Source: an optimization exercise on an open RTL-to-GDS flow (aim: small area and a short achievable clock period). Production flows keep margins and buffers that such runs may drop.
RTL that was checked went through simulation tests only; none was proved equivalent to the original.
Not every run is shown, and edits may drop behaviour that the tests do not exercise.
For run 2, only the layout was checked, not whether the RTL still works.
Power is estimated from default activity; no workload was simulated.

==> flow/design.v <==
module cpu (
    input clk,
    input reset,
    output reg [15:0] mem_addr,
    output reg [7:0] mem_data_write,
    input [7:0] mem_data_read,
    output reg mem_do_write,
    input [4:0] interrupts_enabled,
    input [4:0] interrupts_request,
    output reg [4:0] interrupts_ack,
    output cpu_is_halted,
    output [15:0] dbg_pc,
    output [15:0] dbg_sp,
    output [15:0] dbg_AF,
    output [15:0] dbg_BC,
    output [15:0] dbg_DE,
    output [15:0] dbg_HL,
    output dbg_instruction_retired,
    output reg [7:0] dbg_last_opcode
);
localparam S_IDLE = 4'd0,   
           S_FET  = 4'd1,
           S_DEC  = 4'd2,
           S_CB   = 4'd3,
           S_IML  = 4'd4,
           S_IMH  = 4'd5,
           S_LDL  = 4'd6,
           S_LDH  = 4'd7,
           S_EX   = 4'd8,
           S_STL  = 4'd9,
           S_STH  = 4'd10,
           S_PDL  = 4'd11,
           S_PDH  = 4'd12,
           S_WB   = 4'd13;
reg [3:0] st, nst;
reg [1:0] ph;
reg halted;
reg ime;
reg [15:0] pc, sp;
reg [7:0] rA, rB, rC, rD, rE, rH, rL;
reg fZ, fN, fH, fC;
reg [15:0] t;           
reg [4:0] ih;           
reg cbm;                
wire [7:0] op = dbg_last_opcode;
wire [7:0] cbop = t[15:8];
wire intr = |ih;
assign cpu_is_halted = halted;
assign dbg_pc = pc;
assign dbg_sp = sp;
assign dbg_AF = {rA, fZ, fN, fH, fC, 4'b0};
assign dbg_BC = {rB, rC};
assign dbg_DE = {rD, rE};
assign dbg_HL = {rH, rL};
assign dbg_instruction_retired = st == S_WB;
wire [4:0] irq = interrupts_request & interrupts_enabled;
wire pending = ime & |irq;
wire [4:0] irq_first = irq & (~irq + 5'd1);
wire op_halts = mem_data_read == 8'h76 || mem_data_read == 8'h10 ||
                mem_data_read == 8'hd3 || mem_data_read == 8'hdb ||
                mem_data_read == 8'hdd || mem_data_read == 8'he3 ||
                mem_data_read == 8'he4 || mem_data_read == 8'heb ||
                mem_data_read == 8'hec || mem_data_read == 8'hed ||
                mem_data_read == 8'hf4 || mem_data_read == 8'hfc ||
                mem_data_read == 8'hfd;
wire nrm = ~intr & ~cbm;
wire cbx = cbm;                  
wire intd = intr & ~cbm;         
reg cond;
always @(*)
    case (op[4:3])
        2'd0: cond = ~fZ;
        2'd1: cond = fZ;
        2'd2: cond = ~fC;
        default: cond = fC;
    endcase
wire o_ldrr_imm = (op & 8'hcf) == 8'h01;
wire o_st_a_rr  = (op & 8'hcf) == 8'h02;    
wire o_ld_a_rr  = (op & 8'hcf) == 8'h0a;    
wire o_inc16    = (op & 8'hcf) == 8'h03;
wire o_dec16    = (op & 8'hcf) == 8'h0b;
wire o_inc8     = (op & 8'hc7) == 8'h04;
wire o_dec8     = (op & 8'hc7) == 8'h05;
wire o_ld8_imm  = (op & 8'hc7) == 8'h06;
wire o_rota     = (op & 8'he7) == 8'h07;    
wire o_ldnnsp   = op == 8'h08;
wire o_addhl    = (op & 8'hcf) == 8'h09;
wire o_jr       = op == 8'h18;
wire o_jrcc     = (op & 8'he7) == 8'h20;
wire o_daa      = op == 8'h27;
wire o_cpl      = op == 8'h2f;
wire o_scf      = op == 8'h37;
wire o_ccf      = op == 8'h3f;
wire o_ldrr8    = op[7:6] == 2'b01 && op != 8'h76;
wire o_alu      = op[7:6] == 2'b10;
wire o_alui     = (op & 8'hc7) == 8'hc6;
wire o_retcc    = (op & 8'he7) == 8'hc0;
wire o_pop      = (op & 8'hcf) == 8'hc1;
wire o_jpcc     = (op & 8'he7) == 8'hc2;
wire o_jp       = op == 8'hc3;
wire o_callcc   = (op & 8'he7) == 8'hc4;
wire o_push     = (op & 8'hcf) == 8'hc5;
wire o_rst      = (op & 8'hc7) == 8'hc7;
wire o_ret      = op == 8'hc9;
wire o_reti     = op == 8'hd9;
wire o_call     = op == 8'hcd;
wire o_ldh_st   = op == 8'he0;
wire o_ldc_st   = op == 8'he2;
wire o_addsp    = op == 8'he8;
wire o_jphl     = op == 8'he9;
wire o_ldnn_st  = op == 8'hea;
wire o_ldh_ld   = op == 8'hf0;
wire o_ldc_ld   = op == 8'hf2;
wire o_di       = op == 8'hf3;
wire o_ldhlsp   = op == 8'hf8;
wire o_ldsphl   = op == 8'hf9;
wire o_ldnn_ld  = op == 8'hfa;
wire o_ei       = op == 8'hfb;
wire alu_imm_or_reg = o_alu | o_alui;
wire [2:0] alu_kind = op[5:3];    
wire call_t  = o_call | (o_callcc & cond);
wire ret_t   = o_ret | o_reti | (o_retcc & cond);
wire jp_t    = o_jp | (o_jpcc & cond);
wire jr_t    = o_jr | (o_jrcc & cond);
wire hl_src  = (o_ldrr8 | o_alu) & (op[2:0] == 3'd6) |
               (o_inc8 | o_dec8) & (op[5:3] == 3'd6);
wire hl_dst  = (o_ldrr8 | o_inc8 | o_dec8 | o_ld8_imm) & (op[5:3] == 3'd6);
wire n_imm16 = o_ldrr_imm | o_ldnnsp | o_jpcc | o_jp | o_callcc | o_call |
               o_ldnn_st | o_ldnn_ld;
wire n_imm   = n_imm16 | o_ld8_imm | o_jr | o_jrcc | o_alui | o_ldh_st |
               o_addsp | o_ldh_ld | o_ldhlsp;
wire n_ld16  = o_pop | ret_t;
wire n_ld    = n_ld16 | o_ld_a_rr | o_ldh_ld | o_ldc_ld | o_ldnn_ld | hl_src;
wire n_st16  = o_ldnnsp | o_push | call_t | o_rst;
wire n_st    = n_st16 | o_st_a_rr | o_ldh_st | o_ldc_st | o_ldnn_st | hl_dst;
wire n_pad   = call_t | o_retcc | o_ret | o_reti | o_rst | jp_t | jr_t |
               o_ldsphl | o_inc16 | o_dec16 | o_addhl | o_addsp | o_ldhlsp | o_push;
wire n_pad8  = (o_retcc & cond) | o_addsp;
wire cb_hl   = cbop[2:0] == 3'd6;
wire cb_bit  = cbop[7:6] == 2'b01;
wire d_imm   = nrm & n_imm;
wire d_imm16 = nrm & n_imm16;
wire d_ld    = nrm ? n_ld : (cbx & cb_hl);
wire d_ld16  = nrm & n_ld16;
wire d_st    = nrm ? n_st : intd | (cbx & cb_hl & ~cb_bit);
wire d_st16  = nrm ? n_st16 : intr;
wire d_pad   = nrm & n_pad;
wire d_pad8  = nrm & n_pad8;
reg [1:0] n_len;
always @(*)
    if (n_imm16) n_len = 2'd3;
    else if (n_imm | op == 8'hcb) n_len = 2'd2;
    else n_len = 2'd1;
wire [1:0] pc_inc = intr ? (cbm ? 2'd1 : 2'd0) : (cbm ? 2'd2 : n_len);
wire [15:0] pcn = pc + {14'b0, pc_inc};
reg [2:0] sidx;
always @(*)
    if (cbm) sidx = cbop[2:0];
    else if (o_inc8 | o_dec8) sidx = op[5:3];
    else sidx = op[2:0];
wire s_useT = sidx == 3'd6 | (nrm & (o_ld8_imm | o_alui | o_ld_a_rr | o_ldh_ld | o_ldc_ld | o_ldnn_ld));
reg [7:0] sv;
always @(*)
    if (s_useT) sv = t[7:0];
    else case (sidx)
        3'd0: sv = rB;
        3'd1: sv = rC;
        3'd2: sv = rD;
        3'd3: sv = rE;
        3'd4: sv = rH;
        3'd5: sv = rL;
        default: sv = rA;
    endcase
reg [15:0] rr;      
always @(*)
    case (op[5:4])
        2'd0: rr = {rB, rC};
        2'd1: rr = {rD, rE};
        2'd2: rr = {rH, rL};
        default: rr = sp;
    endcase
wire [7:0] daa_add = ((fH | (~fN & (rA[3:0] > 4'h9))) ? 8'h06 : 8'h00) |
                     ((fC | (~fN & (rA > 8'h99))) ? 8'h60 : 8'h00);
wire sub8 = (alu_imm_or_reg & (alu_kind == 3'd2 | alu_kind == 3'd3 | alu_kind == 3'd7)) | o_dec8;
wire [15:0] sext_t = {{8{t[7]}}, t[7:0]};
reg [15:0] ax, ay;
reg acin;
always @(*) begin
    ax = sp;
    ay = 16'hfffe;
    acin = 1'b0;
    if (nrm) begin
        if (o_inc16) begin ax = rr; ay = 16'h0001; end
        else if (o_dec16) begin ax = rr; ay = 16'hffff; end
        else if (o_addhl) begin ax = rr; ay = {rH, rL}; end
        else if (o_st_a_rr | o_ld_a_rr) begin
            ax = {rH, rL}; ay = op[4] ? 16'hffff : 16'h0001;
        end
        else if (o_pop | o_ret | o_reti | o_retcc) begin ax = sp; ay = 16'h0002; end
        else if (o_addsp | o_ldhlsp) begin ax = sp; ay = sext_t; end
        else if (o_jr | o_jrcc) begin ax = mem_addr; ay = sext_t; acin = 1'b1; end
        else if (alu_imm_or_reg) begin
            ax = {8'h00, rA};
            ay = {8'h00, sub8 ? ~sv : sv};
            acin = sub8 ^ (alu_kind[0] & ~alu_kind[2] & fC);
        end
        else if (o_inc8) begin ax = {8'h00, sv}; ay = 16'h0001; end
        else if (o_dec8) begin ax = {8'h00, sv}; ay = 16'h00ff; end
        else if (o_daa) begin
            ax = {8'h00, rA}; ay = {8'h00, fN ? ~daa_add : daa_add}; acin = fN;
        end
    end
end
wire [16:0] asum = {1'b0, ax} + {1'b0, ay} + {16'b0, acin};
wire c4  = ax[4] ^ ay[4] ^ asum[4];
wire c8  = ax[8] ^ ay[8] ^ asum[8];
wire c12 = ax[12] ^ ay[12] ^ asum[12];
wire c16 = asum[16];
wire [7:0] bmask = 8'b1 << cbop[5:3];
wire [7:0] sh_in = (nrm & o_rota) ? rA : sv;
wire [2:0] sh_kind = (nrm & o_rota) ? {1'b0, op[4:3]} : cbop[5:3];
reg [7:0] sh_out;
reg sh_c;
always @(*)
    case (sh_kind)
        3'd0: begin sh_out = {sh_in[6:0], sh_in[7]}; sh_c = sh_in[7]; end    
        3'd1: begin sh_out = {sh_in[0], sh_in[7:1]}; sh_c = sh_in[0]; end    
        3'd2: begin sh_out = {sh_in[6:0], fC}; sh_c = sh_in[7]; end          
        3'd3: begin sh_out = {fC, sh_in[7:1]}; sh_c = sh_in[0]; end          
        3'd4: begin sh_out = {sh_in[6:0], 1'b0}; sh_c = sh_in[7]; end        
        3'd5: begin sh_out = {sh_in[7], sh_in[7:1]}; sh_c = sh_in[0]; end    
        3'd6: begin sh_out = {sh_in[3:0], sh_in[7:4]}; sh_c = 1'b0; end      
        default: begin sh_out = {1'b0, sh_in[7:1]}; sh_c = sh_in[0]; end     
    endcase
reg [7:0] w8;
always @(*)
    if (cbm) begin
        case (cbop[7:6])
            2'b00: w8 = sh_out;
            2'b01: w8 = sv & bmask;
            2'b10: w8 = sv & ~bmask;
            default: w8 = sv | bmask;
        endcase
    end else if (o_rota) w8 = sh_out;
    else if (o_cpl) w8 = ~rA;
    else if (alu_imm_or_reg & alu_kind == 3'd4) w8 = rA & sv;
    else if (alu_imm_or_reg & alu_kind == 3'd5) w8 = rA ^ sv;
    else if (alu_imm_or_reg & alu_kind == 3'd6) w8 = rA | sv;
    else if (alu_imm_or_reg | o_inc8 | o_dec8 | o_daa) w8 = asum[7:0];
    else w8 = sv;
wire z8 = w8 == 8'h00;
reg [2:0] didx;
reg w8_en;
always @(*) begin
    didx = 3'd7;
    w8_en = 1'b0;
    if (cbm) begin
        didx = cbop[2:0];
        w8_en = ~cb_bit;
    end else if (nrm) begin
        if (o_ldrr8 | o_ld8_imm | o_inc8 | o_dec8) begin didx = op[5:3]; w8_en = 1'b1; end
        else if ((alu_imm_or_reg & alu_kind != 3'd7) | o_rota | o_daa | o_cpl |
                 o_ld_a_rr | o_ldh_ld | o_ldc_ld | o_ldnn_ld) w8_en = 1'b1;
    end
end
wire w16_T  = nrm & (o_ldrr_imm | o_pop);           
wire w16_ad = nrm & (o_inc16 | o_dec16);            
wire hl_ad  = nrm & (o_addhl | o_ldhlsp | ((o_st_a_rr | o_ld_a_rr) & op[5]));
wire sp_ad  = intr | (nrm & (o_push | call_t | o_rst | o_pop | ret_t | o_addsp));
wire sp_hl  = nrm & o_ldsphl;
reg [3:0] fnew;
always @(*) begin
    fnew = {fZ, fN, fH, fC};
    if (cbm) begin
        case (cbop[7:6])
            2'b00: fnew = {z8, 1'b0, 1'b0, sh_c};
            2'b01: fnew = {z8, 1'b0, 1'b1, fC};
            default: ;
        endcase
    end else if (nrm) begin
        if (alu_imm_or_reg) begin
            case (alu_kind)
                3'd4: fnew = {z8, 1'b0, 1'b1, 1'b0};
                3'd5, 3'd6: fnew = {z8, 1'b0, 1'b0, 1'b0};
                default: fnew = {z8, sub8, c4 ^ sub8, c8 ^ sub8};
            endcase
        end
        else if (o_inc8 | o_dec8) fnew = {z8, sub8, c4 ^ sub8, fC};
        else if (o_daa) fnew = {z8, fN, 1'b0, fC | (~fN & (rA > 8'h99))};
        else if (o_cpl) fnew = {fZ, 1'b1, 1'b1, fC};
        else if (o_scf) fnew = {fZ, 1'b0, 1'b0, 1'b1};
        else if (o_ccf) fnew = {fZ, 1'b0, 1'b0, ~fC};
        else if (o_rota) fnew = {1'b0, 1'b0, 1'b0, sh_c};
        else if (o_addhl) fnew = {fZ, 1'b0, c12, c16};
        else if (o_addsp | o_ldhlsp) fnew = {1'b0, 1'b0, c4, c8};
        else if (o_pop & op[5:4] == 2'd3) fnew = t[7:4];
    end
end
reg [15:0] npc;
always @(*)
    if (intd) npc = {9'b0, 1'b1, ih[4], ih[3] | ih[2], ih[3] | ih[1], 3'b0};
    else if (nrm & (jp_t | call_t | ret_t)) npc = t;
    else if (nrm & o_jphl) npc = {rH, rL};
    else if (nrm & jr_t) npc = asum[15:0];
    else if (nrm & o_rst) npc = {10'b0, op[5:3], 3'b0};
    else npc = pcn;
reg [15:0] addr_ls;
always @(*)
    if (cbm) addr_ls = {rH, rL};
    else if (intr) addr_ls = asum[15:0];    
    else if (hl_src | hl_dst | ((o_st_a_rr | o_ld_a_rr) & op[5])) addr_ls = {rH, rL};
    else if (o_st_a_rr | o_ld_a_rr) addr_ls = op[4] ? {rD, rE} : {rB, rC};
    else if (o_ldh_st | o_ldh_ld) addr_ls = {8'hff, t[7:0]};
    else if (o_ldc_st | o_ldc_ld) addr_ls = {8'hff, rC};
    else if (o_ldnn_st | o_ldnn_ld | o_ldnnsp) addr_ls = t;
    else if (o_pop | o_ret | o_reti | o_retcc) addr_ls = sp;
    else addr_ls = asum[15:0];    
reg [15:0] sdat;
always @(*)
    if (intr) sdat = cbm ? {cbop[7:6] == 2'b11 ? {8{t[7]}} : 8'h00, w8} : pcn;
    else if (cbm | hl_dst) sdat = {8'h00, w8};
    else if (o_ldnnsp) sdat = sp;
    else if (o_push) sdat = (op[5:4] == 2'd3) ? {rA, fZ, fN, fH, fC, 4'b0} : rr;
    else if (call_t | o_rst) sdat = pcn;
    else sdat = {8'h00, rA};
wire grp = st == S_CB || st == S_IML || st == S_IMH || st == S_LDL ||
           st == S_LDH || st == S_STL || st == S_STH || st == S_PDL || st == S_PDH;
wire ph3 = ph == 2'd3;
wire cb_go = op == 8'hcb && !pending;
always @(*) begin
    nst = st;
    case (st)
        S_IDLE: nst = (pending | ~halted) ? S_FET : S_IDLE;
        S_FET:  nst = S_DEC;
        S_DEC:  nst = cb_go ? S_CB : d_imm ? S_IML : d_ld ? S_LDL : S_EX;
        S_CB:   if (ph3) nst = d_ld ? S_LDL : S_EX;
        S_IML:  if (ph3) nst = d_imm16 ? S_IMH : d_ld ? S_LDL : S_EX;
        S_IMH:  if (ph3) nst = d_ld ? S_LDL : S_EX;
        S_LDL:  if (ph3) nst = d_ld16 ? S_LDH : S_EX;
        S_LDH:  if (ph3) nst = S_EX;
        S_EX:   nst = d_st ? S_STL : d_pad ? S_PDL : S_WB;
        S_STL:  if (ph3) nst = d_st16 ? S_STH : d_pad ? S_PDL : S_WB;
        S_STH:  if (ph3) nst = d_pad ? S_PDL : S_WB;
        S_PDL:  if (ph3) nst = d_pad8 ? S_PDH : S_WB;
        S_PDH:  if (ph3) nst = S_WB;
        S_WB:   nst = (pending | ~halted) ? S_FET : S_IDLE;
        default: nst = S_IDLE;
    endcase
end
wire to_wb  = nst == S_WB;
wire to_inc = (nst != st) && (nst == S_CB || nst == S_IML || nst == S_IMH ||
                              nst == S_LDH || nst == S_STH);
wire to_ldl = nst == S_LDL && st != S_LDL;
wire to_stl = nst == S_STL && st != S_STL;
wire to_sth = nst == S_STH && st != S_STH;
always @(posedge clk) begin
    interrupts_ack <= 5'b0;
    if (reset) begin
        st <= S_IDLE;
        ph <= 2'd0;
        halted <= 1'b0;
        pc <= 16'h0000;
        sp <= 16'h0000;
        rA <= 8'h00; rB <= 8'h00; rC <= 8'h00; rD <= 8'h00;
        rE <= 8'h00; rH <= 8'h00; rL <= 8'h00;
        {fZ, fN, fH, fC} <= 4'h0;
        mem_do_write <= 1'b0;
        mem_addr <= 16'h0000;
        ime <= 1'b0;
    end else begin
        st <= nst;
        ph <= grp ? ph + 2'd1 : 2'd0;
        mem_do_write <= to_stl | to_sth;
        if (st == S_FET) begin
            dbg_last_opcode <= mem_data_read;
            halted <= op_halts & ~pending;
            ih <= pending ? irq_first : 5'b0;
            cbm <= 1'b0;
        end
        if (nst == S_FET) halted <= 1'b0;
        if (st == S_DEC) cbm <= cb_go;
        if (ph == 2'd1 && (st == S_IML || st == S_LDL)) t[7:0] <= mem_data_read;
        if (ph == 2'd1 && (st == S_CB || st == S_IMH || st == S_LDH)) t[15:8] <= mem_data_read;
        if (to_inc) mem_addr <= mem_addr + 16'd1;
        if (to_ldl | to_stl) mem_addr <= addr_ls;
        if (to_stl) mem_data_write <= sdat[7:0];
        if (to_sth) mem_data_write <= sdat[15:8];
        if (to_wb) begin
            pc <= npc;
            mem_addr <= npc;
            interrupts_ack <= ih;
            {fZ, fN, fH, fC} <= fnew;
            if (nrm & o_di) ime <= 1'b0;
            if (nrm & (o_ei | o_reti)) ime <= 1'b1;
            if (w8_en) case (didx)
                3'd0: rB <= w8;
                3'd1: rC <= w8;
                3'd2: rD <= w8;
                3'd3: rE <= w8;
                3'd4: rH <= w8;
                3'd5: rL <= w8;
                3'd7: rA <= w8;
                default: ;
            endcase
            if (w16_T | w16_ad) case (op[5:4])
                2'd0: {rB, rC} <= w16_T ? t : asum[15:0];
                2'd1: {rD, rE} <= w16_T ? t : asum[15:0];
                2'd2: {rH, rL} <= w16_T ? t : asum[15:0];
                default: if (o_pop) rA <= t[15:8]; else sp <= w16_T ? t : asum[15:0];
            endcase
            if (hl_ad) {rH, rL} <= asum[15:0];
            if (sp_ad) sp <= asum[15:0];
            if (sp_hl) sp <= {rH, rL};
        end
    end
end
endmodule
==> flow/run.sh <==
#!/bin/bash
# synth_recipe.tcl (not shown) runs the flow's synth.tcl, then flattens the netlist and writes it again
# the make line also repeats each setting of config.mk as NAME=value (left out here)
make -C /OpenROAD-flow-scripts/flow DESIGN_CONFIG=/design/flow/config.mk WORK_HOME=/design/flow/orfs CLKGATE_MAP_FILE= SYNTH_SCRIPT=/design/flow/synth_recipe.tcl finish
==> flow/config.mk <==
export PLATFORM = sky130hd
export DESIGN_NAME = cpu
export DESIGN_NICKNAME = cpu
export VERILOG_FILES = /design/flow/design.v
export SDC_FILE = /design/flow/constraint.sdc
export NUM_CORES = 4
export LEC_CHECK = 0
export CAP_MARGIN = 20
export CORE_MARGIN = 2
export CORE_UTILIZATION = 40
export SLEW_MARGIN = 20
==> flow/constraint.sdc <==
create_clock -name core_clock -period 12.0 [get_ports {clk}]
set_input_delay 2.4000 -clock core_clock [delete_from_list [all_inputs] [get_ports {clk}]]
set_output_delay 2.4000 -clock core_clock [all_outputs]
set_load 0.01 [all_outputs]
run_1/cell_classes.png
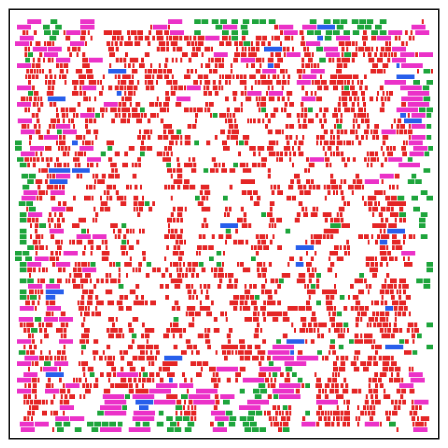
magenta -> flip-flops  # cells 160, share of their area 19%
blue -> clock drivers and dummy loads  # cells 31, share of their area 3.0%
red -> all other logic  # cells 2083, share of their area 67%
green -> other buffers and delay cells  # cells 233, share of their area 11%
core area: 0.0421 mm²
Final Util: 0.468

run_1/final_clocks.png
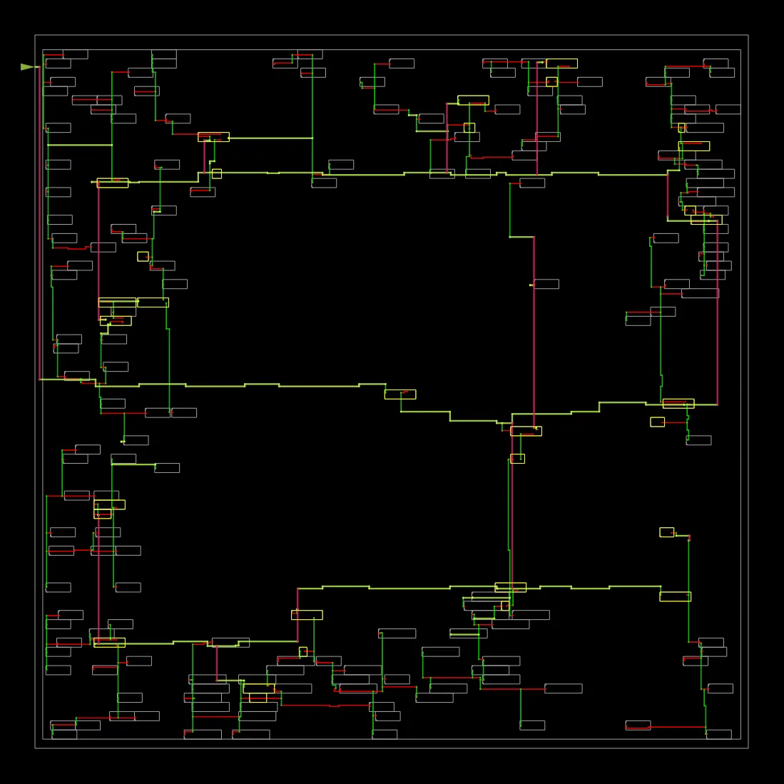
clk_buf instances: 19
TritonCTS Buffers: 17
Clock Skew: 0.0200 ns
clk sink count: 160
FFs & Latches: 160

==> impl_metrics.tcl, run 1 <==
set metrics [dict create \
    die-area_mm2 0.0446 \
    ant_nets 0 \
    synth_top_family_by_area "compound AO/OA/AOI/OAI gates" \
    period_minus_slack_ns 9.03 \
    gr-max-usage-layer "met2" \
    initial_core_util 0.407 \
    row_count 75 \
    finalSetupTns_ns 0 \
    cts_tree "built" \
    worst-path-stages 23 \
    tap_cells 539 \
    multi_input_area_mm2 0.0125 \
    clkPwrFrac 0.234 \
    hold_path.startpoint "ph[0]$_SDFF_PP0_" \
    hold_class "flip-flop to flip-flop" \
    gr-total-overflow 0 \
    cp-startpoint "dbg_last_opcode[6]$_DFFE_PP_" \
    path_buf_inv 0 \
    rsz0062_at_grt "no" \
    reg2regPathDepth 23 \
    finalHoldViolCount 0 \
    status "finished clean" \
    clockNetworkAreaShare 0.0293 \
    cts.clk_slew.worst_paths_ns 0.07 \
    yosysWarningCount 1 \
    synth.most_common_cell "nand2_1" \
    hold_path_depth 1 \
    cts_resized 0 \
    top_power_group "combinational logic" \
    avgSynthCellArea_um2 6.98 \
    finalWeightedCongestion 1.12 \
    slew_viol_final 0 \
    setup_viol 0 \
    drtIter0Drc 3908 \
    fin_total_pwr_w 0.00248 \
    finalCritPeriodShare 0.753 \
    holdPathEnd "ph[0]$_SDFF_PP0_" \
    port-buffer-count 151 \
    synth_xor_area_frac 0.0327 \
    ys.flop_type "dfxtp_1" \
    ir_drop_uv 88.1 \
    mostFrequentLayoutCells "nand2_1 (269), nor2_1 (264), a21oi_1 (225), o21ai_0 (215), clkdlybuf4s50_1 (150)" \
    dieWidth_um 211 \
    critPathLaunchType "flip-flop" \
    pg_comb_w 0.00124 \
    r2r-start "dbg_last_opcode[6]$_DFFE_PP_" \
    endpoint "sp[14]$_SDFFE_PP0P_" \
    cts_root_buf "clkbuf_16" \
    clk_latency_ns 0.53 \
    pre_cts_ws_ns 3.40 \
    synth_compound_area_frac 0.377 \
    switching_power_w 0.00122 \
    viasPerCell 7.39 \
    multi_input_area_share 0.635 \
    first_pass_iters 8 \
    bufAreaShareNonClock 0.108 \
    place_inst 3015 \
    powerClk_w 0.000581 \
    use_met3 0.178 \
    power_per_cell_area_mw_per_mm2 126 \
    use_met2 0.677 \
    nNonClkInverters 56 \
    intPower_w 0.00126 \
    nets 2558 \
    clock_path_buffers 2 \
    worst_ep_required_time_ns 12.44 \
    grt_pass1_vias 20300 \
    synth_area_leaders "dfxtp_1 (14%), a21oi_1 (6.7%), edfxtp_1 (6.7%)" \
    cap_violations 0 \
    cpPeakStageDelay_ns 1.08 \
    path_max_fanout 27 \
    wl_met3_um 16000 \
    met1Wirelength_um 41800 \
    stdcell_area_mm2 0.0197 \
    place_hpwl_um 81600 \
    ys_ff_latch 160 \
    cp_data_arrival_time_ns 9.47 \
    syn_area_mm2 0.0172 \
    seqCellArea_mm2 0.00358 \
    antenna_found_initial 8 \
    synthToLayoutAreaGrowth_pct 14.9 \
]
run_1/metal_stack.png
Bar = 50 µm. Two of the layers only.
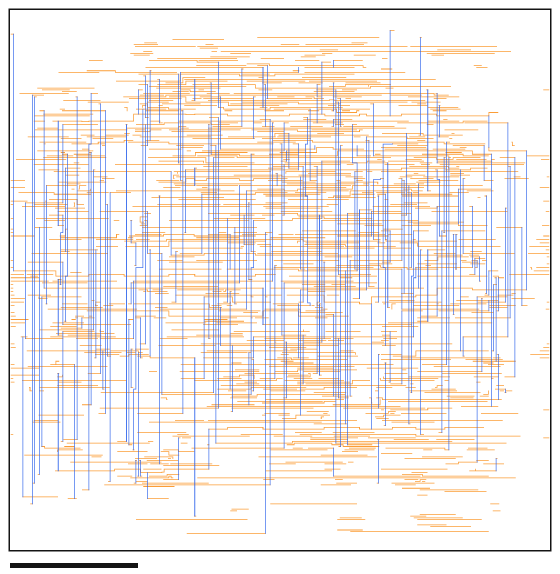
orange -> met3  # wire length 16000 µm
blue -> met4  # wire length 8750 µm
routed wire length: 110000 µm
WL/cell: 36.1 µm
aggregate global-route resource usage: 0.485
total number of vias: 22.5k

run_1/final_placement.png
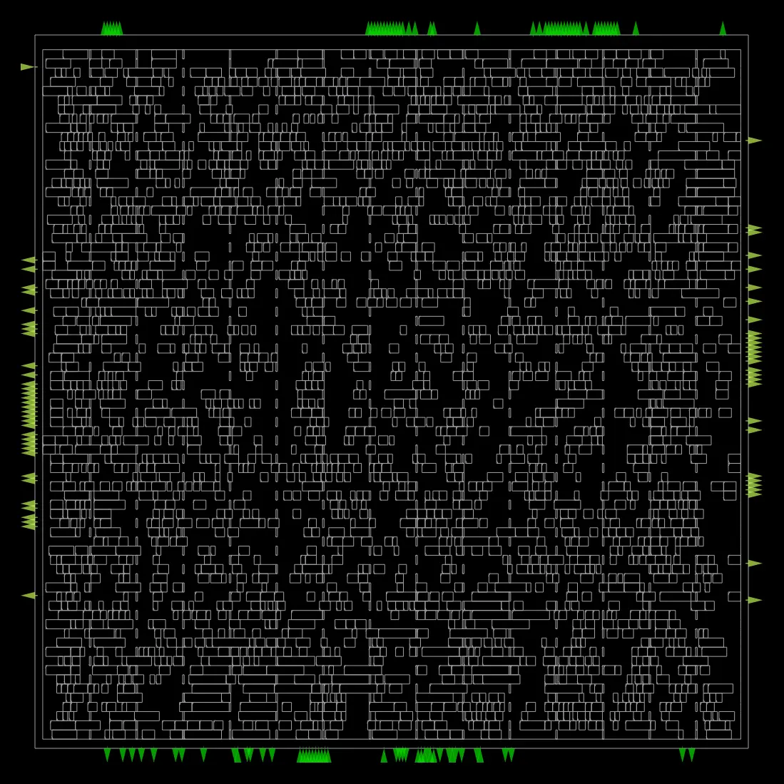
Fillers: 4336
fraction of area in registers: 0.182

--- run 2 (changed files replaced; the others as in run 1) ---
==> flow/design.v <==
module cpu (
    input clk,
    input reset,
    output reg [15:0] mem_addr,
    output reg [7:0] mem_data_write,
    input [7:0] mem_data_read,
    output reg mem_do_write,
    input [4:0] interrupts_enabled,
    input [4:0] interrupts_request,
    output reg [4:0] interrupts_ack,
    output cpu_is_halted,
    output [15:0] dbg_pc,
    output [15:0] dbg_sp,
    output [15:0] dbg_AF,
    output [15:0] dbg_BC,
    output [15:0] dbg_DE,
    output [15:0] dbg_HL,
    output dbg_instruction_retired,
    output reg [7:0] dbg_last_opcode
);
localparam S_IDLE = 4'd0,   
           S_FET  = 4'd1,
           S_DEC  = 4'd2,
           S_CB   = 4'd3,
           S_IML  = 4'd4,
           S_IMH  = 4'd5,
           S_LDL  = 4'd6,
           S_LDH  = 4'd7,
           S_EX   = 4'd8,
           S_STL  = 4'd9,
           S_STH  = 4'd10,
           S_PDL  = 4'd11,
           S_PDH  = 4'd12,
           S_WB   = 4'd13;
reg [3:0] st, nst;
reg [1:0] ph;
reg halted;
reg ime;
reg [15:0] pc, sp;
reg [7:0] rA, rB, rC, rD, rE, rH, rL;
reg fZ, fN, fH, fC;
reg [15:0] t;           
reg [4:0] ih;           
reg cbm;                
wire [7:0] op = dbg_last_opcode;
wire [7:0] cbop = t[15:8];
wire intr = |ih;
assign cpu_is_halted = halted;
assign dbg_pc = pc;
assign dbg_sp = sp;
assign dbg_AF = {rA, fZ, fN, fH, fC, 4'b0};
assign dbg_BC = {rB, rC};
assign dbg_DE = {rD, rE};
assign dbg_HL = {rH, rL};
wire [4:0] irq = interrupts_request & interrupts_enabled;
wire pending = ime & |irq;
wire [4:0] irq_first = irq & (~irq + 5'd1);
wire op_halts = mem_data_read == 8'h76 || mem_data_read == 8'h10 ||
                mem_data_read == 8'hd3 || mem_data_read == 8'hdb ||
                mem_data_read == 8'hdd || mem_data_read == 8'he3 ||
                mem_data_read == 8'he4 || mem_data_read == 8'heb ||
                mem_data_read == 8'hec || mem_data_read == 8'hed ||
                mem_data_read == 8'hf4 || mem_data_read == 8'hfc ||
                mem_data_read == 8'hfd;
wire nrm = ~intr & ~cbm;
wire cbx = cbm;                  
wire intd = intr & ~cbm;         
reg cond;
always @(*)
    case (op[4:3])
        2'd0: cond = ~fZ;
        2'd1: cond = fZ;
        2'd2: cond = ~fC;
        default: cond = fC;
    endcase
wire o_ldrr_imm = (op & 8'hcf) == 8'h01;
wire o_st_a_rr  = (op & 8'hcf) == 8'h02;    
wire o_ld_a_rr  = (op & 8'hcf) == 8'h0a;    
wire o_inc16    = (op & 8'hcf) == 8'h03;
wire o_dec16    = (op & 8'hcf) == 8'h0b;
wire o_inc8     = (op & 8'hc7) == 8'h04;
wire o_dec8     = (op & 8'hc7) == 8'h05;
wire o_ld8_imm  = (op & 8'hc7) == 8'h06;
wire o_rota     = (op & 8'he7) == 8'h07;    
wire o_ldnnsp   = op == 8'h08;
wire o_addhl    = (op & 8'hcf) == 8'h09;
wire o_jr       = op == 8'h18;
wire o_jrcc     = (op & 8'he7) == 8'h20;
wire o_daa      = op == 8'h27;
wire o_cpl      = op == 8'h2f;
wire o_scf      = op == 8'h37;
wire o_ccf      = op == 8'h3f;
wire o_ldrr8    = op[7:6] == 2'b01 && op != 8'h76;
wire o_alu      = op[7:6] == 2'b10;
wire o_alui     = (op & 8'hc7) == 8'hc6;
wire o_retcc    = (op & 8'he7) == 8'hc0;
wire o_pop      = (op & 8'hcf) == 8'hc1;
wire o_jpcc     = (op & 8'he7) == 8'hc2;
wire o_jp       = op == 8'hc3;
wire o_callcc   = (op & 8'he7) == 8'hc4;
wire o_push     = (op & 8'hcf) == 8'hc5;
wire o_rst      = (op & 8'hc7) == 8'hc7;
wire o_ret      = op == 8'hc9;
wire o_reti     = op == 8'hd9;
wire o_call     = op == 8'hcd;
wire o_ldh_st   = op == 8'he0;
wire o_ldc_st   = op == 8'he2;
wire o_addsp    = op == 8'he8;
wire o_jphl     = op == 8'he9;
wire o_ldnn_st  = op == 8'hea;
wire o_ldh_ld   = op == 8'hf0;
wire o_ldc_ld   = op == 8'hf2;
wire o_di       = op == 8'hf3;
wire o_ldhlsp   = op == 8'hf8;
wire o_ldsphl   = op == 8'hf9;
wire o_ldnn_ld  = op == 8'hfa;
wire o_ei       = op == 8'hfb;
wire call_t  = o_call | (o_callcc & cond);
wire ret_t   = o_ret | o_reti | (o_retcc & cond);
wire jp_t    = o_jp | (o_jpcc & cond);
wire jr_t    = o_jr | (o_jrcc & cond);
wire hl_src  = (o_ldrr8 | o_alu) & (op[2:0] == 3'd6) |
               (o_inc8 | o_dec8) & (op[5:3] == 3'd6);
wire hl_dst  = (o_ldrr8 | o_inc8 | o_dec8 | o_ld8_imm) & (op[5:3] == 3'd6);
wire n_imm16 = o_ldrr_imm | o_ldnnsp | o_jpcc | o_jp | o_callcc | o_call |
               o_ldnn_st | o_ldnn_ld;
wire n_imm   = n_imm16 | o_ld8_imm | o_jr | o_jrcc | o_alui | o_ldh_st |
               o_addsp | o_ldh_ld | o_ldhlsp;
wire n_ld16  = o_pop | ret_t;
wire n_ld    = n_ld16 | o_ld_a_rr | o_ldh_ld | o_ldc_ld | o_ldnn_ld | hl_src;
wire n_st16  = o_ldnnsp | o_push | call_t | o_rst;
wire n_st    = n_st16 | o_st_a_rr | o_ldh_st | o_ldc_st | o_ldnn_st | hl_dst;
wire n_pad   = call_t | o_retcc | o_ret | o_reti | o_rst | jp_t | jr_t |
               o_ldsphl | o_inc16 | o_dec16 | o_addhl | o_addsp | o_ldhlsp | o_push;
wire n_pad8  = (o_retcc & cond) | o_addsp;
wire cb_hl   = cbop[2:0] == 3'd6;
wire cb_bit  = cbop[7:6] == 2'b01;
wire d_imm   = nrm & n_imm;
wire d_imm16 = nrm & n_imm16;
wire d_ld    = nrm ? n_ld : (cbx & cb_hl);
wire d_ld16  = nrm & n_ld16;
wire d_st    = nrm ? n_st : intd | (cbx & cb_hl & ~cb_bit);
wire d_st16  = nrm ? n_st16 : intr;
wire d_pad   = nrm & n_pad;
wire d_pad8  = nrm & n_pad8;
reg [1:0] n_len;
always @(*)
    if (n_imm16) n_len = 2'd3;
    else if (n_imm | op == 8'hcb) n_len = 2'd2;
    else n_len = 2'd1;
wire [1:0] pc_inc = intr ? (cbm ? 2'd1 : 2'd0) : (cbm ? 2'd2 : n_len);
reg [1:0] c_pcinc;
always @(posedge clk) c_pcinc <= pc_inc;
wire [15:0] pcn = pc + {14'b0, c_pcinc};
wire hlpm = (o_st_a_rr | o_ld_a_rr) & op[5];           
wire o_popret = o_pop | o_ret | o_reti | o_retcc;
wire alu8 = o_alu | o_alui;
wire [2:0] alu_kind = op[5:3];    
wire sub8 = (alu8 & (alu_kind == 3'd2 | alu_kind == 3'd3 | alu_kind == 3'd7)) | o_dec8;
reg [2:0] k_sidx;
always @(*)
    if (cbm) k_sidx = cbop[2:0];
    else if (o_inc8 | o_dec8) k_sidx = op[5:3];
    else k_sidx = op[2:0];
wire k_useT = k_sidx == 3'd6 | (nrm & (o_ld_a_rr | o_ldh_ld | o_ldc_ld | o_ldnn_ld));
wire k_xP  = nrm & (o_inc16 | o_dec16 | hlpm | o_addhl | o_addsp | o_ldhlsp | o_ldsphl | o_jphl);
wire k_xM  = nrm & (o_jr | o_jrcc);
wire k_xA  = nrm & (alu8 | o_daa);
wire k_x01 = nrm & o_inc8;
wire k_xFF = nrm & o_dec8;
wire k_xT  = nrm & (o_ldrr_imm | o_pop | jp_t | call_t | ret_t);
wire k_y01 = nrm & (o_inc16 | (hlpm & ~op[4]));
wire k_yM1 = nrm & (o_dec16 | (hlpm & op[4]));
wire k_yHL = nrm & o_addhl;
wire k_ySx = nrm & (o_addsp | o_ldhlsp | o_jr | o_jrcc);
wire k_ySv = nrm & (alu8 | o_inc8 | o_dec8);
wire k_yInv = nrm & ((alu8 & sub8) | (o_daa & fN));
wire k_daa6  = nrm & o_daa & (fH | (~fN & (rA[3:0] > 4'h9)));
wire k_daa60 = nrm & o_daa & (fC | (~fN & (rA > 8'h99)));
wire k_cin = nrm & ((o_jr | o_jrcc) | (o_daa & fN) |
                    (alu8 & (alu_kind == 3'd2 | alu_kind == 3'd7)) |
                    (alu8 & alu_kind == 3'd1 & fC) | (alu8 & alu_kind == 3'd3 & ~fC));
wire k_wSh   = (cbm & cbop[7:6] == 2'b00) | (nrm & o_rota);
wire k_wBand = cbm & cbop[7:6] == 2'b01;
wire k_wBres = cbm & cbop[7:6] == 2'b10;
wire k_wBset = cbm & cbop[7:6] == 2'b11;
wire k_wCpl  = nrm & o_cpl;
wire k_wAnd  = nrm & alu8 & alu_kind == 3'd4;
wire k_wXor  = nrm & alu8 & alu_kind == 3'd5;
wire k_wOr   = nrm & alu8 & alu_kind == 3'd6;
wire k_wSum  = nrm & ((alu8 & (alu_kind[2] == 1'b0 | alu_kind == 3'd7)) | o_inc8 | o_dec8 | o_daa);
wire [2:0] k_shk = cbm ? cbop[5:3] : {1'b0, op[4:3]};
reg [2:0] k_didx;
reg k_w8;
always @(*) begin
    k_didx = 3'd7;
    k_w8 = 1'b0;
    if (cbm) begin
        k_didx = cbop[2:0];
        k_w8 = ~cb_bit;
    end else if (nrm) begin
        if (o_ldrr8 | o_ld8_imm | o_inc8 | o_dec8) begin k_didx = op[5:3]; k_w8 = 1'b1; end
        else if ((alu8 & alu_kind != 3'd7) | o_rota | o_daa | o_cpl |
                 o_ld_a_rr | o_ldh_ld | o_ldc_ld | o_ldnn_ld) k_w8 = 1'b1;
    end
end
wire k_w16 = nrm & (o_ldrr_imm | o_pop | o_inc16 | o_dec16 | o_addhl | o_ldhlsp | hlpm |
                    o_addsp | o_ldsphl);
wire [1:0] k_w16i = (o_addhl | o_ldhlsp | hlpm) ? 2'd2 : (o_addsp | o_ldsphl) ? 2'd3 : op[5:4];
wire k_popaf = nrm & o_pop & op[5:4] == 2'd3;
wire k_weA  = (k_w8 & k_didx == 3'd7) | k_popaf;
wire k_weB  = (k_w8 & k_didx == 3'd0) | (k_w16 & k_w16i == 2'd0);
wire k_weC  = (k_w8 & k_didx == 3'd1) | (k_w16 & k_w16i == 2'd0);
wire k_weD  = (k_w8 & k_didx == 3'd2) | (k_w16 & k_w16i == 2'd1);
wire k_weE  = (k_w8 & k_didx == 3'd3) | (k_w16 & k_w16i == 2'd1);
wire k_weH  = (k_w8 & k_didx == 3'd4) | (k_w16 & k_w16i == 2'd2);
wire k_weL  = (k_w8 & k_didx == 3'd5) | (k_w16 & k_w16i == 2'd2);
wire k_weSP = k_w16 & k_w16i == 2'd3 & ~o_pop;
wire k_spst = intr | (nrm & (o_push | call_t | o_rst | o_pop | ret_t));
wire k_rb8  = k_w8 & ~hlpm;    
wire k_aw8  = k_w8;            
reg k_zZ8, k_zA, k_nA, k_hC4, k_hC12, k_hA, k_cC8, k_cSh, k_cC16, k_cA, k_hInv, k_cInv;
reg [3:0] k_fk;    
always @(*) begin
    k_zZ8 = 0; k_zA = 0; k_nA = 0; k_hC4 = 0; k_hC12 = 0; k_hA = 0;
    k_cC8 = 0; k_cSh = 0; k_cC16 = 0; k_cA = 0; k_hInv = 0; k_cInv = 0;
    k_fk = {fZ, fN, fH, fC};
    if (cbm) begin
        case (cbop[7:6])
            2'b00: begin k_zZ8 = 1; k_fk[2:1] = 2'b00; k_cSh = 1; end
            2'b01: begin k_zZ8 = 1; k_fk[2:1] = 2'b01; end
            default: ;
        endcase
    end else if (nrm) begin
        if (alu8) begin
            k_zZ8 = 1;
            case (alu_kind)
                3'd4: k_fk[2:0] = 3'b010;
                3'd5, 3'd6: k_fk[2:0] = 3'b000;
                default: begin k_fk[2] = sub8; k_hC4 = 1; k_hInv = sub8; k_cC8 = 1; k_cInv = sub8; end
            endcase
        end
        else if (o_inc8 | o_dec8) begin k_zZ8 = 1; k_fk[2] = sub8; k_hC4 = 1; k_hInv = sub8; end
        else if (o_daa) begin k_zZ8 = 1; k_fk[1] = 1'b0; k_fk[0] = fC | (~fN & (rA > 8'h99)); end
        else if (o_cpl) k_fk[2:1] = 2'b11;
        else if (o_scf) k_fk[2:0] = 3'b001;
        else if (o_ccf) k_fk[2:0] = {2'b00, ~fC};
        else if (o_rota) begin k_fk[3:1] = 3'b000; k_cSh = 1; end
        else if (o_addhl) begin k_fk[2] = 1'b0; k_hC12 = 1; k_cC16 = 1; end
        else if (o_addsp | o_ldhlsp) begin k_fk[3:2] = 2'b00; k_hC4 = 1; k_cC8 = 1; end
        else if (o_pop & op[5:4] == 2'd3) begin k_zA = 1; k_nA = 1; k_hA = 1; k_cA = 1; end
    end
end
wire k_npcS = nrm & (jp_t | call_t | ret_t | jr_t | o_jphl);
wire k_npcV = intd | (nrm & o_rst);
wire [7:0] k_vec = intd ? {1'b0, 1'b1, ih[4], ih[3] | ih[2], ih[3] | ih[1], 3'b0}
                        : {2'b00, op[5:3], 3'b0};
reg [2:0] c_sidx, c_shk;
reg c_useT, c_xP, c_xM, c_xA, c_x01, c_xFF, c_xT, c_y01, c_yM1, c_yHL, c_ySx, c_ySv, c_yInv,
    c_daa6, c_daa60, c_cin, c_wSh, c_wBand, c_wBres, c_wBset, c_wCpl, c_wAnd, c_wXor, c_wOr,
    c_wSum, c_weA, c_weB, c_weC, c_weD, c_weE, c_weH, c_weL, c_weSP, c_spst, c_rb8, c_aw8,
    c_zZ8, c_zA, c_nA, c_hC4, c_hC12, c_hA, c_cC8, c_cSh, c_cC16, c_cA, c_hInv, c_cInv,
    c_npcS, c_npcV;
reg [3:0] c_fk;
reg [7:0] c_vec;
always @(posedge clk) begin
    c_sidx <= k_sidx; c_shk <= k_shk; c_useT <= k_useT;
    c_xP <= k_xP; c_xM <= k_xM; c_xA <= k_xA; c_x01 <= k_x01; c_xFF <= k_xFF; c_xT <= k_xT;
    c_y01 <= k_y01; c_yM1 <= k_yM1; c_yHL <= k_yHL; c_ySx <= k_ySx; c_ySv <= k_ySv;
    c_yInv <= k_yInv; c_daa6 <= k_daa6; c_daa60 <= k_daa60; c_cin <= k_cin;
    c_wSh <= k_wSh; c_wBand <= k_wBand; c_wBres <= k_wBres; c_wBset <= k_wBset;
    c_wCpl <= k_wCpl; c_wAnd <= k_wAnd; c_wXor <= k_wXor; c_wOr <= k_wOr; c_wSum <= k_wSum;
    c_weA <= k_weA; c_weB <= k_weB; c_weC <= k_weC; c_weD <= k_weD; c_weE <= k_weE;
    c_weH <= k_weH; c_weL <= k_weL; c_weSP <= k_weSP; c_spst <= k_spst; c_rb8 <= k_rb8;
    c_aw8 <= k_aw8;
    c_zZ8 <= k_zZ8; c_zA <= k_zA; c_nA <= k_nA; c_hC4 <= k_hC4; c_hC12 <= k_hC12; c_hA <= k_hA;
    c_cC8 <= k_cC8; c_cSh <= k_cSh; c_cC16 <= k_cC16; c_cA <= k_cA; c_hInv <= k_hInv;
    c_cInv <= k_cInv; c_fk <= k_fk;
    c_npcS <= k_npcS; c_npcV <= k_npcV; c_vec <= k_vec;
end
reg [7:0] sv;
always @(*)
    if (c_useT) sv = t[7:0];
    else case (c_sidx)
        3'd0: sv = rB;
        3'd1: sv = rC;
        3'd2: sv = rD;
        3'd3: sv = rE;
        3'd4: sv = rH;
        3'd5: sv = rL;
        default: sv = rA;
    endcase
function [1:0] psel_of(input [7:0] x);
    if ((x & 8'hcf) == 8'hc1 || (x & 8'he7) == 8'hc0 || x == 8'hc9 || x == 8'hd9 ||
        x == 8'h08 || x == 8'he8 || x == 8'hf8)
        psel_of = 2'd3;
    else if ((x & 8'hcf) == 8'hc5 || (x & 8'hc7) == 8'h03 || (x & 8'hcf) == 8'h09 ||
             (x & 8'he7) == 8'h02)
        psel_of = x[5:4];
    else
        psel_of = 2'd2;
endfunction
reg [1:0] psel;
always @(posedge clk)
    if (st == S_FET) psel <= psel_of(mem_data_read);
reg [15:0] P;
always @(*)
    case (psel)
        2'd0: P = {rB, rC};
        2'd1: P = {rD, rE};
        2'd2: P = {rH, rL};
        default: P = sp;
    endcase
reg sp_dn;
always @(posedge clk) sp_dn <= intr | o_push | call_t | o_rst;
wire [15:0] spn = {sp[15:1] + (sp_dn ? 15'h7fff : 15'h0001), sp[0]};
wire [15:0] sext_t = {{8{t[7]}}, t[7:0]};
wire [7:0] daa_v = {1'b0, c_daa60, c_daa60, 2'b00, c_daa6, c_daa6, 1'b0};
wire [15:0] ax = ({16{c_xP}} & P) | ({16{c_xT}} & t) | ({16{c_xM}} & mem_addr) |
                 ({16{c_xA}} & {8'h00, rA}) | {8'h00, {7{c_xFF}}, c_xFF | c_x01};
wire [7:0] ay_lo8 = ({8{c_ySv}} & sv) | daa_v;
wire [15:0] ay = ({16{c_y01}} & 16'h0001) | {16{c_yM1}} | ({16{c_yHL}} & {rH, rL}) |
                 ({16{c_ySx}} & sext_t) | {8'h00, ay_lo8 ^ {8{c_yInv}}};
wire [16:0] asum = {1'b0, ax} + {1'b0, ay} + {16'b0, c_cin};
wire c4  = ax[4] ^ ay[4] ^ asum[4];
wire c8  = ax[8] ^ ay[8] ^ asum[8];
wire c12 = ax[12] ^ ay[12] ^ asum[12];
wire c16 = asum[16];
wire [7:0] bmask = 8'b1 << cbop[5:3];
reg [7:0] sh_out;
reg sh_c;
always @(*)
    case (c_shk)
        3'd0: begin sh_out = {sv[6:0], sv[7]}; sh_c = sv[7]; end    
        3'd1: begin sh_out = {sv[0], sv[7:1]}; sh_c = sv[0]; end    
        3'd2: begin sh_out = {sv[6:0], fC}; sh_c = sv[7]; end       
        3'd3: begin sh_out = {fC, sv[7:1]}; sh_c = sv[0]; end       
        3'd4: begin sh_out = {sv[6:0], 1'b0}; sh_c = sv[7]; end     
        3'd5: begin sh_out = {sv[7], sv[7:1]}; sh_c = sv[0]; end    
        3'd6: begin sh_out = {sv[3:0], sv[7:4]}; sh_c = 1'b0; end   
        default: begin sh_out = {1'b0, sv[7:1]}; sh_c = sv[0]; end  
    endcase
wire w8_other = ~(c_wSh | c_wBand | c_wBres | c_wBset | c_wCpl | c_wAnd | c_wXor | c_wOr | c_wSum);
wire [7:0] w8 = ({8{c_wSh}} & sh_out) | ({8{c_wBand}} & sv & bmask) |
                ({8{c_wBres}} & sv & ~bmask) | ({8{c_wBset}} & (sv | bmask)) |
                ({8{c_wCpl}} & ~rA) | ({8{c_wAnd}} & rA & sv) | ({8{c_wXor}} & (rA ^ sv)) |
                ({8{c_wOr}} & (rA | sv)) | ({8{c_wSum}} & asum[7:0]) | ({8{w8_other}} & sv);
wire z8 = w8 == 8'h00;
wire [15:0] rb = c_rb8 ? {w8, w8} : asum[15:0];
wire [3:0] fnew = {
    c_zZ8 ? z8 : c_zA ? asum[7] : c_fk[3],
    c_nA ? asum[6] : c_fk[2],
    c_hC4 ? c4 ^ c_hInv : c_hC12 ? c12 : c_hA ? asum[5] : c_fk[1],
    c_cC8 ? c8 ^ c_cInv : c_cSh ? sh_c : c_cC16 ? c16 : c_cA ? asum[4] : c_fk[0]};
wire [15:0] npc = c_npcS ? asum[15:0] : c_npcV ? {8'h00, c_vec} : pcn;
reg [15:0] am;
always @(*)
    if (cbm) am = P;
    else if (intr | o_push | call_t | o_rst) am = spn;
    else if (o_ldh_st | o_ldh_ld) am = {8'hff, t[7:0]};
    else if (o_ldc_st | o_ldc_ld) am = {8'hff, rC};
    else if (o_ldnn_st | o_ldnn_ld | o_ldnnsp) am = t;
    else am = P;
reg [15:0] sdat;
always @(*)
    if (intr) sdat = cbm ? {cbop[7:6] == 2'b11 ? {8{t[7]}} : 8'h00, w8} : pcn;
    else if (cbm | hl_dst) sdat = {8'h00, w8};
    else if (o_push & op[5:4] == 2'd3) sdat = {rA, fZ, fN, fH, fC, 4'b0};
    else if (o_push | o_ldnnsp) sdat = P;
    else if (call_t | o_rst) sdat = pcn;
    else sdat = {8'h00, rA};
wire cb_go = op == 8'hcb && !pending;
wire ph3 = ph == 2'd3;
reg c_ld, c_ld16, c_st, c_st16, c_pad, c_pad8, c_imm16;
always @(posedge clk) begin
    c_ld <= d_ld; c_ld16 <= d_ld16; c_st <= d_st; c_st16 <= d_st16;
    c_pad <= d_pad; c_pad8 <= d_pad8; c_imm16 <= d_imm16;
end
wire s_idle = st == S_IDLE, s_fet = st == S_FET, s_dec = st == S_DEC, s_cb = st == S_CB,
     s_iml = st == S_IML, s_imh = st == S_IMH, s_ldl = st == S_LDL, s_ldh = st == S_LDH,
     s_ex = st == S_EX, s_stl = st == S_STL, s_sth = st == S_STH, s_pdl = st == S_PDL,
     s_pdh = st == S_PDH, s_wb = st == S_WB;
wire grp = ~(s_idle | s_fet | s_dec | s_ex | s_wb);
wire go_fet = (s_idle | s_wb) & (pending | ~halted);
wire go_cb  = s_dec & cb_go;
wire go_iml = s_dec & d_imm;
wire go_ldl = (s_dec & ~d_imm & d_ld) |
              (ph3 & c_ld & (s_cb | (s_iml & ~c_imm16) | s_imh));
wire go_imh = ph3 & s_iml & c_imm16;
wire go_ldh = ph3 & s_ldl & c_ld16;
wire go_ex  = (s_dec & ~cb_go & ~d_imm & ~d_ld) |
              (ph3 & ((s_cb & ~c_ld) | (s_iml & ~c_imm16 & ~c_ld) | (s_imh & ~c_ld) |
                      (s_ldl & ~c_ld16) | s_ldh));
wire go_stl = s_ex & c_st;
wire go_sth = ph3 & s_stl & c_st16;
wire go_pdl = (s_ex & ~c_st & c_pad) | (ph3 & c_pad & ((s_stl & ~c_st16) | s_sth));
wire go_pdh = ph3 & s_pdl & c_pad8;
wire go_wb  = (s_ex & ~c_st & ~c_pad) |
              (ph3 & (((s_stl & ~c_st16) | s_sth) & ~c_pad | (s_pdl & ~c_pad8) | s_pdh));
wire go_idle = (s_idle | s_wb) & ~(pending | ~halted);
always @(*) begin
    nst = st;
    if (go_fet) nst = S_FET;
    if (s_fet) nst = S_DEC;
    if (go_cb) nst = S_CB;
    if (go_iml) nst = S_IML;
    if (go_imh) nst = S_IMH;
    if (go_ldl) nst = S_LDL;
    if (go_ldh) nst = S_LDH;
    if (go_ex) nst = S_EX;
    if (go_stl) nst = S_STL;
    if (go_sth) nst = S_STH;
    if (go_pdl) nst = S_PDL;
    if (go_pdh) nst = S_PDH;
    if (go_wb) nst = S_WB;
    if (go_idle) nst = S_IDLE;
end
wire to_wb  = go_wb;
wire to_inc = go_cb | go_iml | go_imh | go_ldh | go_sth;
wire to_ldl = go_ldl;
wire to_stl = go_stl;
wire to_sth = go_sth;
reg in_wb;
assign dbg_instruction_retired = in_wb;
always @(posedge clk) begin
    interrupts_ack <= 5'b0;
    if (reset) begin
        st <= S_IDLE;
        in_wb <= 1'b0;
        ph <= 2'd0;
        halted <= 1'b0;
        pc <= 16'h0000;
        sp <= 16'h0000;
        rA <= 8'h00; rB <= 8'h00; rC <= 8'h00; rD <= 8'h00;
        rE <= 8'h00; rH <= 8'h00; rL <= 8'h00;
        {fZ, fN, fH, fC} <= 4'h0;
        mem_do_write <= 1'b0;
        mem_addr <= 16'h0000;
        ime <= 1'b0;
    end else begin
        st <= nst;
        in_wb <= to_wb;
        ph <= grp ? ph + 2'd1 : 2'd0;
        mem_do_write <= to_stl | to_sth;
        if (st == S_FET) begin
            dbg_last_opcode <= mem_data_read;
            halted <= op_halts & ~pending;
            ih <= pending ? irq_first : 5'b0;
            cbm <= 1'b0;
        end
        if (nst == S_FET) halted <= 1'b0;
        if (st == S_DEC) cbm <= cb_go;
        if (ph == 2'd1 && (st == S_IML || st == S_LDL)) t[7:0] <= mem_data_read;
        if (ph == 2'd1 && (st == S_CB || st == S_IMH || st == S_LDH)) t[15:8] <= mem_data_read;
        if (to_inc) mem_addr <= mem_addr + 16'd1;
        if (to_ldl | to_stl) mem_addr <= am;
        if (to_stl) mem_data_write <= sdat[7:0];
        if (to_sth) mem_data_write <= sdat[15:8];
        if (to_wb) begin
            pc <= npc;
            mem_addr <= npc;
            interrupts_ack <= ih;
            {fZ, fN, fH, fC} <= fnew;
            if (nrm & o_di) ime <= 1'b0;
            if (nrm & (o_ei | o_reti)) ime <= 1'b1;
            if (c_weA) rA <= c_aw8 ? w8 : rb[15:8];
            if (c_weB) rB <= rb[15:8];
            if (c_weC) rC <= rb[7:0];
            if (c_weD) rD <= rb[15:8];
            if (c_weE) rE <= rb[7:0];
            if (c_weH) rH <= rb[15:8];
            if (c_weL) rL <= rb[7:0];
            if (c_weSP) sp <= rb;
            if (c_spst) sp <= spn;
        end
    end
end
endmodule
run_2/pdn.png
Bar = 50 µm. Pins as bars on the die edge. Tap cells in grey.
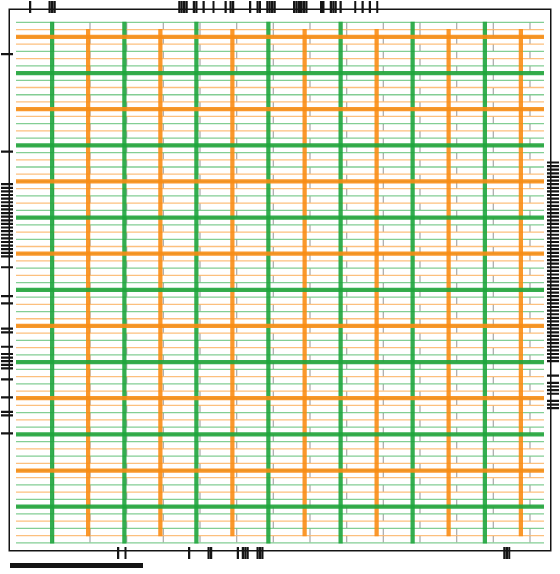
orange -> VDD
green -> VSS
rows = 72
met5 straps = 14
tap cells = 518
signal pins = 156
met1 rails = 73
core area: 0.0389 mm²
Die Ht: 203 µm
Peak supply drop: 96.9 µV
Die W: 203 µm

run_2/metal_stack.png
Bar = 50 µm. Two of the layers only.
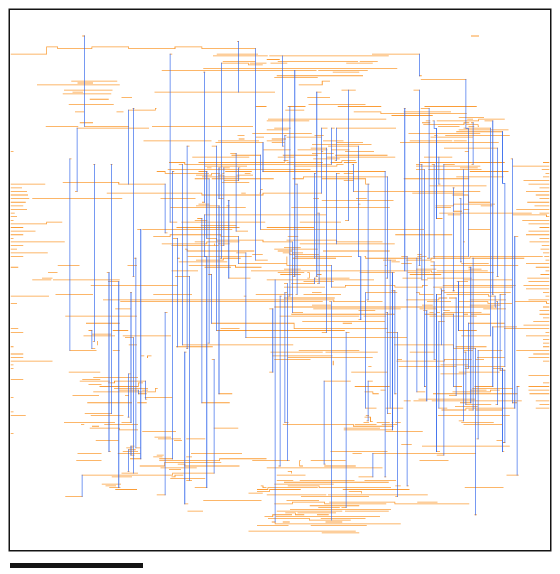
blue -> met4  # wire length 5960 µm
orange -> met3  # wire length 8350 µm

run_2/final_clocks.png
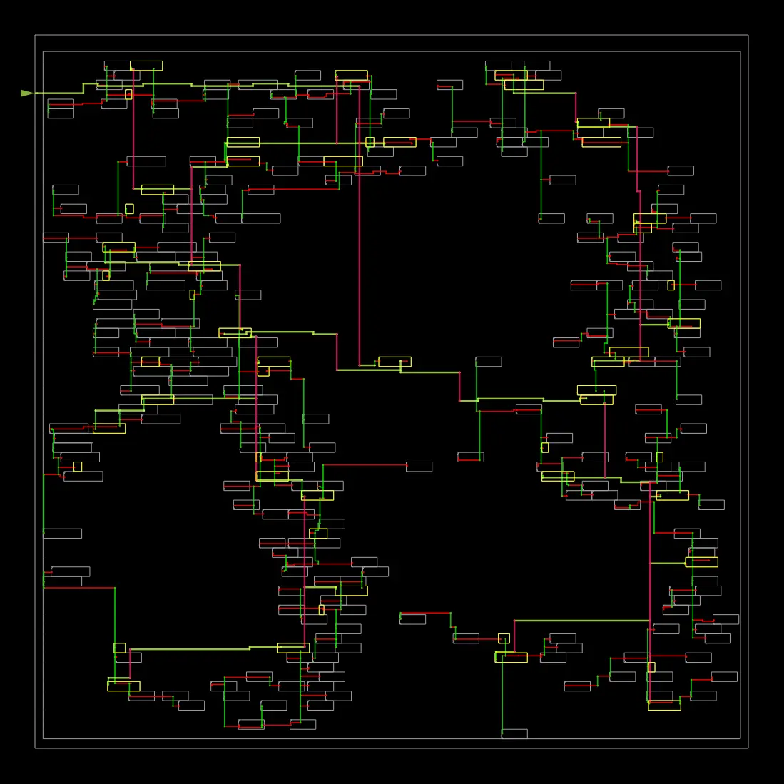
Clock Power: 0.000924 W
clk_buf instances: 35
Clock Skew: 0.0230 ns

==> run 2 against run 1 <==
  * Critical path depth decreased by 6
  * Clock skew increased by 0.0030 ns
  * Non-clock buffer count decreased by 50
  * Highest routed layer unchanged
  * Sequential power increased by 49%
  * Core utilization increased by 1.3 points
  * Largest power group is now registers
  * Sequential share of layout area increased by 8.9 points
==> impl_metrics.tcl, run 2 <==
set metrics [dict create \
    finalCritPeriodShare 0.486 \
    cts_sinks 233 \
    antenna_found_initial 1 \
    yosys-top-cells-count "nand2_1 (245), dfxtp_1 (193), nor2_1 (188), a21oi_1 (150), o21ai_0 (100)" \
    cts_root_buf "clkbuf_16" \
    seqCellArea_mm2 0.00506 \
    row_count 72 \
    multi_input_comb_cells 1538 \
    ys_seq_area_frac 0.319 \
    synthCells 1982 \
    nNonClkInverters 75 \
    ys.flop_type "dfxtp_1" \
    pg_comb_w 0.000873 \
    wl_met3_um 8350 \
    syn_area_mm2 0.0159 \
    synth_xor_area_frac 0.0385 \
    tap_cells 518 \
    top_power_group "registers" \
    synth_adder_area_share 0.0373 \
    leakage_nw 6.84 \
    numCtsBuffers 28 \
    n_all_buffers 183 \
    status "finished clean" \
    hold_class "flip-flop to flip-flop" \
    intPower_w 0.00173 \
    n_fill_cell 3916 \
    ant_nets 0 \
    yosysWarningCount 1 \
    finalWorstSetupSlack_ns 6.17 \
    nets 2124 \
    fin_total_pwr_w 0.00278 \
    cts_tree "built" \
    synth.most_common_cell "nand2_1" \
    path_buf_inv 2 \
    wl_per_cell_um 30.4 \
    finalWeightedCongestion 1.03 \
    crit-reg2reg-capture "sp[5]$_SDFFE_PP0P_" \
    place_hpwl_um 60400 \
    flops_and_latches 233 \
    clock_path_buffers 3 \
    finalNonFillerCells 2599 \
    synth-edff-count 40 \
    cts_max_level 1 \
    multi_input_area_share 0.532 \
    dpl_cell_area_mm2 0.0177 \
    grt_start_max_net_pins 60 \
    multi_input_area_mm2 0.00996 \
    finalSetupTns_ns 0 \
    finalHoldViolCount 0 \
    die-area_mm2 0.0413 \
    cp-startpoint "c_sidx[0]$_DFF_P_" \
    drc 0 \
    pre_cts_ws_ns 6.28 \
    use_met3 0.0751 \
    cap_violations 0 \
    holdPathEnd "ph[0]$_SDFF_PP0_" \
    critical_path_class "flip-flop to flip-flop" \
    slew_viol_final 0 \
    path_max_fanout 21 \
    critPathLaunchType "flip-flop" \
    power_per_cell_area_mw_per_mm2 148 \
    clockNetworkAreaShare 0.0536 \
    r2r-start "c_sidx[0]$_DFF_P_" \
    cpLargestDelayFamily "compound AO/OA/AOI/OAI gates" \
    combinationalPowerShare 0.315 \
    stdcell_area_mm2 0.0187 \
    cts_setup_buffers 0 \
    seq_area_frac 0.271 \
    period_minus_slack_ns 5.83 \
    initial_core_util 0.408 \
    first_pass_iters 9 \
    grt_pass1_vias 16200 \
    postLayoutCoreUtil 0.481 \
    vias 17300 \
    wl_um 79100 \
    track_usage 0.377 \
    avgSynthCellArea_um2 8.01 \
    cp_data_arrival_time_ns 6.35 \
    clkPwrFrac 0.333 \
    hold_path_depth 1 \
    worst_pin_slew_ns 1.12 \
    switching_power_w 0.00105 \
    place_inst 2546 \
    bufAreaShareNonClock 0.0939 \
    synth_compound_area_frac 0.276 \
    mostFrequentLayoutCells "nand2_1 (245), dfxtp_1 (193), nor2_1 (187), a21oi_1 (150), clkdlybuf4s50_1 (150)" \
    rsz0062_at_grt "no" \
    mostFrequentLayoutCell "nand2_1" \
    synth_cell_types 103 \
    synth_top_family_by_area "compound AO/OA/AOI/OAI gates" \
    clk_latency_ns 0.59 \
    worst_ep_required_time_ns 12.52 \
    drtIter0Drc 2031 \
    grtUsageMet1 0.484 \
    antenna_cells 0 \
    synthToLayoutAreaGrowth_pct 17.8 \
    ys_ff_latch 233 \
    gr-total-overflow 0 \
    setup_viol 0 \
    worst-path-stages 17 \
    cts.clk_slew.worst_paths_ns 0.06 \
    synth_largest_area_cell "dfxtp_1" \
    worstPathCellList "mux4_2 -> nor3b_1 -> a311oi_4 -> inv_1 -> a21oi_1 -> xnor2_1 -> a2111o_1 -> ha_1 -> a21o_1 -> a21oi_1 -> o21bai_1 -> a21oi_1 -> xnor2_1 -> a221oi_2 -> a21oi_1 -> a222oi_1 -> inv_1" \
    port-buffer-count 151 \
    cts_resized 0 \
    cpPeakStageDelay_ns 0.95 \
    hold_path.startpoint "ph[0]$_SDFF_PP0_" \
    viasPerCell 6.64 \
    met1Wirelength_um 30700 \
    p_seq_w 0.000979 \
    use_met2 0.583 \
    synthSimpleGateAreaFrac 0.217 \
    gr-max-usage-layer "met2" \
    endpoint "sp[5]$_SDFFE_PP0P_" \
    reg2regPathDepth 17 \
    synth_area_leaders "dfxtp_1 (24%), edfxtp_1 (7.6%), nand2_1 (5.8%)" \
]
==> run 2 -> run 3 <==
--- a/flow/design.v
+++ b/flow/design.v
@@ -255,8 +255,8 @@
 wire k_npcV = intd | (nrm & o_rst);
 wire [7:0] k_vec = intd ? {1'b0, 1'b1, ih[4], ih[3] | ih[2], ih[3] | ih[1], 3'b0}
                         : {2'b00, op[5:3], 3'b0};
-reg [2:0] c_sidx, c_shk;
-reg c_useT, c_xP, c_xM, c_xA, c_x01, c_xFF, c_xT, c_y01, c_yM1, c_yHL, c_ySx, c_ySv, c_yInv,
+reg [2:0] c_shk;
+reg c_xP, c_xM, c_xA, c_x01, c_xFF, c_xT, c_y01, c_yM1, c_yHL, c_ySx, c_ySv, c_yInv,
     c_daa6, c_daa60, c_cin, c_wSh, c_wBand, c_wBres, c_wBset, c_wCpl, c_wAnd, c_wXor, c_wOr,
     c_wSum, c_weA, c_weB, c_weC, c_weD, c_weE, c_weH, c_weL, c_weSP, c_spst, c_rb8, c_aw8,
     c_zZ8, c_zA, c_nA, c_hC4, c_hC12, c_hA, c_cC8, c_cSh, c_cC16, c_cA, c_hInv, c_cInv,
@@ -264,7 +264,7 @@
 reg [3:0] c_fk;
 reg [7:0] c_vec;
 always @(posedge clk) begin
-    c_sidx <= k_sidx; c_shk <= k_shk; c_useT <= k_useT;
+    c_shk <= k_shk;
     c_xP <= k_xP; c_xM <= k_xM; c_xA <= k_xA; c_x01 <= k_x01; c_xFF <= k_xFF; c_xT <= k_xT;
     c_y01 <= k_y01; c_yM1 <= k_yM1; c_yHL <= k_yHL; c_ySx <= k_ySx; c_ySv <= k_ySv;
     c_yInv <= k_yInv; c_daa6 <= k_daa6; c_daa60 <= k_daa60; c_cin <= k_cin;
@@ -278,18 +278,19 @@
     c_cInv <= k_cInv; c_fk <= k_fk;
     c_npcS <= k_npcS; c_npcV <= k_npcV; c_vec <= k_vec;
 end
-reg [7:0] sv;
+reg [7:0] sv_c, sv;
 always @(*)
-    if (c_useT) sv = t[7:0];
-    else case (c_sidx)
-        3'd0: sv = rB;
-        3'd1: sv = rC;
-        3'd2: sv = rD;
-        3'd3: sv = rE;
-        3'd4: sv = rH;
-        3'd5: sv = rL;
-        default: sv = rA;
+    if (k_useT) sv_c = t[7:0];
+    else case (k_sidx)
+        3'd0: sv_c = rB;
+        3'd1: sv_c = rC;
+        3'd2: sv_c = rD;
+        3'd3: sv_c = rE;
+        3'd4: sv_c = rH;
+        3'd5: sv_c = rL;
+        default: sv_c = rA;
     endcase
+always @(posedge clk) sv <= sv_c;
 function [1:0] psel_of(input [7:0] x);
     if ((x & 8'hcf) == 8'hc1 || (x & 8'he7) == 8'hc0 || x == 8'hc9 || x == 8'hd9 ||
         x == 8'h08 || x == 8'he8 || x == 8'hf8)
==> flow/flow/run.sh (new file) <==
#!/bin/bash
# The standard layout (standard.sh, unchanged synthesis), with the
# resizer's setup repair aiming at a larger slack than the ORFS default, so
# that it sizes and buffers the critical paths although the 12 ns clock is met.
set -euo pipefail
bash standard.sh SETUP_SLACK_MARGIN=8 finish > orfs_make.log 2>&1
==> flow/standard.sh (new file) <==
#!/bin/bash
# synth_recipe.tcl (not shown) runs the flow's synth.tcl, then flattens the netlist and writes it again
# the make line also repeats each setting of config.mk as NAME=value (left out here)
make -C /OpenROAD-flow-scripts/flow DESIGN_CONFIG=/design/flow/config.mk WORK_HOME=/design/flow/orfs CLKGATE_MAP_FILE= SYNTH_SCRIPT=/design/flow/synth_recipe.tcl "${@:-finish}"
--- a/flow/config.mk
+++ b/flow/config.mk
@@ -8,4 +8,6 @@
 export CAP_MARGIN = 20
 export CORE_MARGIN = 2
 export CORE_UTILIZATION = 40
+export CTS_CLUSTER_DIAMETER = 100
+export CTS_CLUSTER_SIZE = 30
 export SLEW_MARGIN = 20
removed: flow/run.sh
run_3/final_clocks.png
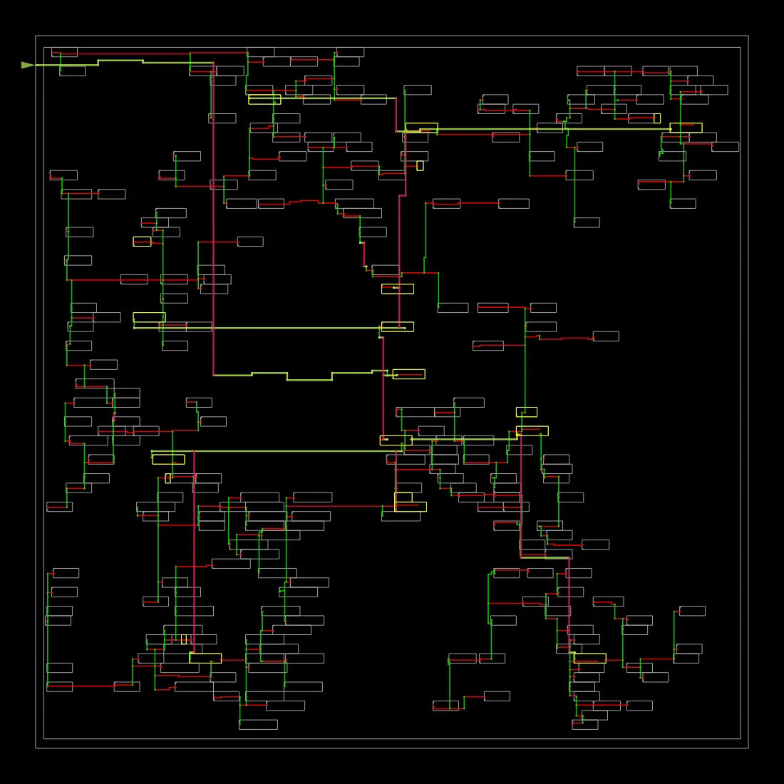
Clock Skew: 0.0269 ns
TritonCTS Buffers: 12
Skew-Pair Late Insertion Delay: 0.53 ns

run_3/pdn.png
Bar = 50 µm. Pins as bars on the die edge. Tap cells in grey.
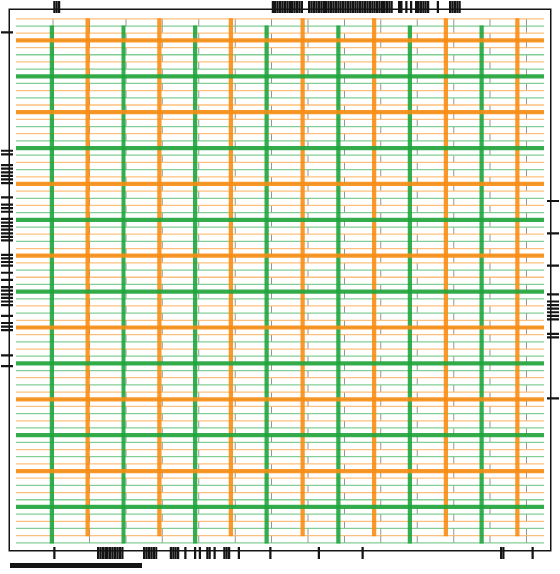
green -> VSS
orange -> VDD
rows = 73
met1 rails = 74
met4 straps = 14
Die W: 205 µm
Die Ht: 205 µm
core area: 0.0397 mm²

run_3/final_placement.png
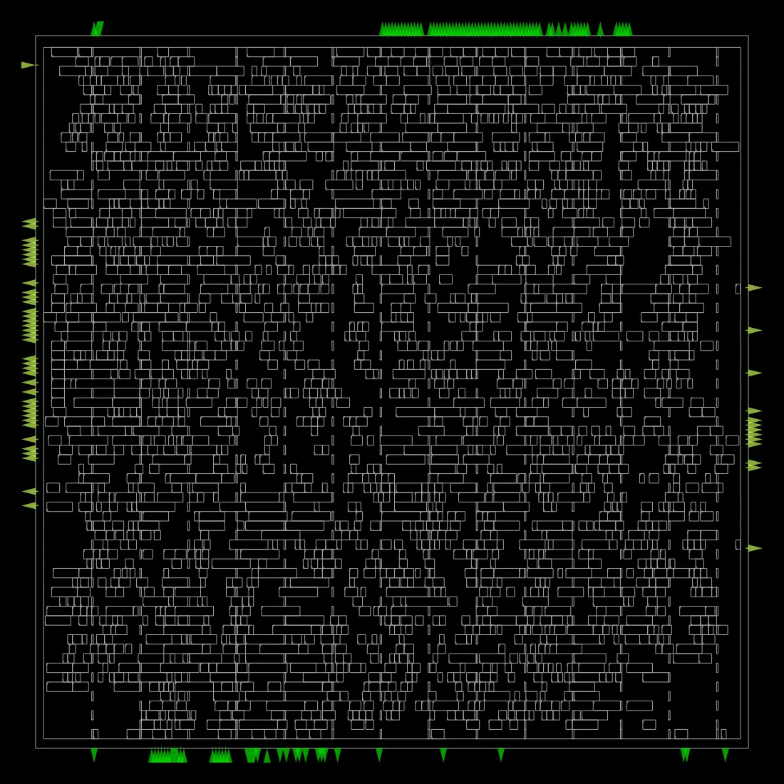
standard-cell rows: 73
Final Util: 0.489
fraction of area in registers: 0.272

==> run 3 against run 2 <==
  * Sequential share of layout area is 0.14 points higher
  * Still clean
  * Critical endpoint is now dbg_sp[8]
  * Clock power is 45% lower
  * Core utilization is 0.77 points higher
  * Setup slack better by 1.8 ns
  * Flip-flop and latch count is 4 higher
  * Critical path type is now flip-flop to primary output
  * Worst hold slack better by 0.0081 ns
  * Die area is 1.4% higher
  * Cell count is 3.8% higher
  * Non-clock buffer count is 47 higher
==> impl_metrics.tcl, run 3 <==
set metrics [dict create \
    synth_xor_area_frac 0.0288 \
    seqPwrFrac 0.382 \
    cpPeakStageDelay_ns 0.60 \
    pg_comb_w 0.00124 \
    powerClk_w 0.000507 \
    synthSimpleGateAreaFrac 0.224 \
    yosys-top-cells-count "nor2_1 (225), nand2_1 (209), dfxtp_1 (197), a21oi_1 (170), o21ai_0 (121)" \
    n_all_buffers 230 \
    finalWorstSetupSlack_ns 7.98 \
    holdPathEnd "ph[0]$_SDFF_PP0_" \
    avgSynthCellArea_um2 7.81 \
    place_inst 2629 \
    antenna_cells 1 \
    critical_path_class "flip-flop to primary output" \
    viasPerCell 6.69 \
    cts_sinks 237 \
    intPower_w 0.00159 \
    first_pass_iters 8 \
    multi_input_area_mm2 0.0106 \
    cts_max_level 1 \
    cp_data_arrival_time_ns 1.62 \
    n_clock_buffer 17 \
    synth_top_family_by_area "compound AO/OA/AOI/OAI gates" \
    wl_um 82300 \
    ys_ff_latch 237 \
    synth_compound_area_frac 0.275 \
    n_fill_cell 3926 \
    antenna_found_initial 1 \
    cts_resized 147 \
    synth_largest_area_cell "dfxtp_1" \
    finalHoldViolCount 0 \
    r2r-start "psel[1]$_SDFFCE_PP1P_" \
    ys.flop_type "dfxtp_1" \
    multi_input_comb_cells 1604 \
    die-area_mm2 0.0419 \
    use_met2 0.564 \
    gr-max-usage-layer "met2" \
    tap_cells 525 \
    worst_pin_slew_ns 1.15 \
    worst_ep_required_time_ns 9.60 \
    finalWeightedCongestion 1.06 \
    cts.clk_slew.worst_paths_ns 0.11 \
    mostFrequentLayoutCells "nor2_1 (223), nand2_1 (208), a21oi_1 (161), clkdlybuf4s50_1 (137), dfxtp_1 (112)" \
    cts_hold_buf 0 \
    cts_tree "built" \
    use_met3 0.0867 \
    finalNonFillerCells 2697 \
    seqCellArea_mm2 0.00528 \
    syn_area_mm2 0.0161 \
    finalSetupTns_ns 0 \
    clock_path_buffers 3 \
    grtUsageMet1 0.518 \
    hold_path.startpoint "ph[0]$_SDFF_PP0_" \
    nets 2230 \
    clockNetworkAreaShare 0.0199 \
    status "finished clean" \
    ys_seq_area_frac 0.320 \
    cts_root_buf "clkbuf_16" \
    nNonClkInverters 80 \
    setup_viol 0 \
    finalCritPeriodShare 0.335 \
    port-buffer-count 151 \
    synth-edff-count 40 \
    yosysWarningCount 1 \
    p_seq_w 0.00108 \
    hold_class "flip-flop to flip-flop" \
    period_minus_slack_ns 4.02 \
    fin_total_pwr_w 0.00282 \
    synth_cell_types 90 \
    track_usage 0.380 \
    wl_met3_um 10100 \
    rsz0062_at_grt "yes" \
    worstPathCellList "clkdlybuf4s50_1" \
    cpLargestDelayFamily "buffers and inverters" \
    drive_above_1_share 0.146 \
    ir_drop_uv 112 \
    cts_setup_buffers 27 \
    place_hpwl_um 61500 \
    synth_adder_area_share 0.0368 \
    path_max_fanout 4 \
    combinationalPowerShare 0.438 \
    hold_path_depth 1 \
    pre_cts_ws_ns 6.72 \
    critPathLaunchType "flip-flop" \
    cap_violations 0 \
    met1Wirelength_um 32800 \
    power_per_cell_area_mw_per_mm2 145 \
    synth_area_leaders "dfxtp_1 (24%), edfxtp_1 (7.5%), a21oi_1 (5.3%)" \
    grt_start_max_net_pins 70 \
    multi_input_area_share 0.545 \
    bufAreaShareNonClock 0.114 \
    drc 0 \
    initial_core_util 0.405 \
    path_buf_inv 1 \
    synth.most_common_cell "nor2_1" \
    cp-startpoint "sp[8]$_SDFFE_PP0P_" \
    drtIter0Drc 2653 \
    synthToLayoutAreaGrowth_pct 20.6 \
    dpl_cell_area_mm2 0.0179 \
    top_power_group "combinational logic" \
    vias 18000 \
    switching_power_w 0.00124 \
    mostFrequentLayoutCell "nor2_1" \
    worst-path-stages 1 \
    leakage_nw 7.11 \
    endpoint "dbg_sp[8]" \
    ant_nets 0 \
    slew_viol_final 0 \
    flops_and_latches 237 \
    r2r_setup_slack_ns 7.98 \
    stdcell_area_mm2 0.0194 \
    synthCells 2062 \
    wl_per_cell_um 30.5 \
    clkPwrFrac 0.180 \
    reg2regPathDepth 13 \
]
==> run 3 -> run 4 <==
--- a/flow/design.v
+++ b/flow/design.v
@@ -165,7 +165,7 @@
 wire k_useT = k_sidx == 3'd6 | (nrm & (o_ld_a_rr | o_ldh_ld | o_ldc_ld | o_ldnn_ld));
 wire k_xP  = nrm & (o_inc16 | o_dec16 | hlpm | o_addhl | o_addsp | o_ldhlsp | o_ldsphl | o_jphl);
 wire k_xM  = nrm & (o_jr | o_jrcc);
-wire k_xA  = nrm & (alu8 | o_daa);
+wire k_xA  = nrm & (alu8 | o_daa | o_cpl);
 wire k_x01 = nrm & o_inc8;
 wire k_xFF = nrm & o_dec8;
 wire k_xT  = nrm & (o_ldrr_imm | o_pop | jp_t | call_t | ret_t);
@@ -173,7 +173,7 @@
 wire k_yM1 = nrm & (o_dec16 | (hlpm & op[4]));
 wire k_yHL = nrm & o_addhl;
 wire k_ySx = nrm & (o_addsp | o_ldhlsp | o_jr | o_jrcc);
-wire k_ySv = nrm & (alu8 | o_inc8 | o_dec8);
+wire k_yZ  = nrm & (o_ldrr_imm | o_pop | jp_t | call_t | ret_t | o_ldsphl | o_jphl);
 wire k_yInv = nrm & ((alu8 & sub8) | (o_daa & fN));
 wire k_daa6  = nrm & o_daa & (fH | (~fN & (rA[3:0] > 4'h9)));
 wire k_daa60 = nrm & o_daa & (fC | (~fN & (rA > 8'h99)));
@@ -189,6 +189,7 @@
 wire k_wXor  = nrm & alu8 & alu_kind == 3'd5;
 wire k_wOr   = nrm & alu8 & alu_kind == 3'd6;
 wire k_wSum  = nrm & ((alu8 & (alu_kind[2] == 1'b0 | alu_kind == 3'd7)) | o_inc8 | o_dec8 | o_daa);
+wire k_wT    = nrm & o_ld_a_rr & op[5];    
 wire [2:0] k_shk = cbm ? cbop[5:3] : {1'b0, op[4:3]};
 reg [2:0] k_didx;
 reg k_w8;
@@ -256,18 +257,13 @@
 wire [7:0] k_vec = intd ? {1'b0, 1'b1, ih[4], ih[3] | ih[2], ih[3] | ih[1], 3'b0}
                         : {2'b00, op[5:3], 3'b0};
 reg [2:0] c_shk;
-reg c_xP, c_xM, c_xA, c_x01, c_xFF, c_xT, c_y01, c_yM1, c_yHL, c_ySx, c_ySv, c_yInv,
-    c_daa6, c_daa60, c_cin, c_wSh, c_wBand, c_wBres, c_wBset, c_wCpl, c_wAnd, c_wXor, c_wOr,
+reg c_cin, c_wT, c_wSh, c_wBand, c_wBres, c_wBset, c_wCpl, c_wAnd, c_wXor, c_wOr,
     c_wSum, c_weA, c_weB, c_weC, c_weD, c_weE, c_weH, c_weL, c_weSP, c_spst, c_rb8, c_aw8,
     c_zZ8, c_zA, c_nA, c_hC4, c_hC12, c_hA, c_cC8, c_cSh, c_cC16, c_cA, c_hInv, c_cInv,
     c_npcS, c_npcV;
-reg [3:0] c_fk;
-reg [7:0] c_vec;
 always @(posedge clk) begin
     c_shk <= k_shk;
-    c_xP <= k_xP; c_xM <= k_xM; c_xA <= k_xA; c_x01 <= k_x01; c_xFF <= k_xFF; c_xT <= k_xT;
-    c_y01 <= k_y01; c_yM1 <= k_yM1; c_yHL <= k_yHL; c_ySx <= k_ySx; c_ySv <= k_ySv;
-    c_yInv <= k_yInv; c_daa6 <= k_daa6; c_daa60 <= k_daa60; c_cin <= k_cin;
+    c_cin <= k_cin; c_wT <= k_wT;
     c_wSh <= k_wSh; c_wBand <= k_wBand; c_wBres <= k_wBres; c_wBset <= k_wBset;
     c_wCpl <= k_wCpl; c_wAnd <= k_wAnd; c_wXor <= k_wXor; c_wOr <= k_wOr; c_wSum <= k_wSum;
     c_weA <= k_weA; c_weB <= k_weB; c_weC <= k_weC; c_weD <= k_weD; c_weE <= k_weE;
@@ -275,10 +271,10 @@
     c_aw8 <= k_aw8;
     c_zZ8 <= k_zZ8; c_zA <= k_zA; c_nA <= k_nA; c_hC4 <= k_hC4; c_hC12 <= k_hC12; c_hA <= k_hA;
     c_cC8 <= k_cC8; c_cSh <= k_cSh; c_cC16 <= k_cC16; c_cA <= k_cA; c_hInv <= k_hInv;
-    c_cInv <= k_cInv; c_fk <= k_fk;
-    c_npcS <= k_npcS; c_npcV <= k_npcV; c_vec <= k_vec;
+    c_cInv <= k_cInv;
+    c_npcS <= k_npcS; c_npcV <= k_npcV;
 end
-reg [7:0] sv_c, sv;
+reg [7:0] sv_c;
 always @(*)
     if (k_useT) sv_c = t[7:0];
     else case (k_sidx)
@@ -290,7 +286,6 @@
         3'd5: sv_c = rL;
         default: sv_c = rA;
     endcase
-always @(posedge clk) sv <= sv_c;
 function [1:0] psel_of(input [7:0] x);
     if ((x & 8'hcf) == 8'hc1 || (x & 8'he7) == 8'hc0 || x == 8'hc9 || x == 8'hd9 ||
         x == 8'h08 || x == 8'he8 || x == 8'hf8)
@@ -316,12 +311,24 @@
 always @(posedge clk) sp_dn <= intr | o_push | call_t | o_rst;
 wire [15:0] spn = {sp[15:1] + (sp_dn ? 15'h7fff : 15'h0001), sp[0]};
 wire [15:0] sext_t = {{8{t[7]}}, t[7:0]};
-wire [7:0] daa_v = {1'b0, c_daa60, c_daa60, 2'b00, c_daa6, c_daa6, 1'b0};
-wire [15:0] ax = ({16{c_xP}} & P) | ({16{c_xT}} & t) | ({16{c_xM}} & mem_addr) |
-                 ({16{c_xA}} & {8'h00, rA}) | {8'h00, {7{c_xFF}}, c_xFF | c_x01};
-wire [7:0] ay_lo8 = ({8{c_ySv}} & sv) | daa_v;
-wire [15:0] ay = ({16{c_y01}} & 16'h0001) | {16{c_yM1}} | ({16{c_yHL}} & {rH, rL}) |
-                 ({16{c_ySx}} & sext_t) | {8'h00, ay_lo8 ^ {8{c_yInv}}};
+wire [7:0] daa_v = {1'b0, k_daa60, k_daa60, 2'b00, k_daa6, k_daa6, 1'b0};
+wire [15:0] ax_c = ({16{k_xP}} & P) | ({16{k_xT}} & t) | ({16{k_xM}} & mem_addr) |
+                   ({16{k_xA}} & {8'h00, rA}) | {8'h00, {7{k_xFF}}, k_xFF | k_x01};
+reg [15:0] ay_c;
+always @(*)
+    if (k_y01) ay_c = 16'h0001;
+    else if (k_yM1) ay_c = 16'hffff;
+    else if (k_yHL) ay_c = {rH, rL};
+    else if (k_ySx) ay_c = sext_t;
+    else if (k_yZ) ay_c = 16'h0000;
+    else ay_c = {8'h00, (o_daa & nrm ? daa_v : sv_c) ^ {8{k_yInv}}};
+reg [15:0] ax, ay;
+always @(posedge clk) begin
+    ax <= ax_c;
+    ay <= ay_c;
+end
+wire [7:0] sv = ay[7:0];
+wire [7:0] av = ax[7:0];
 wire [16:0] asum = {1'b0, ax} + {1'b0, ay} + {16'b0, c_cin};
 wire c4  = ax[4] ^ ay[4] ^ asum[4];
 wire c8  = ax[8] ^ ay[8] ^ asum[8];
@@ -341,19 +348,19 @@
         3'd6: begin sh_out = {sv[3:0], sv[7:4]}; sh_c = 1'b0; end   
         default: begin sh_out = {1'b0, sv[7:1]}; sh_c = sv[0]; end  
     endcase
-wire w8_other = ~(c_wSh | c_wBand | c_wBres | c_wBset | c_wCpl | c_wAnd | c_wXor | c_wOr | c_wSum);
-wire [7:0] w8 = ({8{c_wSh}} & sh_out) | ({8{c_wBand}} & sv & bmask) |
+wire w8_other = ~(c_wT | c_wSh | c_wBand | c_wBres | c_wBset | c_wCpl | c_wAnd | c_wXor | c_wOr | c_wSum);
+wire [7:0] w8 = ({8{c_wT}} & t[7:0]) | ({8{c_wSh}} & sh_out) | ({8{c_wBand}} & sv & bmask) |
                 ({8{c_wBres}} & sv & ~bmask) | ({8{c_wBset}} & (sv | bmask)) |
-                ({8{c_wCpl}} & ~rA) | ({8{c_wAnd}} & rA & sv) | ({8{c_wXor}} & (rA ^ sv)) |
-                ({8{c_wOr}} & (rA | sv)) | ({8{c_wSum}} & asum[7:0]) | ({8{w8_other}} & sv);
+                ({8{c_wCpl}} & ~av) | ({8{c_wAnd}} & av & sv) | ({8{c_wXor}} & (av ^ sv)) |
+                ({8{c_wOr}} & (av | sv)) | ({8{c_wSum}} & asum[7:0]) | ({8{w8_other}} & sv);
 wire z8 = w8 == 8'h00;
 wire [15:0] rb = c_rb8 ? {w8, w8} : asum[15:0];
 wire [3:0] fnew = {
-    c_zZ8 ? z8 : c_zA ? asum[7] : c_fk[3],
-    c_nA ? asum[6] : c_fk[2],
-    c_hC4 ? c4 ^ c_hInv : c_hC12 ? c12 : c_hA ? asum[5] : c_fk[1],
-    c_cC8 ? c8 ^ c_cInv : c_cSh ? sh_c : c_cC16 ? c16 : c_cA ? asum[4] : c_fk[0]};
-wire [15:0] npc = c_npcS ? asum[15:0] : c_npcV ? {8'h00, c_vec} : pcn;
+    c_zZ8 ? z8 : c_zA ? asum[7] : k_fk[3],
+    c_nA ? asum[6] : k_fk[2],
+    c_hC4 ? c4 ^ c_hInv : c_hC12 ? c12 : c_hA ? asum[5] : k_fk[1],
+    c_cC8 ? c8 ^ c_cInv : c_cSh ? sh_c : c_cC16 ? c16 : c_cA ? asum[4] : k_fk[0]};
+wire [15:0] npc = c_npcS ? asum[15:0] : c_npcV ? {8'h00, k_vec} : pcn;
 reg [15:0] am;
 always @(*)
     if (cbm) am = P;
==> flow/flow/run.sh (replaced) <==
#!/bin/bash
# The standard layout (standard.sh: unchanged synthesis, placement, CTS,
# routing), with two settings changed:
#  - the resizer's setup repair aims at a larger slack than the ORFS default,
#    so that it sizes and buffers the critical paths although 12 ns is met;
#  - the port buffers are buf_2 cells (ORFS otherwise picks a 10 um2 delay
#    buffer); every input and output port is still buffered.
# make's output goes to orfs_make.log; each ORFS step logs to orfs/logs/.
set -euo pipefail
bash standard.sh SETUP_SLACK_MARGIN=8.3 \
    "BUFFER_PORTS_ARGS=-buffer_cell sky130_fd_sc_hd__buf_2" \
    finish > orfs_make.log 2>&1
--- a/flow/config.mk
+++ b/flow/config.mk
@@ -7,7 +7,7 @@
 export LEC_CHECK = 0
 export CAP_MARGIN = 20
 export CORE_MARGIN = 2
-export CORE_UTILIZATION = 40
-export CTS_CLUSTER_DIAMETER = 100
-export CTS_CLUSTER_SIZE = 30
+export CORE_UTILIZATION = 55
+export CTS_CLUSTER_DIAMETER = 60
+export CTS_CLUSTER_SIZE = 20
 export SLEW_MARGIN = 20
run_4/pdn.png
Bar = 50 µm. Pins as bars on the die edge. Tap cells in grey.
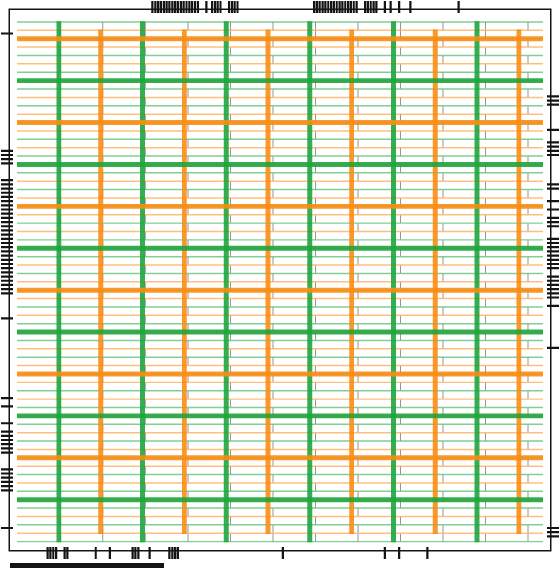
orange -> VDD
green -> VSS
met1 rails = 63
tap cells = 384
core area: 0.0288 mm²
Die Ht: 175 µm
Die W: 175 µm
Peak supply drop: 122 µV

run_4/metal_stack.png
Bar = 50 µm. Two of the layers only.
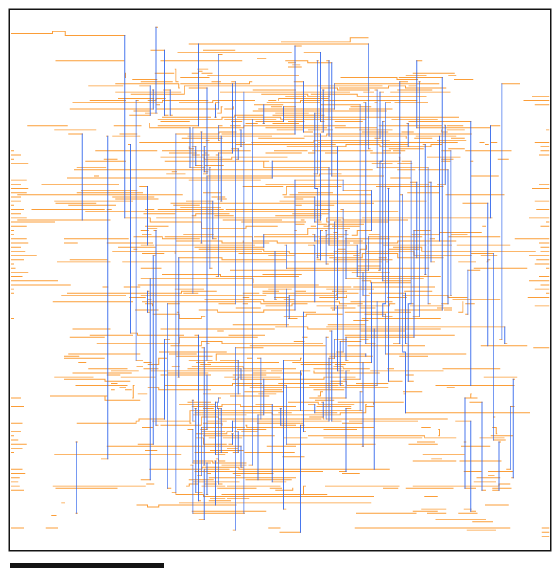
blue -> met4  # wire length 4840 µm
orange -> met3  # wire length 10100 µm
total number of vias: 18.0k
routed wire length: 71200 µm
WL/cell: 28.1 µm
aggregate global-route resource usage: 0.447

run_4/final_placement.png
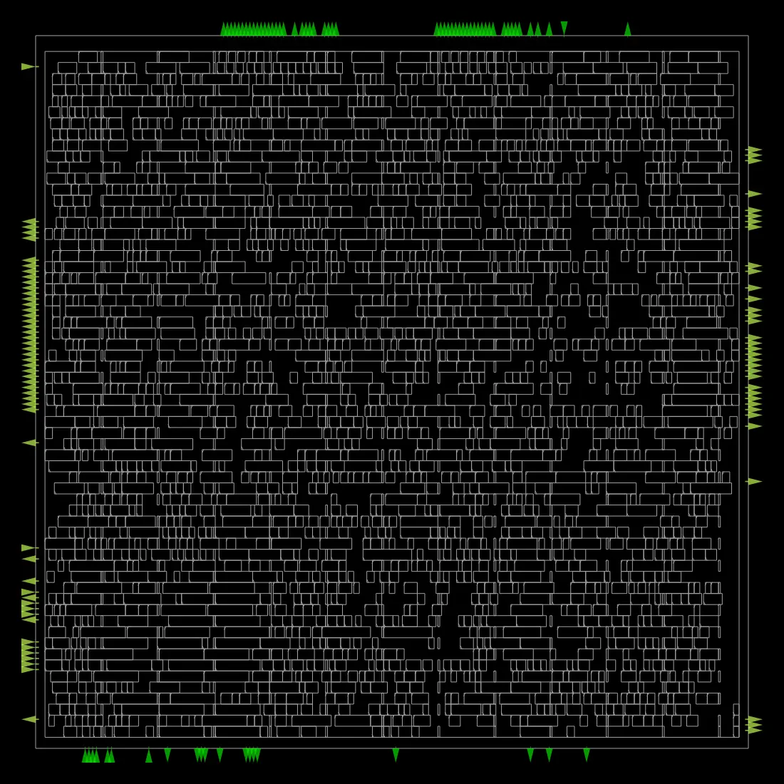
Final Util: 0.647
fraction of area in registers: 0.280

==> run 4 against run 3 <==
  * Still clean on timing, DRC and antenna
  * Power is 1.9% higher
  * First-iteration DRC count rose by 14%
  * Combinational power is 13% lower
  * Clock skew shrank 0.0082 ns
  * Synthesized cell count fell by 2.5%
  * Synthesized area rose by 0.16%
  * Cell count is 6.0% lower
  * Clock power increased by about 60%
  * Largest power group unchanged
==> impl_metrics.tcl, run 4 <==
set metrics [dict create \
    finalSetupTns_ns 0 \
    ys_seq_area_frac 0.323 \
    top_layer "met5" \
    synthCells 2011 \
    drive_above_1_share 0.183 \
    die-area_mm2 0.0307 \
    status "finished clean" \
    dr_wl_met2_um 29600 \
    finalHoldViolCount 0 \
    n_fill_cell 2539 \
    mostFrequentLayoutCell "nand2_1" \
    slew_viol_final 0 \
    cts_setup_buffers 26 \
    leakage_nw 7.31 \
    grt_pass1_vias 16000 \
    grt_pass1_wl_um 104000 \
    bufAreaShareNonClock 0.0822 \
    cp-startpoint "interrupts_enabled[0]" \
    num_io_pins 156 \
    power_per_cell_area_mw_per_mm2 154 \
    cpMaxStageDelayCell "a2111oi_4" \
    path_buf_inv 4 \
    cts_hold_buf 0 \
    synthToLayoutAreaGrowth_pct 15.5 \
    critical_path_class "input pin to flip-flop" \
    clk_latency_ns 0.56 \
    nets 2197 \
    finalWorstSetupSlack_ns 8.18 \
    multi_input_area_mm2 0.0103 \
    largest_class "multi-input gates" \
    setup_viol 0 \
    ys.flop_type "dfxtp_1" \
    synth_adder_area_share 0.0374 \
    gr-max-usage-layer "met2" \
    synth_xor_area_frac 0.0341 \
    relSlewSlack 0.210 \
    ant_nets 0 \
    combinationalPowerShare 0.375 \
    reg2regPathDepth 10 \
    top_power_group "combinational logic" \
    use_met3 0.121 \
    stdcell_area_mm2 0.0186 \
    place_inst 2444 \
    nNonClkInverters 68 \
    first_pass_iters 12 \
    grt_start_max_net_pins 64 \
    worstPathCellList "buf_6 -> a222oi_1 -> buf_4 -> a31o_4 -> nor2b_4 -> nand2_2 -> nand2_2 -> a2111oi_4 -> buf_6 -> buf_4 -> a21oi_2 -> a22oi_2 -> nor2_1" \
    clkPwrFrac 0.282 \
    hold_class "flip-flop to flip-flop" \
    clock_path_buffers 3 \
    finalCritPeriodShare 0.319 \
    dpl_cell_area_mm2 0.0171 \
    initial_core_util 0.560 \
    holdWs_ns 0.459 \
    drtIter0Drc 3025 \
    seqCellArea_mm2 0.00522 \
    synth_top_area_frac 0.248 \
    cts.clk_slew.worst_paths_ns 0.07 \
    port-buffer-count 151 \
    yosysWarningCount 1 \
    period_minus_slack_ns 3.82 \
    yosys-top-cells-count "nand2_1 (226), nor2_1 (220), dfxtp_1 (200), a21oi_1 (155), o21ai_0 (131)" \
    clock.fmax_mhz 262 \
    cts_resized 34 \
    cap_violations 0 \
    rsz0062_at_grt "yes" \
    numCtsBuffers 24 \
    synth_area_leaders "dfxtp_1 (25%), edfxtp_1 (7.4%), nand2_1 (5.3%)" \
    synth_top_family_by_area "compound AO/OA/AOI/OAI gates" \
    gr-total-overflow 0 \
    avgSynthCellArea_um2 8.02 \
    worst_pin_slew_ns 1.18 \
    p_seq_w 0.000986 \
    cts_max_level 1 \
    cts_tree "built" \
    seqPwrFrac 0.343 \
    cpPeakStageDelay_ns 0.44 \
    use_met2 0.662 \
    hold_path.startpoint "ph[0]$_SDFF_PP0_" \
    multi_input_comb_cells 1570 \
    clockNetworkAreaShare 0.0453 \
    finalWeightedCongestion 1.09 \
    cpLargestDelayFamily "compound AO/OA/AOI/OAI gates" \
    powerClk_w 0.000812 \
    met1Wirelength_um 26600 \
    fin_total_pwr_w 0.00288 \
    r2r_setup_slack_ns 8.34 \
    finClkSkew_ns 0.0186 \
    wl_met3_um 10100 \
    sw_frac_of_total 0.419 \
    antenna_cells 2 \
    synthMuxAreaShare 0.0592 \
    flops_and_latches 240 \
    holdPathEnd "ph[0]$_SDFF_PP0_" \
    cts_root_buf "clkbuf_16" \
    n_clock_buffer 27 \
    r2r-start "dbg_last_opcode[1]$_DFFE_PP_" \
    tap_cells 384 \
    synth_compound_area_frac 0.277 \
    finalNonFillerCells 2535 \
    endpoint "mem_addr[1]$_SDFFE_PP0P_" \
    antenna_found_initial 3 \
    syn_area_mm2 0.0161 \
    hold_path_depth 1 \
    pre_cts_ws_ns 7.34 \
    worst_ep_required_time_ns 12.41 \
    synth_largest_area_cell "dfxtp_1" \
    path_max_fanout 5 \
    worst-path-stages 13 \
    drc 0 \
    multi_input_area_share 0.552 \
    synth-edff-count 40 \
    viasPerCell 7.11 \
    synth_cell_types 103 \
    row_count 62 \
    critPathLaunchType "input pin" \
    intPower_w 0.00167 \
    place_hpwl_um 52200 \
    pg_comb_w 0.00108 \
    worstSetupEndpointType "flip-flop" \
    synthSimpleGateAreaFrac 0.214 \
    ys_ff_latch 240 \
    crit-reg2reg-capture "mem_addr[12]$_SDFFE_PP0P_" \
    cts_sinks 240 \
    cp_data_arrival_time_ns 4.24 \
    switching_power_w 0.00120 \
    n_all_buffers 228 \
    grtUsageMet1 0.601 \
    async_reset_ff_frac 0 \
    mostFrequentLayoutCells "nand2_1 (220), nor2_1 (215), dfxtp_1 (185), a21oi_1 (151), buf_2 (145)" \
    synth.most_common_cell "nand2_1" \
]
==> run 4 -> run 5 <==
--- a/flow/design.v
+++ b/flow/design.v
@@ -377,7 +377,8 @@
     else if (o_push | o_ldnnsp) sdat = P;
     else if (call_t | o_rst) sdat = pcn;
     else sdat = {8'h00, rA};
-wire cb_go = op == 8'hcb && !pending;
+reg opcb;    
+wire cb_go = opcb & ~pending;
 wire ph3 = ph == 2'd3;
 reg c_ld, c_ld16, c_st, c_st16, c_pad, c_pad8, c_imm16;
 always @(posedge clk) begin
@@ -389,14 +390,12 @@
      s_ex = st == S_EX, s_stl = st == S_STL, s_sth = st == S_STH, s_pdl = st == S_PDL,
      s_pdh = st == S_PDH, s_wb = st == S_WB;
 wire grp = ~(s_idle | s_fet | s_dec | s_ex | s_wb);
-wire go_fet = (s_idle | s_wb) & (pending | ~halted);
-wire go_cb  = s_dec & cb_go;
 wire go_iml = s_dec & d_imm;
 wire go_ldl = (s_dec & ~d_imm & d_ld) |
               (ph3 & c_ld & (s_cb | (s_iml & ~c_imm16) | s_imh));
 wire go_imh = ph3 & s_iml & c_imm16;
 wire go_ldh = ph3 & s_ldl & c_ld16;
-wire go_ex  = (s_dec & ~cb_go & ~d_imm & ~d_ld) |
+wire go_ex  = (s_dec & ~opcb & ~d_imm & ~d_ld) |
               (ph3 & ((s_cb & ~c_ld) | (s_iml & ~c_imm16 & ~c_ld) | (s_imh & ~c_ld) |
                       (s_ldl & ~c_ld16) | s_ldh));
 wire go_stl = s_ex & c_st;
@@ -405,12 +404,9 @@
 wire go_pdh = ph3 & s_pdl & c_pad8;
 wire go_wb  = (s_ex & ~c_st & ~c_pad) |
               (ph3 & (((s_stl & ~c_st16) | s_sth) & ~c_pad | (s_pdl & ~c_pad8) | s_pdh));
-wire go_idle = (s_idle | s_wb) & ~(pending | ~halted);
 always @(*) begin
     nst = st;
-    if (go_fet) nst = S_FET;
     if (s_fet) nst = S_DEC;
-    if (go_cb) nst = S_CB;
     if (go_iml) nst = S_IML;
     if (go_imh) nst = S_IMH;
     if (go_ldl) nst = S_LDL;
@@ -421,10 +417,11 @@
     if (go_pdl) nst = S_PDL;
     if (go_pdh) nst = S_PDH;
     if (go_wb) nst = S_WB;
-    if (go_idle) nst = S_IDLE;
+    if (s_idle | s_wb) nst = (pending | ~halted) ? S_FET : S_IDLE;
+    if (s_dec & opcb) nst = pending ? S_EX : S_CB;
 end
 wire to_wb  = go_wb;
-wire to_inc = go_cb | go_iml | go_imh | go_ldh | go_sth;
+wire to_inc = go_iml | go_imh | go_ldh | go_sth;    
 wire to_ldl = go_ldl;
 wire to_stl = go_stl;
 wire to_sth = go_sth;
@@ -454,13 +451,14 @@
             dbg_last_opcode <= mem_data_read;
             halted <= op_halts & ~pending;
             ih <= pending ? irq_first : 5'b0;
+            opcb <= mem_data_read == 8'hcb;
             cbm <= 1'b0;
         end
-        if (nst == S_FET) halted <= 1'b0;
+        if (s_idle | s_wb) halted <= halted & ~pending;
         if (st == S_DEC) cbm <= cb_go;
         if (ph == 2'd1 && (st == S_IML || st == S_LDL)) t[7:0] <= mem_data_read;
         if (ph == 2'd1 && (st == S_CB || st == S_IMH || st == S_LDH)) t[15:8] <= mem_data_read;
-        if (to_inc) mem_addr <= mem_addr + 16'd1;
+        if (to_inc | (s_dec & opcb & ~pending)) mem_addr <= mem_addr + 16'd1;
         if (to_ldl | to_stl) mem_addr <= am;
         if (to_stl) mem_data_write <= sdat[7:0];
         if (to_sth) mem_data_write <= sdat[15:8];
run_5/clock_map.png
Bar = 50 µm.
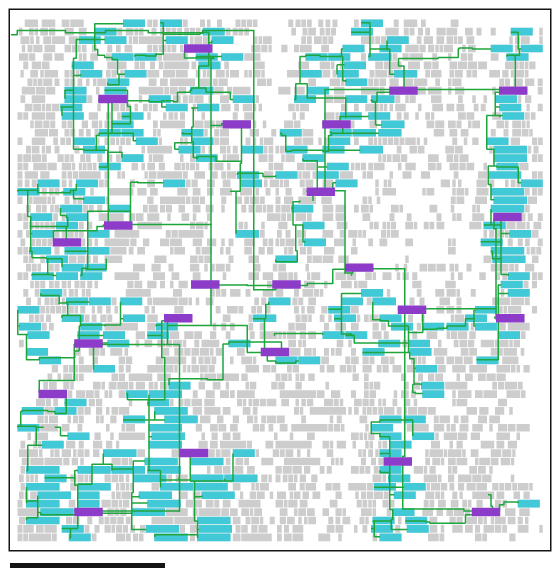
cyan -> flip-flops  # count 241
purple -> cells driving clock nets  # count 23
green -> clock wires  # length 3020 µm
routed clock nets = 24
flops lie = widely spread

run_5/cell_classes.png
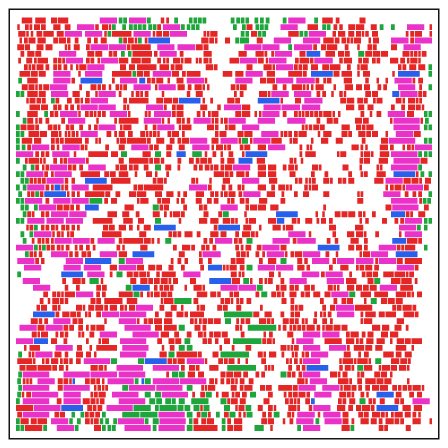
blue -> clock drivers and dummy loads  # cells 41, share of their area 4.5%
red -> all other logic  # cells 1602, share of their area 58%
magenta -> flip-flops  # cells 241, share of their area 29%
green -> other buffers and delay cells  # cells 227, share of their area 8.6%

run_5/pdn.png
Bar = 50 µm. Pins as bars on the die edge. Tap cells in grey.
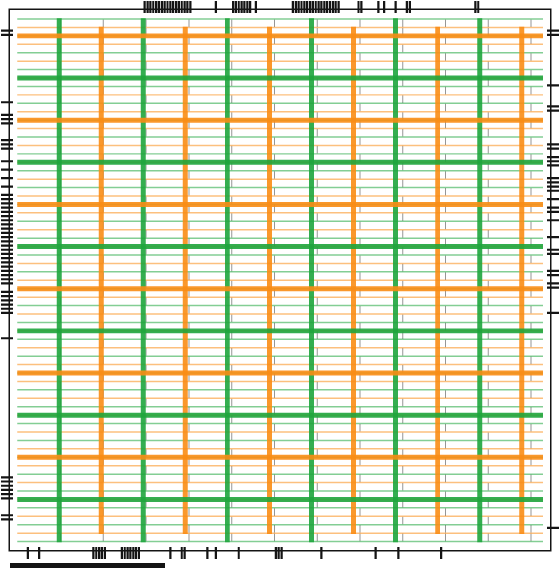
orange -> VDD
green -> VSS
met1 rails = 63
tap cells = 384
rows = 62
met4 straps = 12

==> run 5 against run 4 <==
  * First-iteration DRC count rose by 1.3%
  * Design area fell by 0.77%
  * Die area fell by 1.1%
  * Synthesized area fell by 1.1%
  * Worst hold slack improved by 0.0026 ns
  * Combinational power rose by 16%
  * Critical path type is now flip-flop to flip-flop
  * Global-route usage rose by 0.83 points
  * Cell count fell by 1.6%
  * Highest routed layer unchanged
  * Still clean on timing, DRC and antenna
  * Via count fell by 0.21%
==> impl_metrics.tcl, run 5 <==
set metrics [dict create \
    finClkSkew_ns 0.0386 \
    relSlewSlack 0.301 \
    reg2regPathDepth 12 \
    combinationalPowerShare 0.405 \
    met1Wirelength_um 26600 \
    clock_path_buffers 3 \
    holdPathEnd "ph[0]$_SDFF_PP0_" \
    ant_nets 0 \
    cts_root_buf "clkbuf_16" \
    synth_adder_area_share 0.0372 \
    use_met3 0.117 \
    switching_power_w 0.00133 \
    pre_cts_ws_ns 7.37 \
    clockNetworkAreaShare 0.0441 \
    synth_top_family_by_area "compound AO/OA/AOI/OAI gates" \
    rsz0062_at_grt "yes" \
    dieWidth_um 174 \
    use_met2 0.677 \
    worst-path-stages 12 \
    mostFrequentLayoutCell "dfxtp_1" \
    ys_seq_area_frac 0.328 \
    stdcell_area_mm2 0.0185 \
    setup_viol 0 \
    cp-startpoint "dbg_last_opcode[1]$_DFFE_PP_" \
    r2r_setup_slack_ns 8.29 \
    ir_drop_uv 147 \
    nNonClkInverters 67 \
    finalNonFillerCells 2495 \
    finalSetupTns_ns 0 \
    worstSetupEndpointType "flip-flop" \
    cts_setup_buffers 26 \
    antenna_cells 0 \
    cpLargestDelayFamily "compound AO/OA/AOI/OAI gates" \
    cpMaxStageDelayCell "o41ai_1" \
    cap_violations 0 \
    worstPathCellList "buf_12 -> buf_4 -> buf_4 -> o41ai_1 -> o21a_2 -> mux2_2 -> a22oi_1 -> a21oi_1 -> a21oi_1 -> a21oi_1 -> mux2i_1 -> a21oi_1" \
    cts_max_level 1 \
    die_h_um 174 \
    r2r-start "dbg_last_opcode[1]$_DFFE_PP_" \
    wl_per_cell_um 28.7 \
    wl_um 71700 \
    period_minus_slack_ns 3.71 \
    crit-reg2reg-capture "ay[7]$_SDFF_PP0_" \
    ys.flop_type "dfxtp_1" \
    path_max_fanout 11 \
    seq_area_frac 0.284 \
    powerClk_w 0.000793 \
    multi_input_area_mm2 0.0101 \
    postLayoutCoreUtil 0.646 \
    synthSimpleGateAreaFrac 0.205 \
    fin_total_pwr_w 0.00308 \
    wl_met3_um 10100 \
    cts_tree "built" \
    synthToLayoutAreaGrowth_pct 16.0 \
    finalWeightedCongestion 1.04 \
    largest_class "multi-input gates" \
    clk_latency_ns 0.56 \
    vias 18000 \
    power_per_cell_area_mw_per_mm2 167 \
    status "finished clean" \
    gr-total-overflow 0 \
    critPathLaunchType "flip-flop" \
    tap_cells 384 \
    synthCells 1973 \
    seqPwrFrac 0.338 \
    mostFrequentLayoutCells "dfxtp_1 (188), nand2_1 (185), nor2_1 (167), a21oi_1 (167), buf_2 (150)" \
    path_buf_inv 3 \
    bufAreaShareNonClock 0.0839 \
    synth_cell_types 91 \
    cp_data_arrival_time_ns 4.13 \
    drtIter0Drc 3063 \
    worst_pin_slew_ns 1.04 \
    p_seq_w 0.00104 \
    synth_compound_area_frac 0.293 \
    dr_wl_met2_um 30100 \
    worst_ep_required_time_ns 12.43 \
    place_hpwl_um 52400 \
    first_pass_iters 7 \
    synth_xor_area_frac 0.0308 \
    seqCellArea_mm2 0.00525 \
    drive_above_1_share 0.175 \
    top_power_group "combinational logic" \
]
==> run 5 -> run 6 <==
--- a/flow/design.v
+++ b/flow/design.v
@@ -263,7 +263,7 @@
     c_npcS, c_npcV;
 always @(posedge clk) begin
     c_shk <= k_shk;
-    c_cin <= k_cin; c_wT <= k_wT;
+    c_cin <= k_cin & ~incmode; c_wT <= k_wT;
     c_wSh <= k_wSh; c_wBand <= k_wBand; c_wBres <= k_wBres; c_wBset <= k_wBset;
     c_wCpl <= k_wCpl; c_wAnd <= k_wAnd; c_wXor <= k_wXor; c_wOr <= k_wOr; c_wSum <= k_wSum;
     c_weA <= k_weA; c_weB <= k_weB; c_weC <= k_weC; c_weD <= k_weD; c_weE <= k_weE;
@@ -312,11 +312,12 @@
 wire [15:0] spn = {sp[15:1] + (sp_dn ? 15'h7fff : 15'h0001), sp[0]};
 wire [15:0] sext_t = {{8{t[7]}}, t[7:0]};
 wire [7:0] daa_v = {1'b0, k_daa60, k_daa60, 2'b00, k_daa6, k_daa6, 1'b0};
-wire [15:0] ax_c = ({16{k_xP}} & P) | ({16{k_xT}} & t) | ({16{k_xM}} & mem_addr) |
+wire incmode;
+wire [15:0] ax_c = incmode ? mem_addr : ({16{k_xP}} & P) | ({16{k_xT}} & t) | ({16{k_xM}} & mem_addr) |
                    ({16{k_xA}} & {8'h00, rA}) | {8'h00, {7{k_xFF}}, k_xFF | k_x01};
 reg [15:0] ay_c;
 always @(*)
-    if (k_y01) ay_c = 16'h0001;
+    if (incmode | k_y01) ay_c = 16'h0001;
     else if (k_yM1) ay_c = 16'hffff;
     else if (k_yHL) ay_c = {rH, rL};
     else if (k_ySx) ay_c = sext_t;
@@ -380,6 +381,9 @@
 reg opcb;    
 wire cb_go = opcb & ~pending;
 wire ph3 = ph == 2'd3;
+assign incmode = (st == S_FET) |
+                 (ph == 2'd2 & ((st == S_IML & c_imm16) | (st == S_LDL & c_ld16) |
+                                (st == S_STL & c_st16)));
 reg c_ld, c_ld16, c_st, c_st16, c_pad, c_pad8, c_imm16;
 always @(posedge clk) begin
     c_ld <= d_ld; c_ld16 <= d_ld16; c_st <= d_st; c_st16 <= d_st16;
@@ -458,7 +462,7 @@
         if (st == S_DEC) cbm <= cb_go;
         if (ph == 2'd1 && (st == S_IML || st == S_LDL)) t[7:0] <= mem_data_read;
         if (ph == 2'd1 && (st == S_CB || st == S_IMH || st == S_LDH)) t[15:8] <= mem_data_read;
-        if (to_inc | (s_dec & opcb & ~pending)) mem_addr <= mem_addr + 16'd1;
+        if (to_inc | (s_dec & opcb & ~pending)) mem_addr <= asum[15:0];
         if (to_ldl | to_stl) mem_addr <= am;
         if (to_stl) mem_data_write <= sdat[7:0];
         if (to_sth) mem_data_write <= sdat[15:8];
run_6/clock_map.png
Bar = 50 µm.
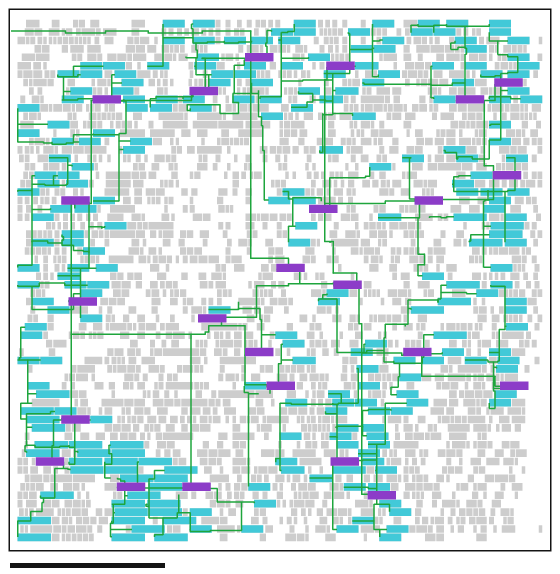
cyan -> flip-flops  # count 241
purple -> cells driving clock nets  # count 24
green -> clock wires  # length 3120 µm
routed clock nets = 25
flops lie = widely spread
Clock Skew: 0.0208 ns
Clk network pwr share: 0.253
Skew-Pair Late Insertion Delay: 0.56 ns

run_6/final_placement.png
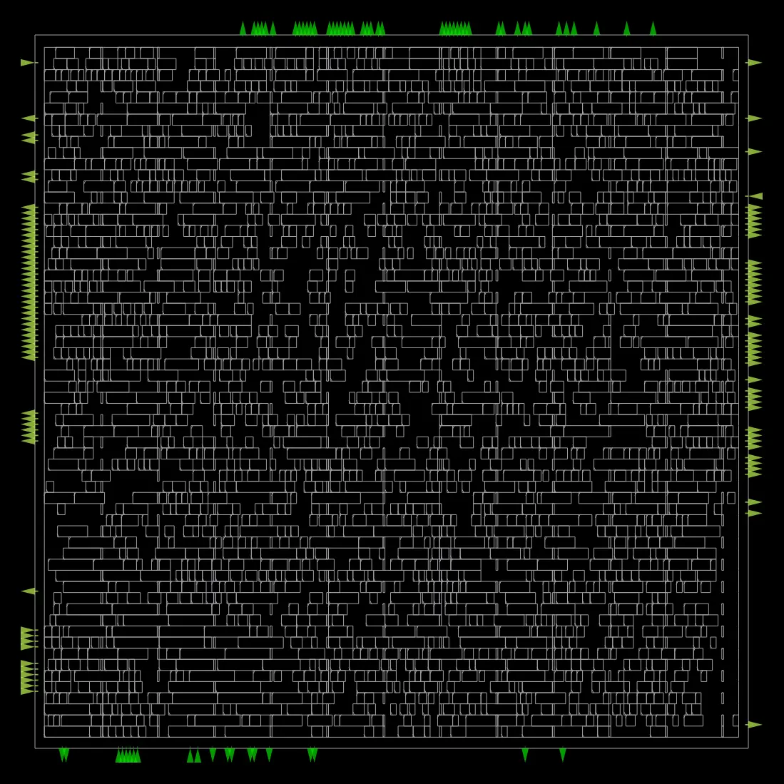
fraction of area in registers: 0.283
Fillers: 2504
core area: 0.0286 mm²

run_6/pdn.png
Bar = 50 µm. Pins as bars on the die edge. Tap cells in grey.
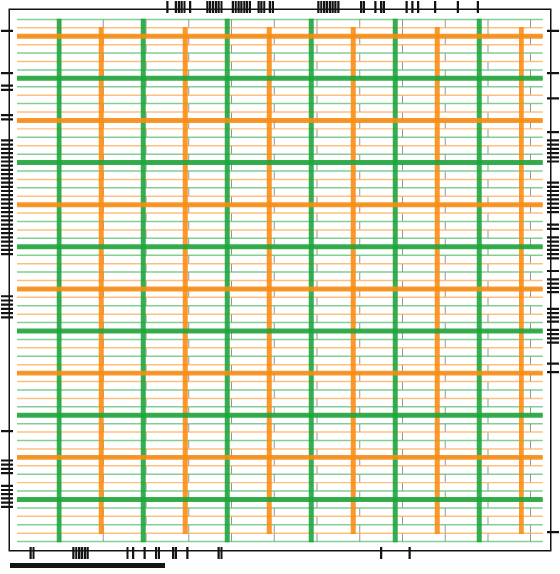
orange -> VDD
green -> VSS
signal pins = 156
met4 straps = 12

==> run 6 against run 5 <==
  * Setup slack got worse by 0.17 ns
  * Die area increased by 0.14%
  * Synthesized cell count increased by 3.2%
  * Clock skew decreased by 0.018 ns
  * Core utilization increased by 0.29 points
  * Worst hold slack improved by 0.014 ns
  * Non-clock buffer count increased by 3
  * Routed wire length increased by 2.4%
  * Via count increased by 1.9%
  * Design area increased by 0.45%
  * Critical path depth decreased by 2
  * Clock power increased by 4.2%
  * Critical path type unchanged
  * Largest cell class unchanged
==> impl_metrics.tcl, run 6 <==
set metrics [dict create \
    met1Wirelength_um 27400 \
    initial_core_util 0.558 \
    wl_met3_um 11000 \
    status "finished clean" \
    synth-edff-count 41 \
    cpMaxStageDelayCell "xnor2_1" \
    pg_comb_w 0.00141 \
    synthSimpleGateAreaFrac 0.218 \
    synth_xor_area_frac 0.0252 \
    holdWs_ns 0.475 \
    dpl_cell_area_mm2 0.0169 \
    worstSetupEndpointType "flip-flop" \
    r2r_setup_slack_ns 8.12 \
    powerClk_w 0.000826 \
    critical_path_class "flip-flop to flip-flop" \
    sw_frac_of_total 0.453 \
    use_met2 0.661 \
    synth_top_family_by_area "compound AO/OA/AOI/OAI gates" \
    ir_drop_uv 133 \
    postLayoutCoreUtil 0.649 \
    synth_compound_area_frac 0.287 \
    endpoint "fH$_SDFFE_PP0P_" \
    cts_max_level 1 \
    ys_ff_latch 241 \
    synth_cell_types 99 \
    finalSetupTns_ns 0 \
    syn_area_mm2 0.0160 \
    p_seq_w 0.00104 \
    synthMuxAreaShare 0.0507 \
    grt_start_max_net_pins 74 \
    place_hpwl_um 53000 \
    stdcell_area_mm2 0.0186 \
    track_usage 0.461 \
    worst_pin_slew_ns 1.19 \
    cts_tree "built" \
    gr-total-overflow 0 \
    finalWeightedCongestion 1.07 \
    n_all_buffers 230 \
    drive_above_1_share 0.174 \
    seqPwrFrac 0.317 \
    seqCellArea_mm2 0.00525 \
    synth_largest_area_cell "dfxtp_1" \
    n_clock_buffer 27 \
    avgSynthCellArea_um2 7.84 \
    cts_hold_buf 0 \
    grtUsageMet1 0.619 \
    vias 18300 \
    wl_per_cell_um 28.7 \
    path_max_fanout 6 \
    r2r-start "ay[3]$_SDFF_PP0_" \
    switching_power_w 0.00148 \
    synth_adder_area_share 0.0378 \
    cts_resized 23 \
    worstPathCellList "inv_1 -> ha_1 -> o21ai_0 -> o21bai_1 -> a21oi_1 -> xnor2_1 -> a221oi_1 -> a211oi_2 -> a21oi_1 -> a211oi_1" \
    hold_path_depth 1 \
    pre_cts_ws_ns 7.79 \
    clock_path_buffers 3 \
    nNonClkInverters 65 \
    place_inst 2461 \
    dieWidth_um 174 \
]
==> run 6 -> run 7 <==
--- a/flow/design.v
+++ b/flow/design.v
@@ -161,8 +161,10 @@
 always @(*)
     if (cbm) k_sidx = cbop[2:0];
     else if (o_inc8 | o_dec8) k_sidx = op[5:3];
+    else if (o_addhl) k_sidx = 3'd5;       
     else k_sidx = op[2:0];
-wire k_useT = k_sidx == 3'd6 | (nrm & (o_ld_a_rr | o_ldh_ld | o_ldc_ld | o_ldnn_ld));
+wire k_useT = k_sidx == 3'd6 | (nrm & (o_ld_a_rr | o_ldh_ld | o_ldc_ld | o_ldnn_ld |
+                                      o_addsp | o_ldhlsp | o_jr | o_jrcc));
 wire k_xP  = nrm & (o_inc16 | o_dec16 | hlpm | o_addhl | o_addsp | o_ldhlsp | o_ldsphl | o_jphl);
 wire k_xM  = nrm & (o_jr | o_jrcc);
 wire k_xA  = nrm & (alu8 | o_daa | o_cpl);
@@ -313,16 +315,20 @@
 wire [15:0] sext_t = {{8{t[7]}}, t[7:0]};
 wire [7:0] daa_v = {1'b0, k_daa60, k_daa60, 2'b00, k_daa6, k_daa6, 1'b0};
 wire incmode;
-wire [15:0] ax_c = incmode ? mem_addr : ({16{k_xP}} & P) | ({16{k_xT}} & t) | ({16{k_xM}} & mem_addr) |
-                   ({16{k_xA}} & {8'h00, rA}) | {8'h00, {7{k_xFF}}, k_xFF | k_x01};
-reg [15:0] ay_c;
-always @(*)
-    if (incmode | k_y01) ay_c = 16'h0001;
-    else if (k_yM1) ay_c = 16'hffff;
-    else if (k_yHL) ay_c = {rH, rL};
-    else if (k_ySx) ay_c = sext_t;
-    else if (k_yZ) ay_c = 16'h0000;
-    else ay_c = {8'h00, (o_daa & nrm ? daa_v : sv_c) ^ {8{k_yInv}}};
+wire xm = k_xM | incmode;
+wire xo = ~incmode;
+wire [15:0] ax_c = ({16{xm}} & mem_addr) | ({16{k_xP & xo}} & P) | ({16{k_xT & xo}} & t) |
+                   ({16{k_xA & xo}} & {8'h00, rA}) |
+                   {8'h00, {7{k_xFF & xo}}, (k_xFF | k_x01) & xo};
+wire y_c01  = incmode | k_y01;
+wire y_cFF  = xo & k_yM1;
+wire y_daa  = xo & nrm & o_daa;
+wire y_sv   = xo & ~k_y01 & ~k_yM1 & ~k_yZ & ~(nrm & o_daa);
+wire y_svInv = nrm & alu8 & sub8;
+wire [7:0] ay_lo = ({8{y_sv}} & (sv_c ^ {8{y_svInv}})) | ({8{y_daa}} & (daa_v ^ {8{fN}})) |
+                   {7'b0, y_c01} | {8{y_cFF}};
+wire [7:0] ay_hi = {8{y_cFF}} | ({8{xo & k_yHL}} & rH) | ({8{xo & k_ySx}} & {8{t[7]}});
+wire [15:0] ay_c = {ay_hi, ay_lo};
 reg [15:0] ax, ay;
 always @(posedge clk) begin
     ax <= ax_c;
@@ -362,22 +368,37 @@
     c_hC4 ? c4 ^ c_hInv : c_hC12 ? c12 : c_hA ? asum[5] : k_fk[1],
     c_cC8 ? c8 ^ c_cInv : c_cSh ? sh_c : c_cC16 ? c16 : c_cA ? asum[4] : k_fk[0]};
 wire [15:0] npc = c_npcS ? asum[15:0] : c_npcV ? {8'h00, k_vec} : pcn;
-reg [15:0] am;
-always @(*)
-    if (cbm) am = P;
-    else if (intr | o_push | call_t | o_rst) am = spn;
-    else if (o_ldh_st | o_ldh_ld) am = {8'hff, t[7:0]};
-    else if (o_ldc_st | o_ldc_ld) am = {8'hff, rC};
-    else if (o_ldnn_st | o_ldnn_ld | o_ldnnsp) am = t;
-    else am = P;
-reg [15:0] sdat;
-always @(*)
-    if (intr) sdat = cbm ? {cbop[7:6] == 2'b11 ? {8{t[7]}} : 8'h00, w8} : pcn;
-    else if (cbm | hl_dst) sdat = {8'h00, w8};
-    else if (o_push & op[5:4] == 2'd3) sdat = {rA, fZ, fN, fH, fC, 4'b0};
-    else if (o_push | o_ldnnsp) sdat = P;
-    else if (call_t | o_rst) sdat = pcn;
-    else sdat = {8'h00, rA};
+wire k_amSP  = ~cbm & (intr | o_push | call_t | o_rst);
+wire k_amIOt = ~cbm & ~intr & (o_ldh_st | o_ldh_ld);
+wire k_amIOC = ~cbm & ~intr & (o_ldc_st | o_ldc_ld);
+wire k_amT   = ~cbm & ~intr & (o_ldnn_st | o_ldnn_ld | o_ldnnsp);
+reg c_amSP, c_amIOt, c_amIOC, c_amT, opF2;
+always @(posedge clk) begin
+    c_amSP <= k_amSP; c_amIOt <= k_amIOt; c_amIOC <= k_amIOC; c_amT <= k_amT;
+end
+wire in_dec = st == S_DEC;
+wire a_SP  = ~in_dec & c_amSP;
+wire a_IOt = ~in_dec & c_amIOt;
+wire a_IOC = in_dec ? opF2 : c_amIOC;
+wire a_T   = ~in_dec & c_amT;
+wire a_P   = ~(a_SP | a_IOt | a_IOC | a_T);
+wire [15:0] am = ({16{a_P}} & P) | ({16{a_SP}} & spn) | ({16{a_T}} & t) |
+                 {{8{a_IOt | a_IOC}}, ({8{a_IOt}} & t[7:0]) | ({8{a_IOC}} & rC)};
+wire k_sdw8 = cbm | (~intr & hl_dst);
+wire k_sdpc = intd | (nrm & (call_t | o_rst));
+wire k_sdaf = nrm & o_push & op[5:4] == 2'd3;
+wire k_sdP  = nrm & ((o_push & op[5:4] != 2'd3) | o_ldnnsp);
+wire k_sdhy = intr & cbm & cbop[7:6] == 2'b11;
+reg sd_w8, sd_pc, sd_af, sd_P, sd_hy;
+always @(posedge clk) begin
+    sd_w8 <= k_sdw8; sd_pc <= k_sdpc; sd_af <= k_sdaf; sd_P <= k_sdP; sd_hy <= k_sdhy;
+end
+wire sd_A  = ~(sd_w8 | sd_pc | sd_af | sd_P);
+wire [7:0] sd_lo = ({8{sd_w8}} & w8) | ({8{sd_pc}} & pcn[7:0]) |
+                   ({8{sd_af}} & {fZ, fN, fH, fC, 4'b0}) | ({8{sd_P}} & P[7:0]) |
+                   ({8{sd_A}} & rA);
+wire [7:0] sd_hi = ({8{sd_hy}} & {8{t[7]}}) |
+                   ({8{sd_pc}} & pcn[15:8]) | ({8{sd_af}} & rA) | ({8{sd_P}} & P[15:8]);
 reg opcb;    
 wire cb_go = opcb & ~pending;
 wire ph3 = ph == 2'd3;
@@ -456,6 +477,7 @@
             halted <= op_halts & ~pending;
             ih <= pending ? irq_first : 5'b0;
             opcb <= mem_data_read == 8'hcb;
+            opF2 <= mem_data_read == 8'hf2;
             cbm <= 1'b0;
         end
         if (s_idle | s_wb) halted <= halted & ~pending;
@@ -464,8 +486,8 @@
         if (ph == 2'd1 && (st == S_CB || st == S_IMH || st == S_LDH)) t[15:8] <= mem_data_read;
         if (to_inc | (s_dec & opcb & ~pending)) mem_addr <= asum[15:0];
         if (to_ldl | to_stl) mem_addr <= am;
-        if (to_stl) mem_data_write <= sdat[7:0];
-        if (to_sth) mem_data_write <= sdat[15:8];
+        if (to_stl) mem_data_write <= sd_lo;
+        if (to_sth) mem_data_write <= sd_hi;
         if (to_wb) begin
             pc <= npc;
             mem_addr <= npc;
run_7/clock_map.png
Bar = 50 µm.
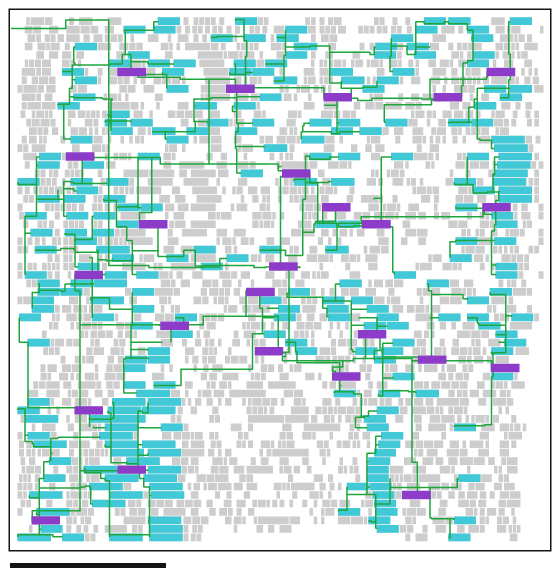
cyan -> flip-flops  # count 251
purple -> cells driving clock nets  # count 24
green -> clock wires  # length 3200 µm
flops lie = widely spread

run_7/metal_stack.png
Bar = 50 µm. Two of the layers only.
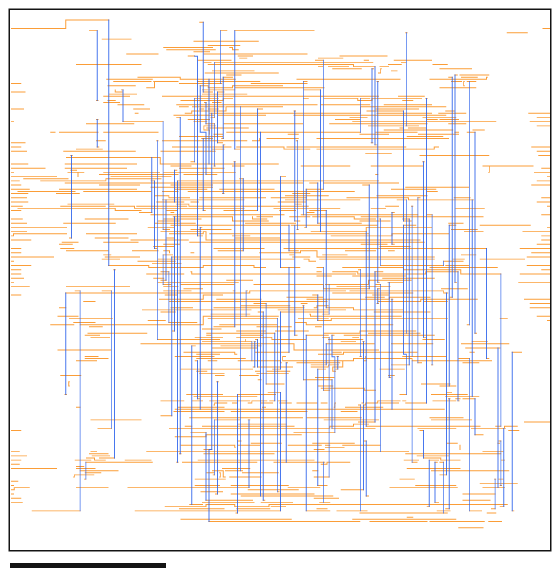
orange -> met3  # wire length 9140 µm
blue -> met4  # wire length 4800 µm

run_7/final_clocks.png
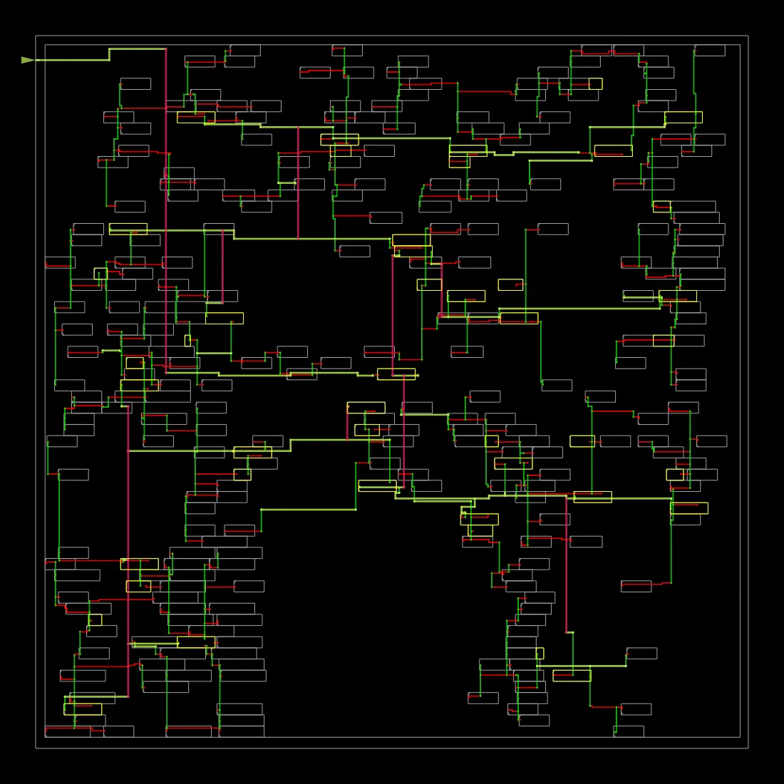
Clock Skew: 0.0268 ns
clk_buf instances: 29

==> run 7 against run 6 <==
  * Synthesized area fell by 0.95%
  * Die area shrank 0.93%
  * Sequential power about the same
  * Non-clock buffer count down 25
  * Cell count down 6.9%
  * First-iteration DRC count fell by 29%
==> impl_metrics.tcl, run 7 <==
set metrics [dict create \
    synth.most_common_cell "dfxtp_1" \
    initial_core_util 0.554 \
    r2r_setup_slack_ns 8.42 \
    cts_sinks 251 \
    cts_max_level 1 \
    top_layer "met5" \
    crit-reg2reg-capture "mem_addr[15]$_SDFFE_PP0P_" \
    worstPathCellList "buf_2" \
    grtUsageMet1 0.597 \
    mostFrequentLayoutCell "nor2_1" \
    critical_path_class "flip-flop to primary output" \
    track_usage 0.433 \
    n_fill_cell 2563 \
    path_buf_inv 1 \
    relSlewSlack 0.322 \
    drive_above_1_share 0.173 \
    worst_pin_slew_ns 1.01 \
    cts.clk_slew.worst_paths_ns 0.07 \
    flops_and_latches 251 \
    yosysWarningCount 1 \
    critPathLaunchType "flip-flop" \
    gr-total-overflow 0 \
    ys_ff_latch 251 \
    synthSimpleGateAreaFrac 0.209 \
    gr-max-usage-layer "met2" \
    row_count 62 \
    pre_cts_ws_ns 7.54 \
    synth_area_leaders "dfxtp_1 (26%), edfxtp_1 (8.0%), nor2_1 (4.8%)" \
    synth_cell_types 94 \
    synthMuxAreaShare 0.0667 \
    synth_compound_area_frac 0.265 \
    combinationalPowerShare 0.388 \
    path_max_fanout 12 \
    r2r-start "sp[1]$_SDFFE_PP0P_" \
    synth-edff-count 42 \
    cap_violations 0 \
    synth_adder_area_share 0.0381 \
    seqCellArea_mm2 0.00546 \
    sw_frac_of_total 0.427 \
    synthCells 1884 \
    cp-startpoint "fC$_SDFFE_PP0P_" \
    multi_input_comb_cells 1440 \
    use_met3 0.0943 \
    n_all_buffers 205 \
    finalSetupTns_ns 0 \
    cpMaxStageDelayCell "dfxtp_2" \
    dpl_cell_area_mm2 0.0167 \
    top_power_group "combinational logic" \
    synth_top_area_frac 0.265 \
    intPower_w 0.00178 \
    first_pass_iters 7 \
    endpoint "dbg_AF[4]" \
    num_io_pins 156 \
    grt_pass1_wl_um 99000 \
    grt_start_max_net_pins 76 \
    power_per_cell_area_mw_per_mm2 172 \
    leakage_nw 7.04 \
    finalNonFillerCells 2381 \
    numCtsBuffers 24 \
    hold_class "flip-flop to flip-flop" \
    seq_area_frac 0.302 \
    clock.fmax_mhz 271 \
    holdPathEnd "interrupts_ack[1]$_SDFF_PP0_" \
    dr_wl_met2_um 27800 \
    rsz0062_at_grt "yes" \
    worst-path-stages 1 \
    ys.flop_type "dfxtp_1" \
    yosys-top-cells-count "dfxtp_1 (209), nor2_1 (202), nand2_1 (192), a21oi_1 (126), clkbuf_1 (103)" \
    finalWorstSetupSlack_ns 8.30 \
    place_inst 2306 \
    worst_ep_required_time_ns 9.60 \
    seqPwrFrac 0.346 \
    ir_drop_uv 139 \
    ant_nets 0 \
    grt_pass1_vias 15300 \
    stdcell_area_mm2 0.0181 \
    hold_path.startpoint "ih[1]$_SDFFCE_PN0P_" \
    met1Wirelength_um 25900 \
    cp_data_arrival_time_ns 1.30 \
    cpPeakStageDelay_ns 0.55 \
    cts_resized 22 \
    vias 16900 \
    cts_hold_buf 0 \
    nNonClkInverters 56 \
    clk_latency_ns 0.56 \
    synth_top_family_by_area "compound AO/OA/AOI/OAI gates" \
    switching_power_w 0.00132 \
    wl_um 67600 \
    clockNetworkAreaShare 0.0473 \
    nets 2043 \
    avgSynthCellArea_um2 8.40 \
    finalCritPeriodShare 0.308 \
    clkPwrFrac 0.267 \
    synth_xor_area_frac 0.0260 \
    drtIter0Drc 2443 \
    hold_path_depth 1 \
    cts_setup_buffers 20 \
    fin_total_pwr_w 0.00310 \
    synthToLayoutAreaGrowth_pct 14.2 \
    port-buffer-count 151 \
    use_met2 0.636 \
    slew_viol_final 0 \
    wl_met3_um 9140 \
    wl_per_cell_um 28.4 \
    largest_class "multi-input gates" \
    worstSetupEndpointType "primary output" \
    setup_viol 0 \
    die-area_mm2 0.0301 \
    reg2regPathDepth 10 \
    pg_comb_w 0.00120 \
    drc 0 \
    dieWidth_um 174 \
    period_minus_slack_ns 3.70 \
    status "finished clean" \
    antenna_cells 1 \
    cpLargestDelayFamily "flip-flops" \
    async_reset_ff_frac 0 \
    syn_area_mm2 0.0158 \
    finalWeightedCongestion 1.02 \
    holdWs_ns 0.473 \
    ys_seq_area_frac 0.344 \
    die_h_um 174 \
    multi_input_area_mm2 0.00972 \
    cts_root_buf "clkbuf_16" \
    tap_cells 384 \
    cts_tree "built" \
    synth_largest_area_cell "dfxtp_1" \
    bufAreaShareNonClock 0.0738 \
    postLayoutCoreUtil 0.632 \
    antenna_found_initial 2 \
    core_area_mm2 0.0285 \
    viasPerCell 7.08 \
    finalHoldViolCount 0 \
    p_seq_w 0.00107 \
    powerClk_w 0.000827 \
    place_hpwl_um 49400 \
    mostFrequentLayoutCells "nor2_1 (199), dfxtp_1 (198), nand2_1 (191), buf_2 (151), a21oi_1 (122)" \
    multi_input_area_share 0.538 \
]

## what the ideal ports hide
In the flow no input, the clock included, has a driving cell. The finished layouts below were timed again as built, in two steps. Step 1: set_driving_cell puts a clkbuf_16 on clk and a buf_2 on each other input, an assumption about the parent block. Step 2 times the ports against the registers' clock, not the clock port: input delays grow and output delays shrink by t, the midpoint of the rising clock arrivals with the driver on. a / b / c = ideal / step 1 / step 2; a / b = the first two.
run | shift t [ns] | slack for setup (ns) | hold slack, ns | worst setup path at the end | worst data-port slew with drivers (ns)
run 1 | 0.580 | 2.970 / 2.970 / 2.970 | 0.451 / 0.451 / 0.451 | register to register | 0.04
run 2 | 0.637 | 6.165 / 6.165 / 6.165 | 0.456 / 0.456 / 0.456 | register to register | 0.04
run 3 | 0.577 | 7.976 / 7.913 / 7.513 | 0.464 / 0.464 / 0.464 | input to register | 0.04
run 4 | 0.605 | 8.177 / 8.192 / 7.587 | 0.459 / 0.459 / 0.459 | input to register | 0.04
run 5 | 0.593 | 8.294 / 8.248 / 7.777 | 0.462 / 0.462 / 0.462 | input to register | 0.03
run 6 | 0.603 | 8.124 / 8.124 / 7.763 | 0.475 / 0.475 / 0.475 | input to register | 0.04
run 7 | 0.607 | 8.305 / 8.249 / 7.801 | 0.473 / 0.473 / 0.473 | input to register | 0.04
After both steps setup and hold are still met in every run listed. The setup slack of run 4, which loses most, moves by +0.015 ns with the drivers and by -0.590 ns with both steps.
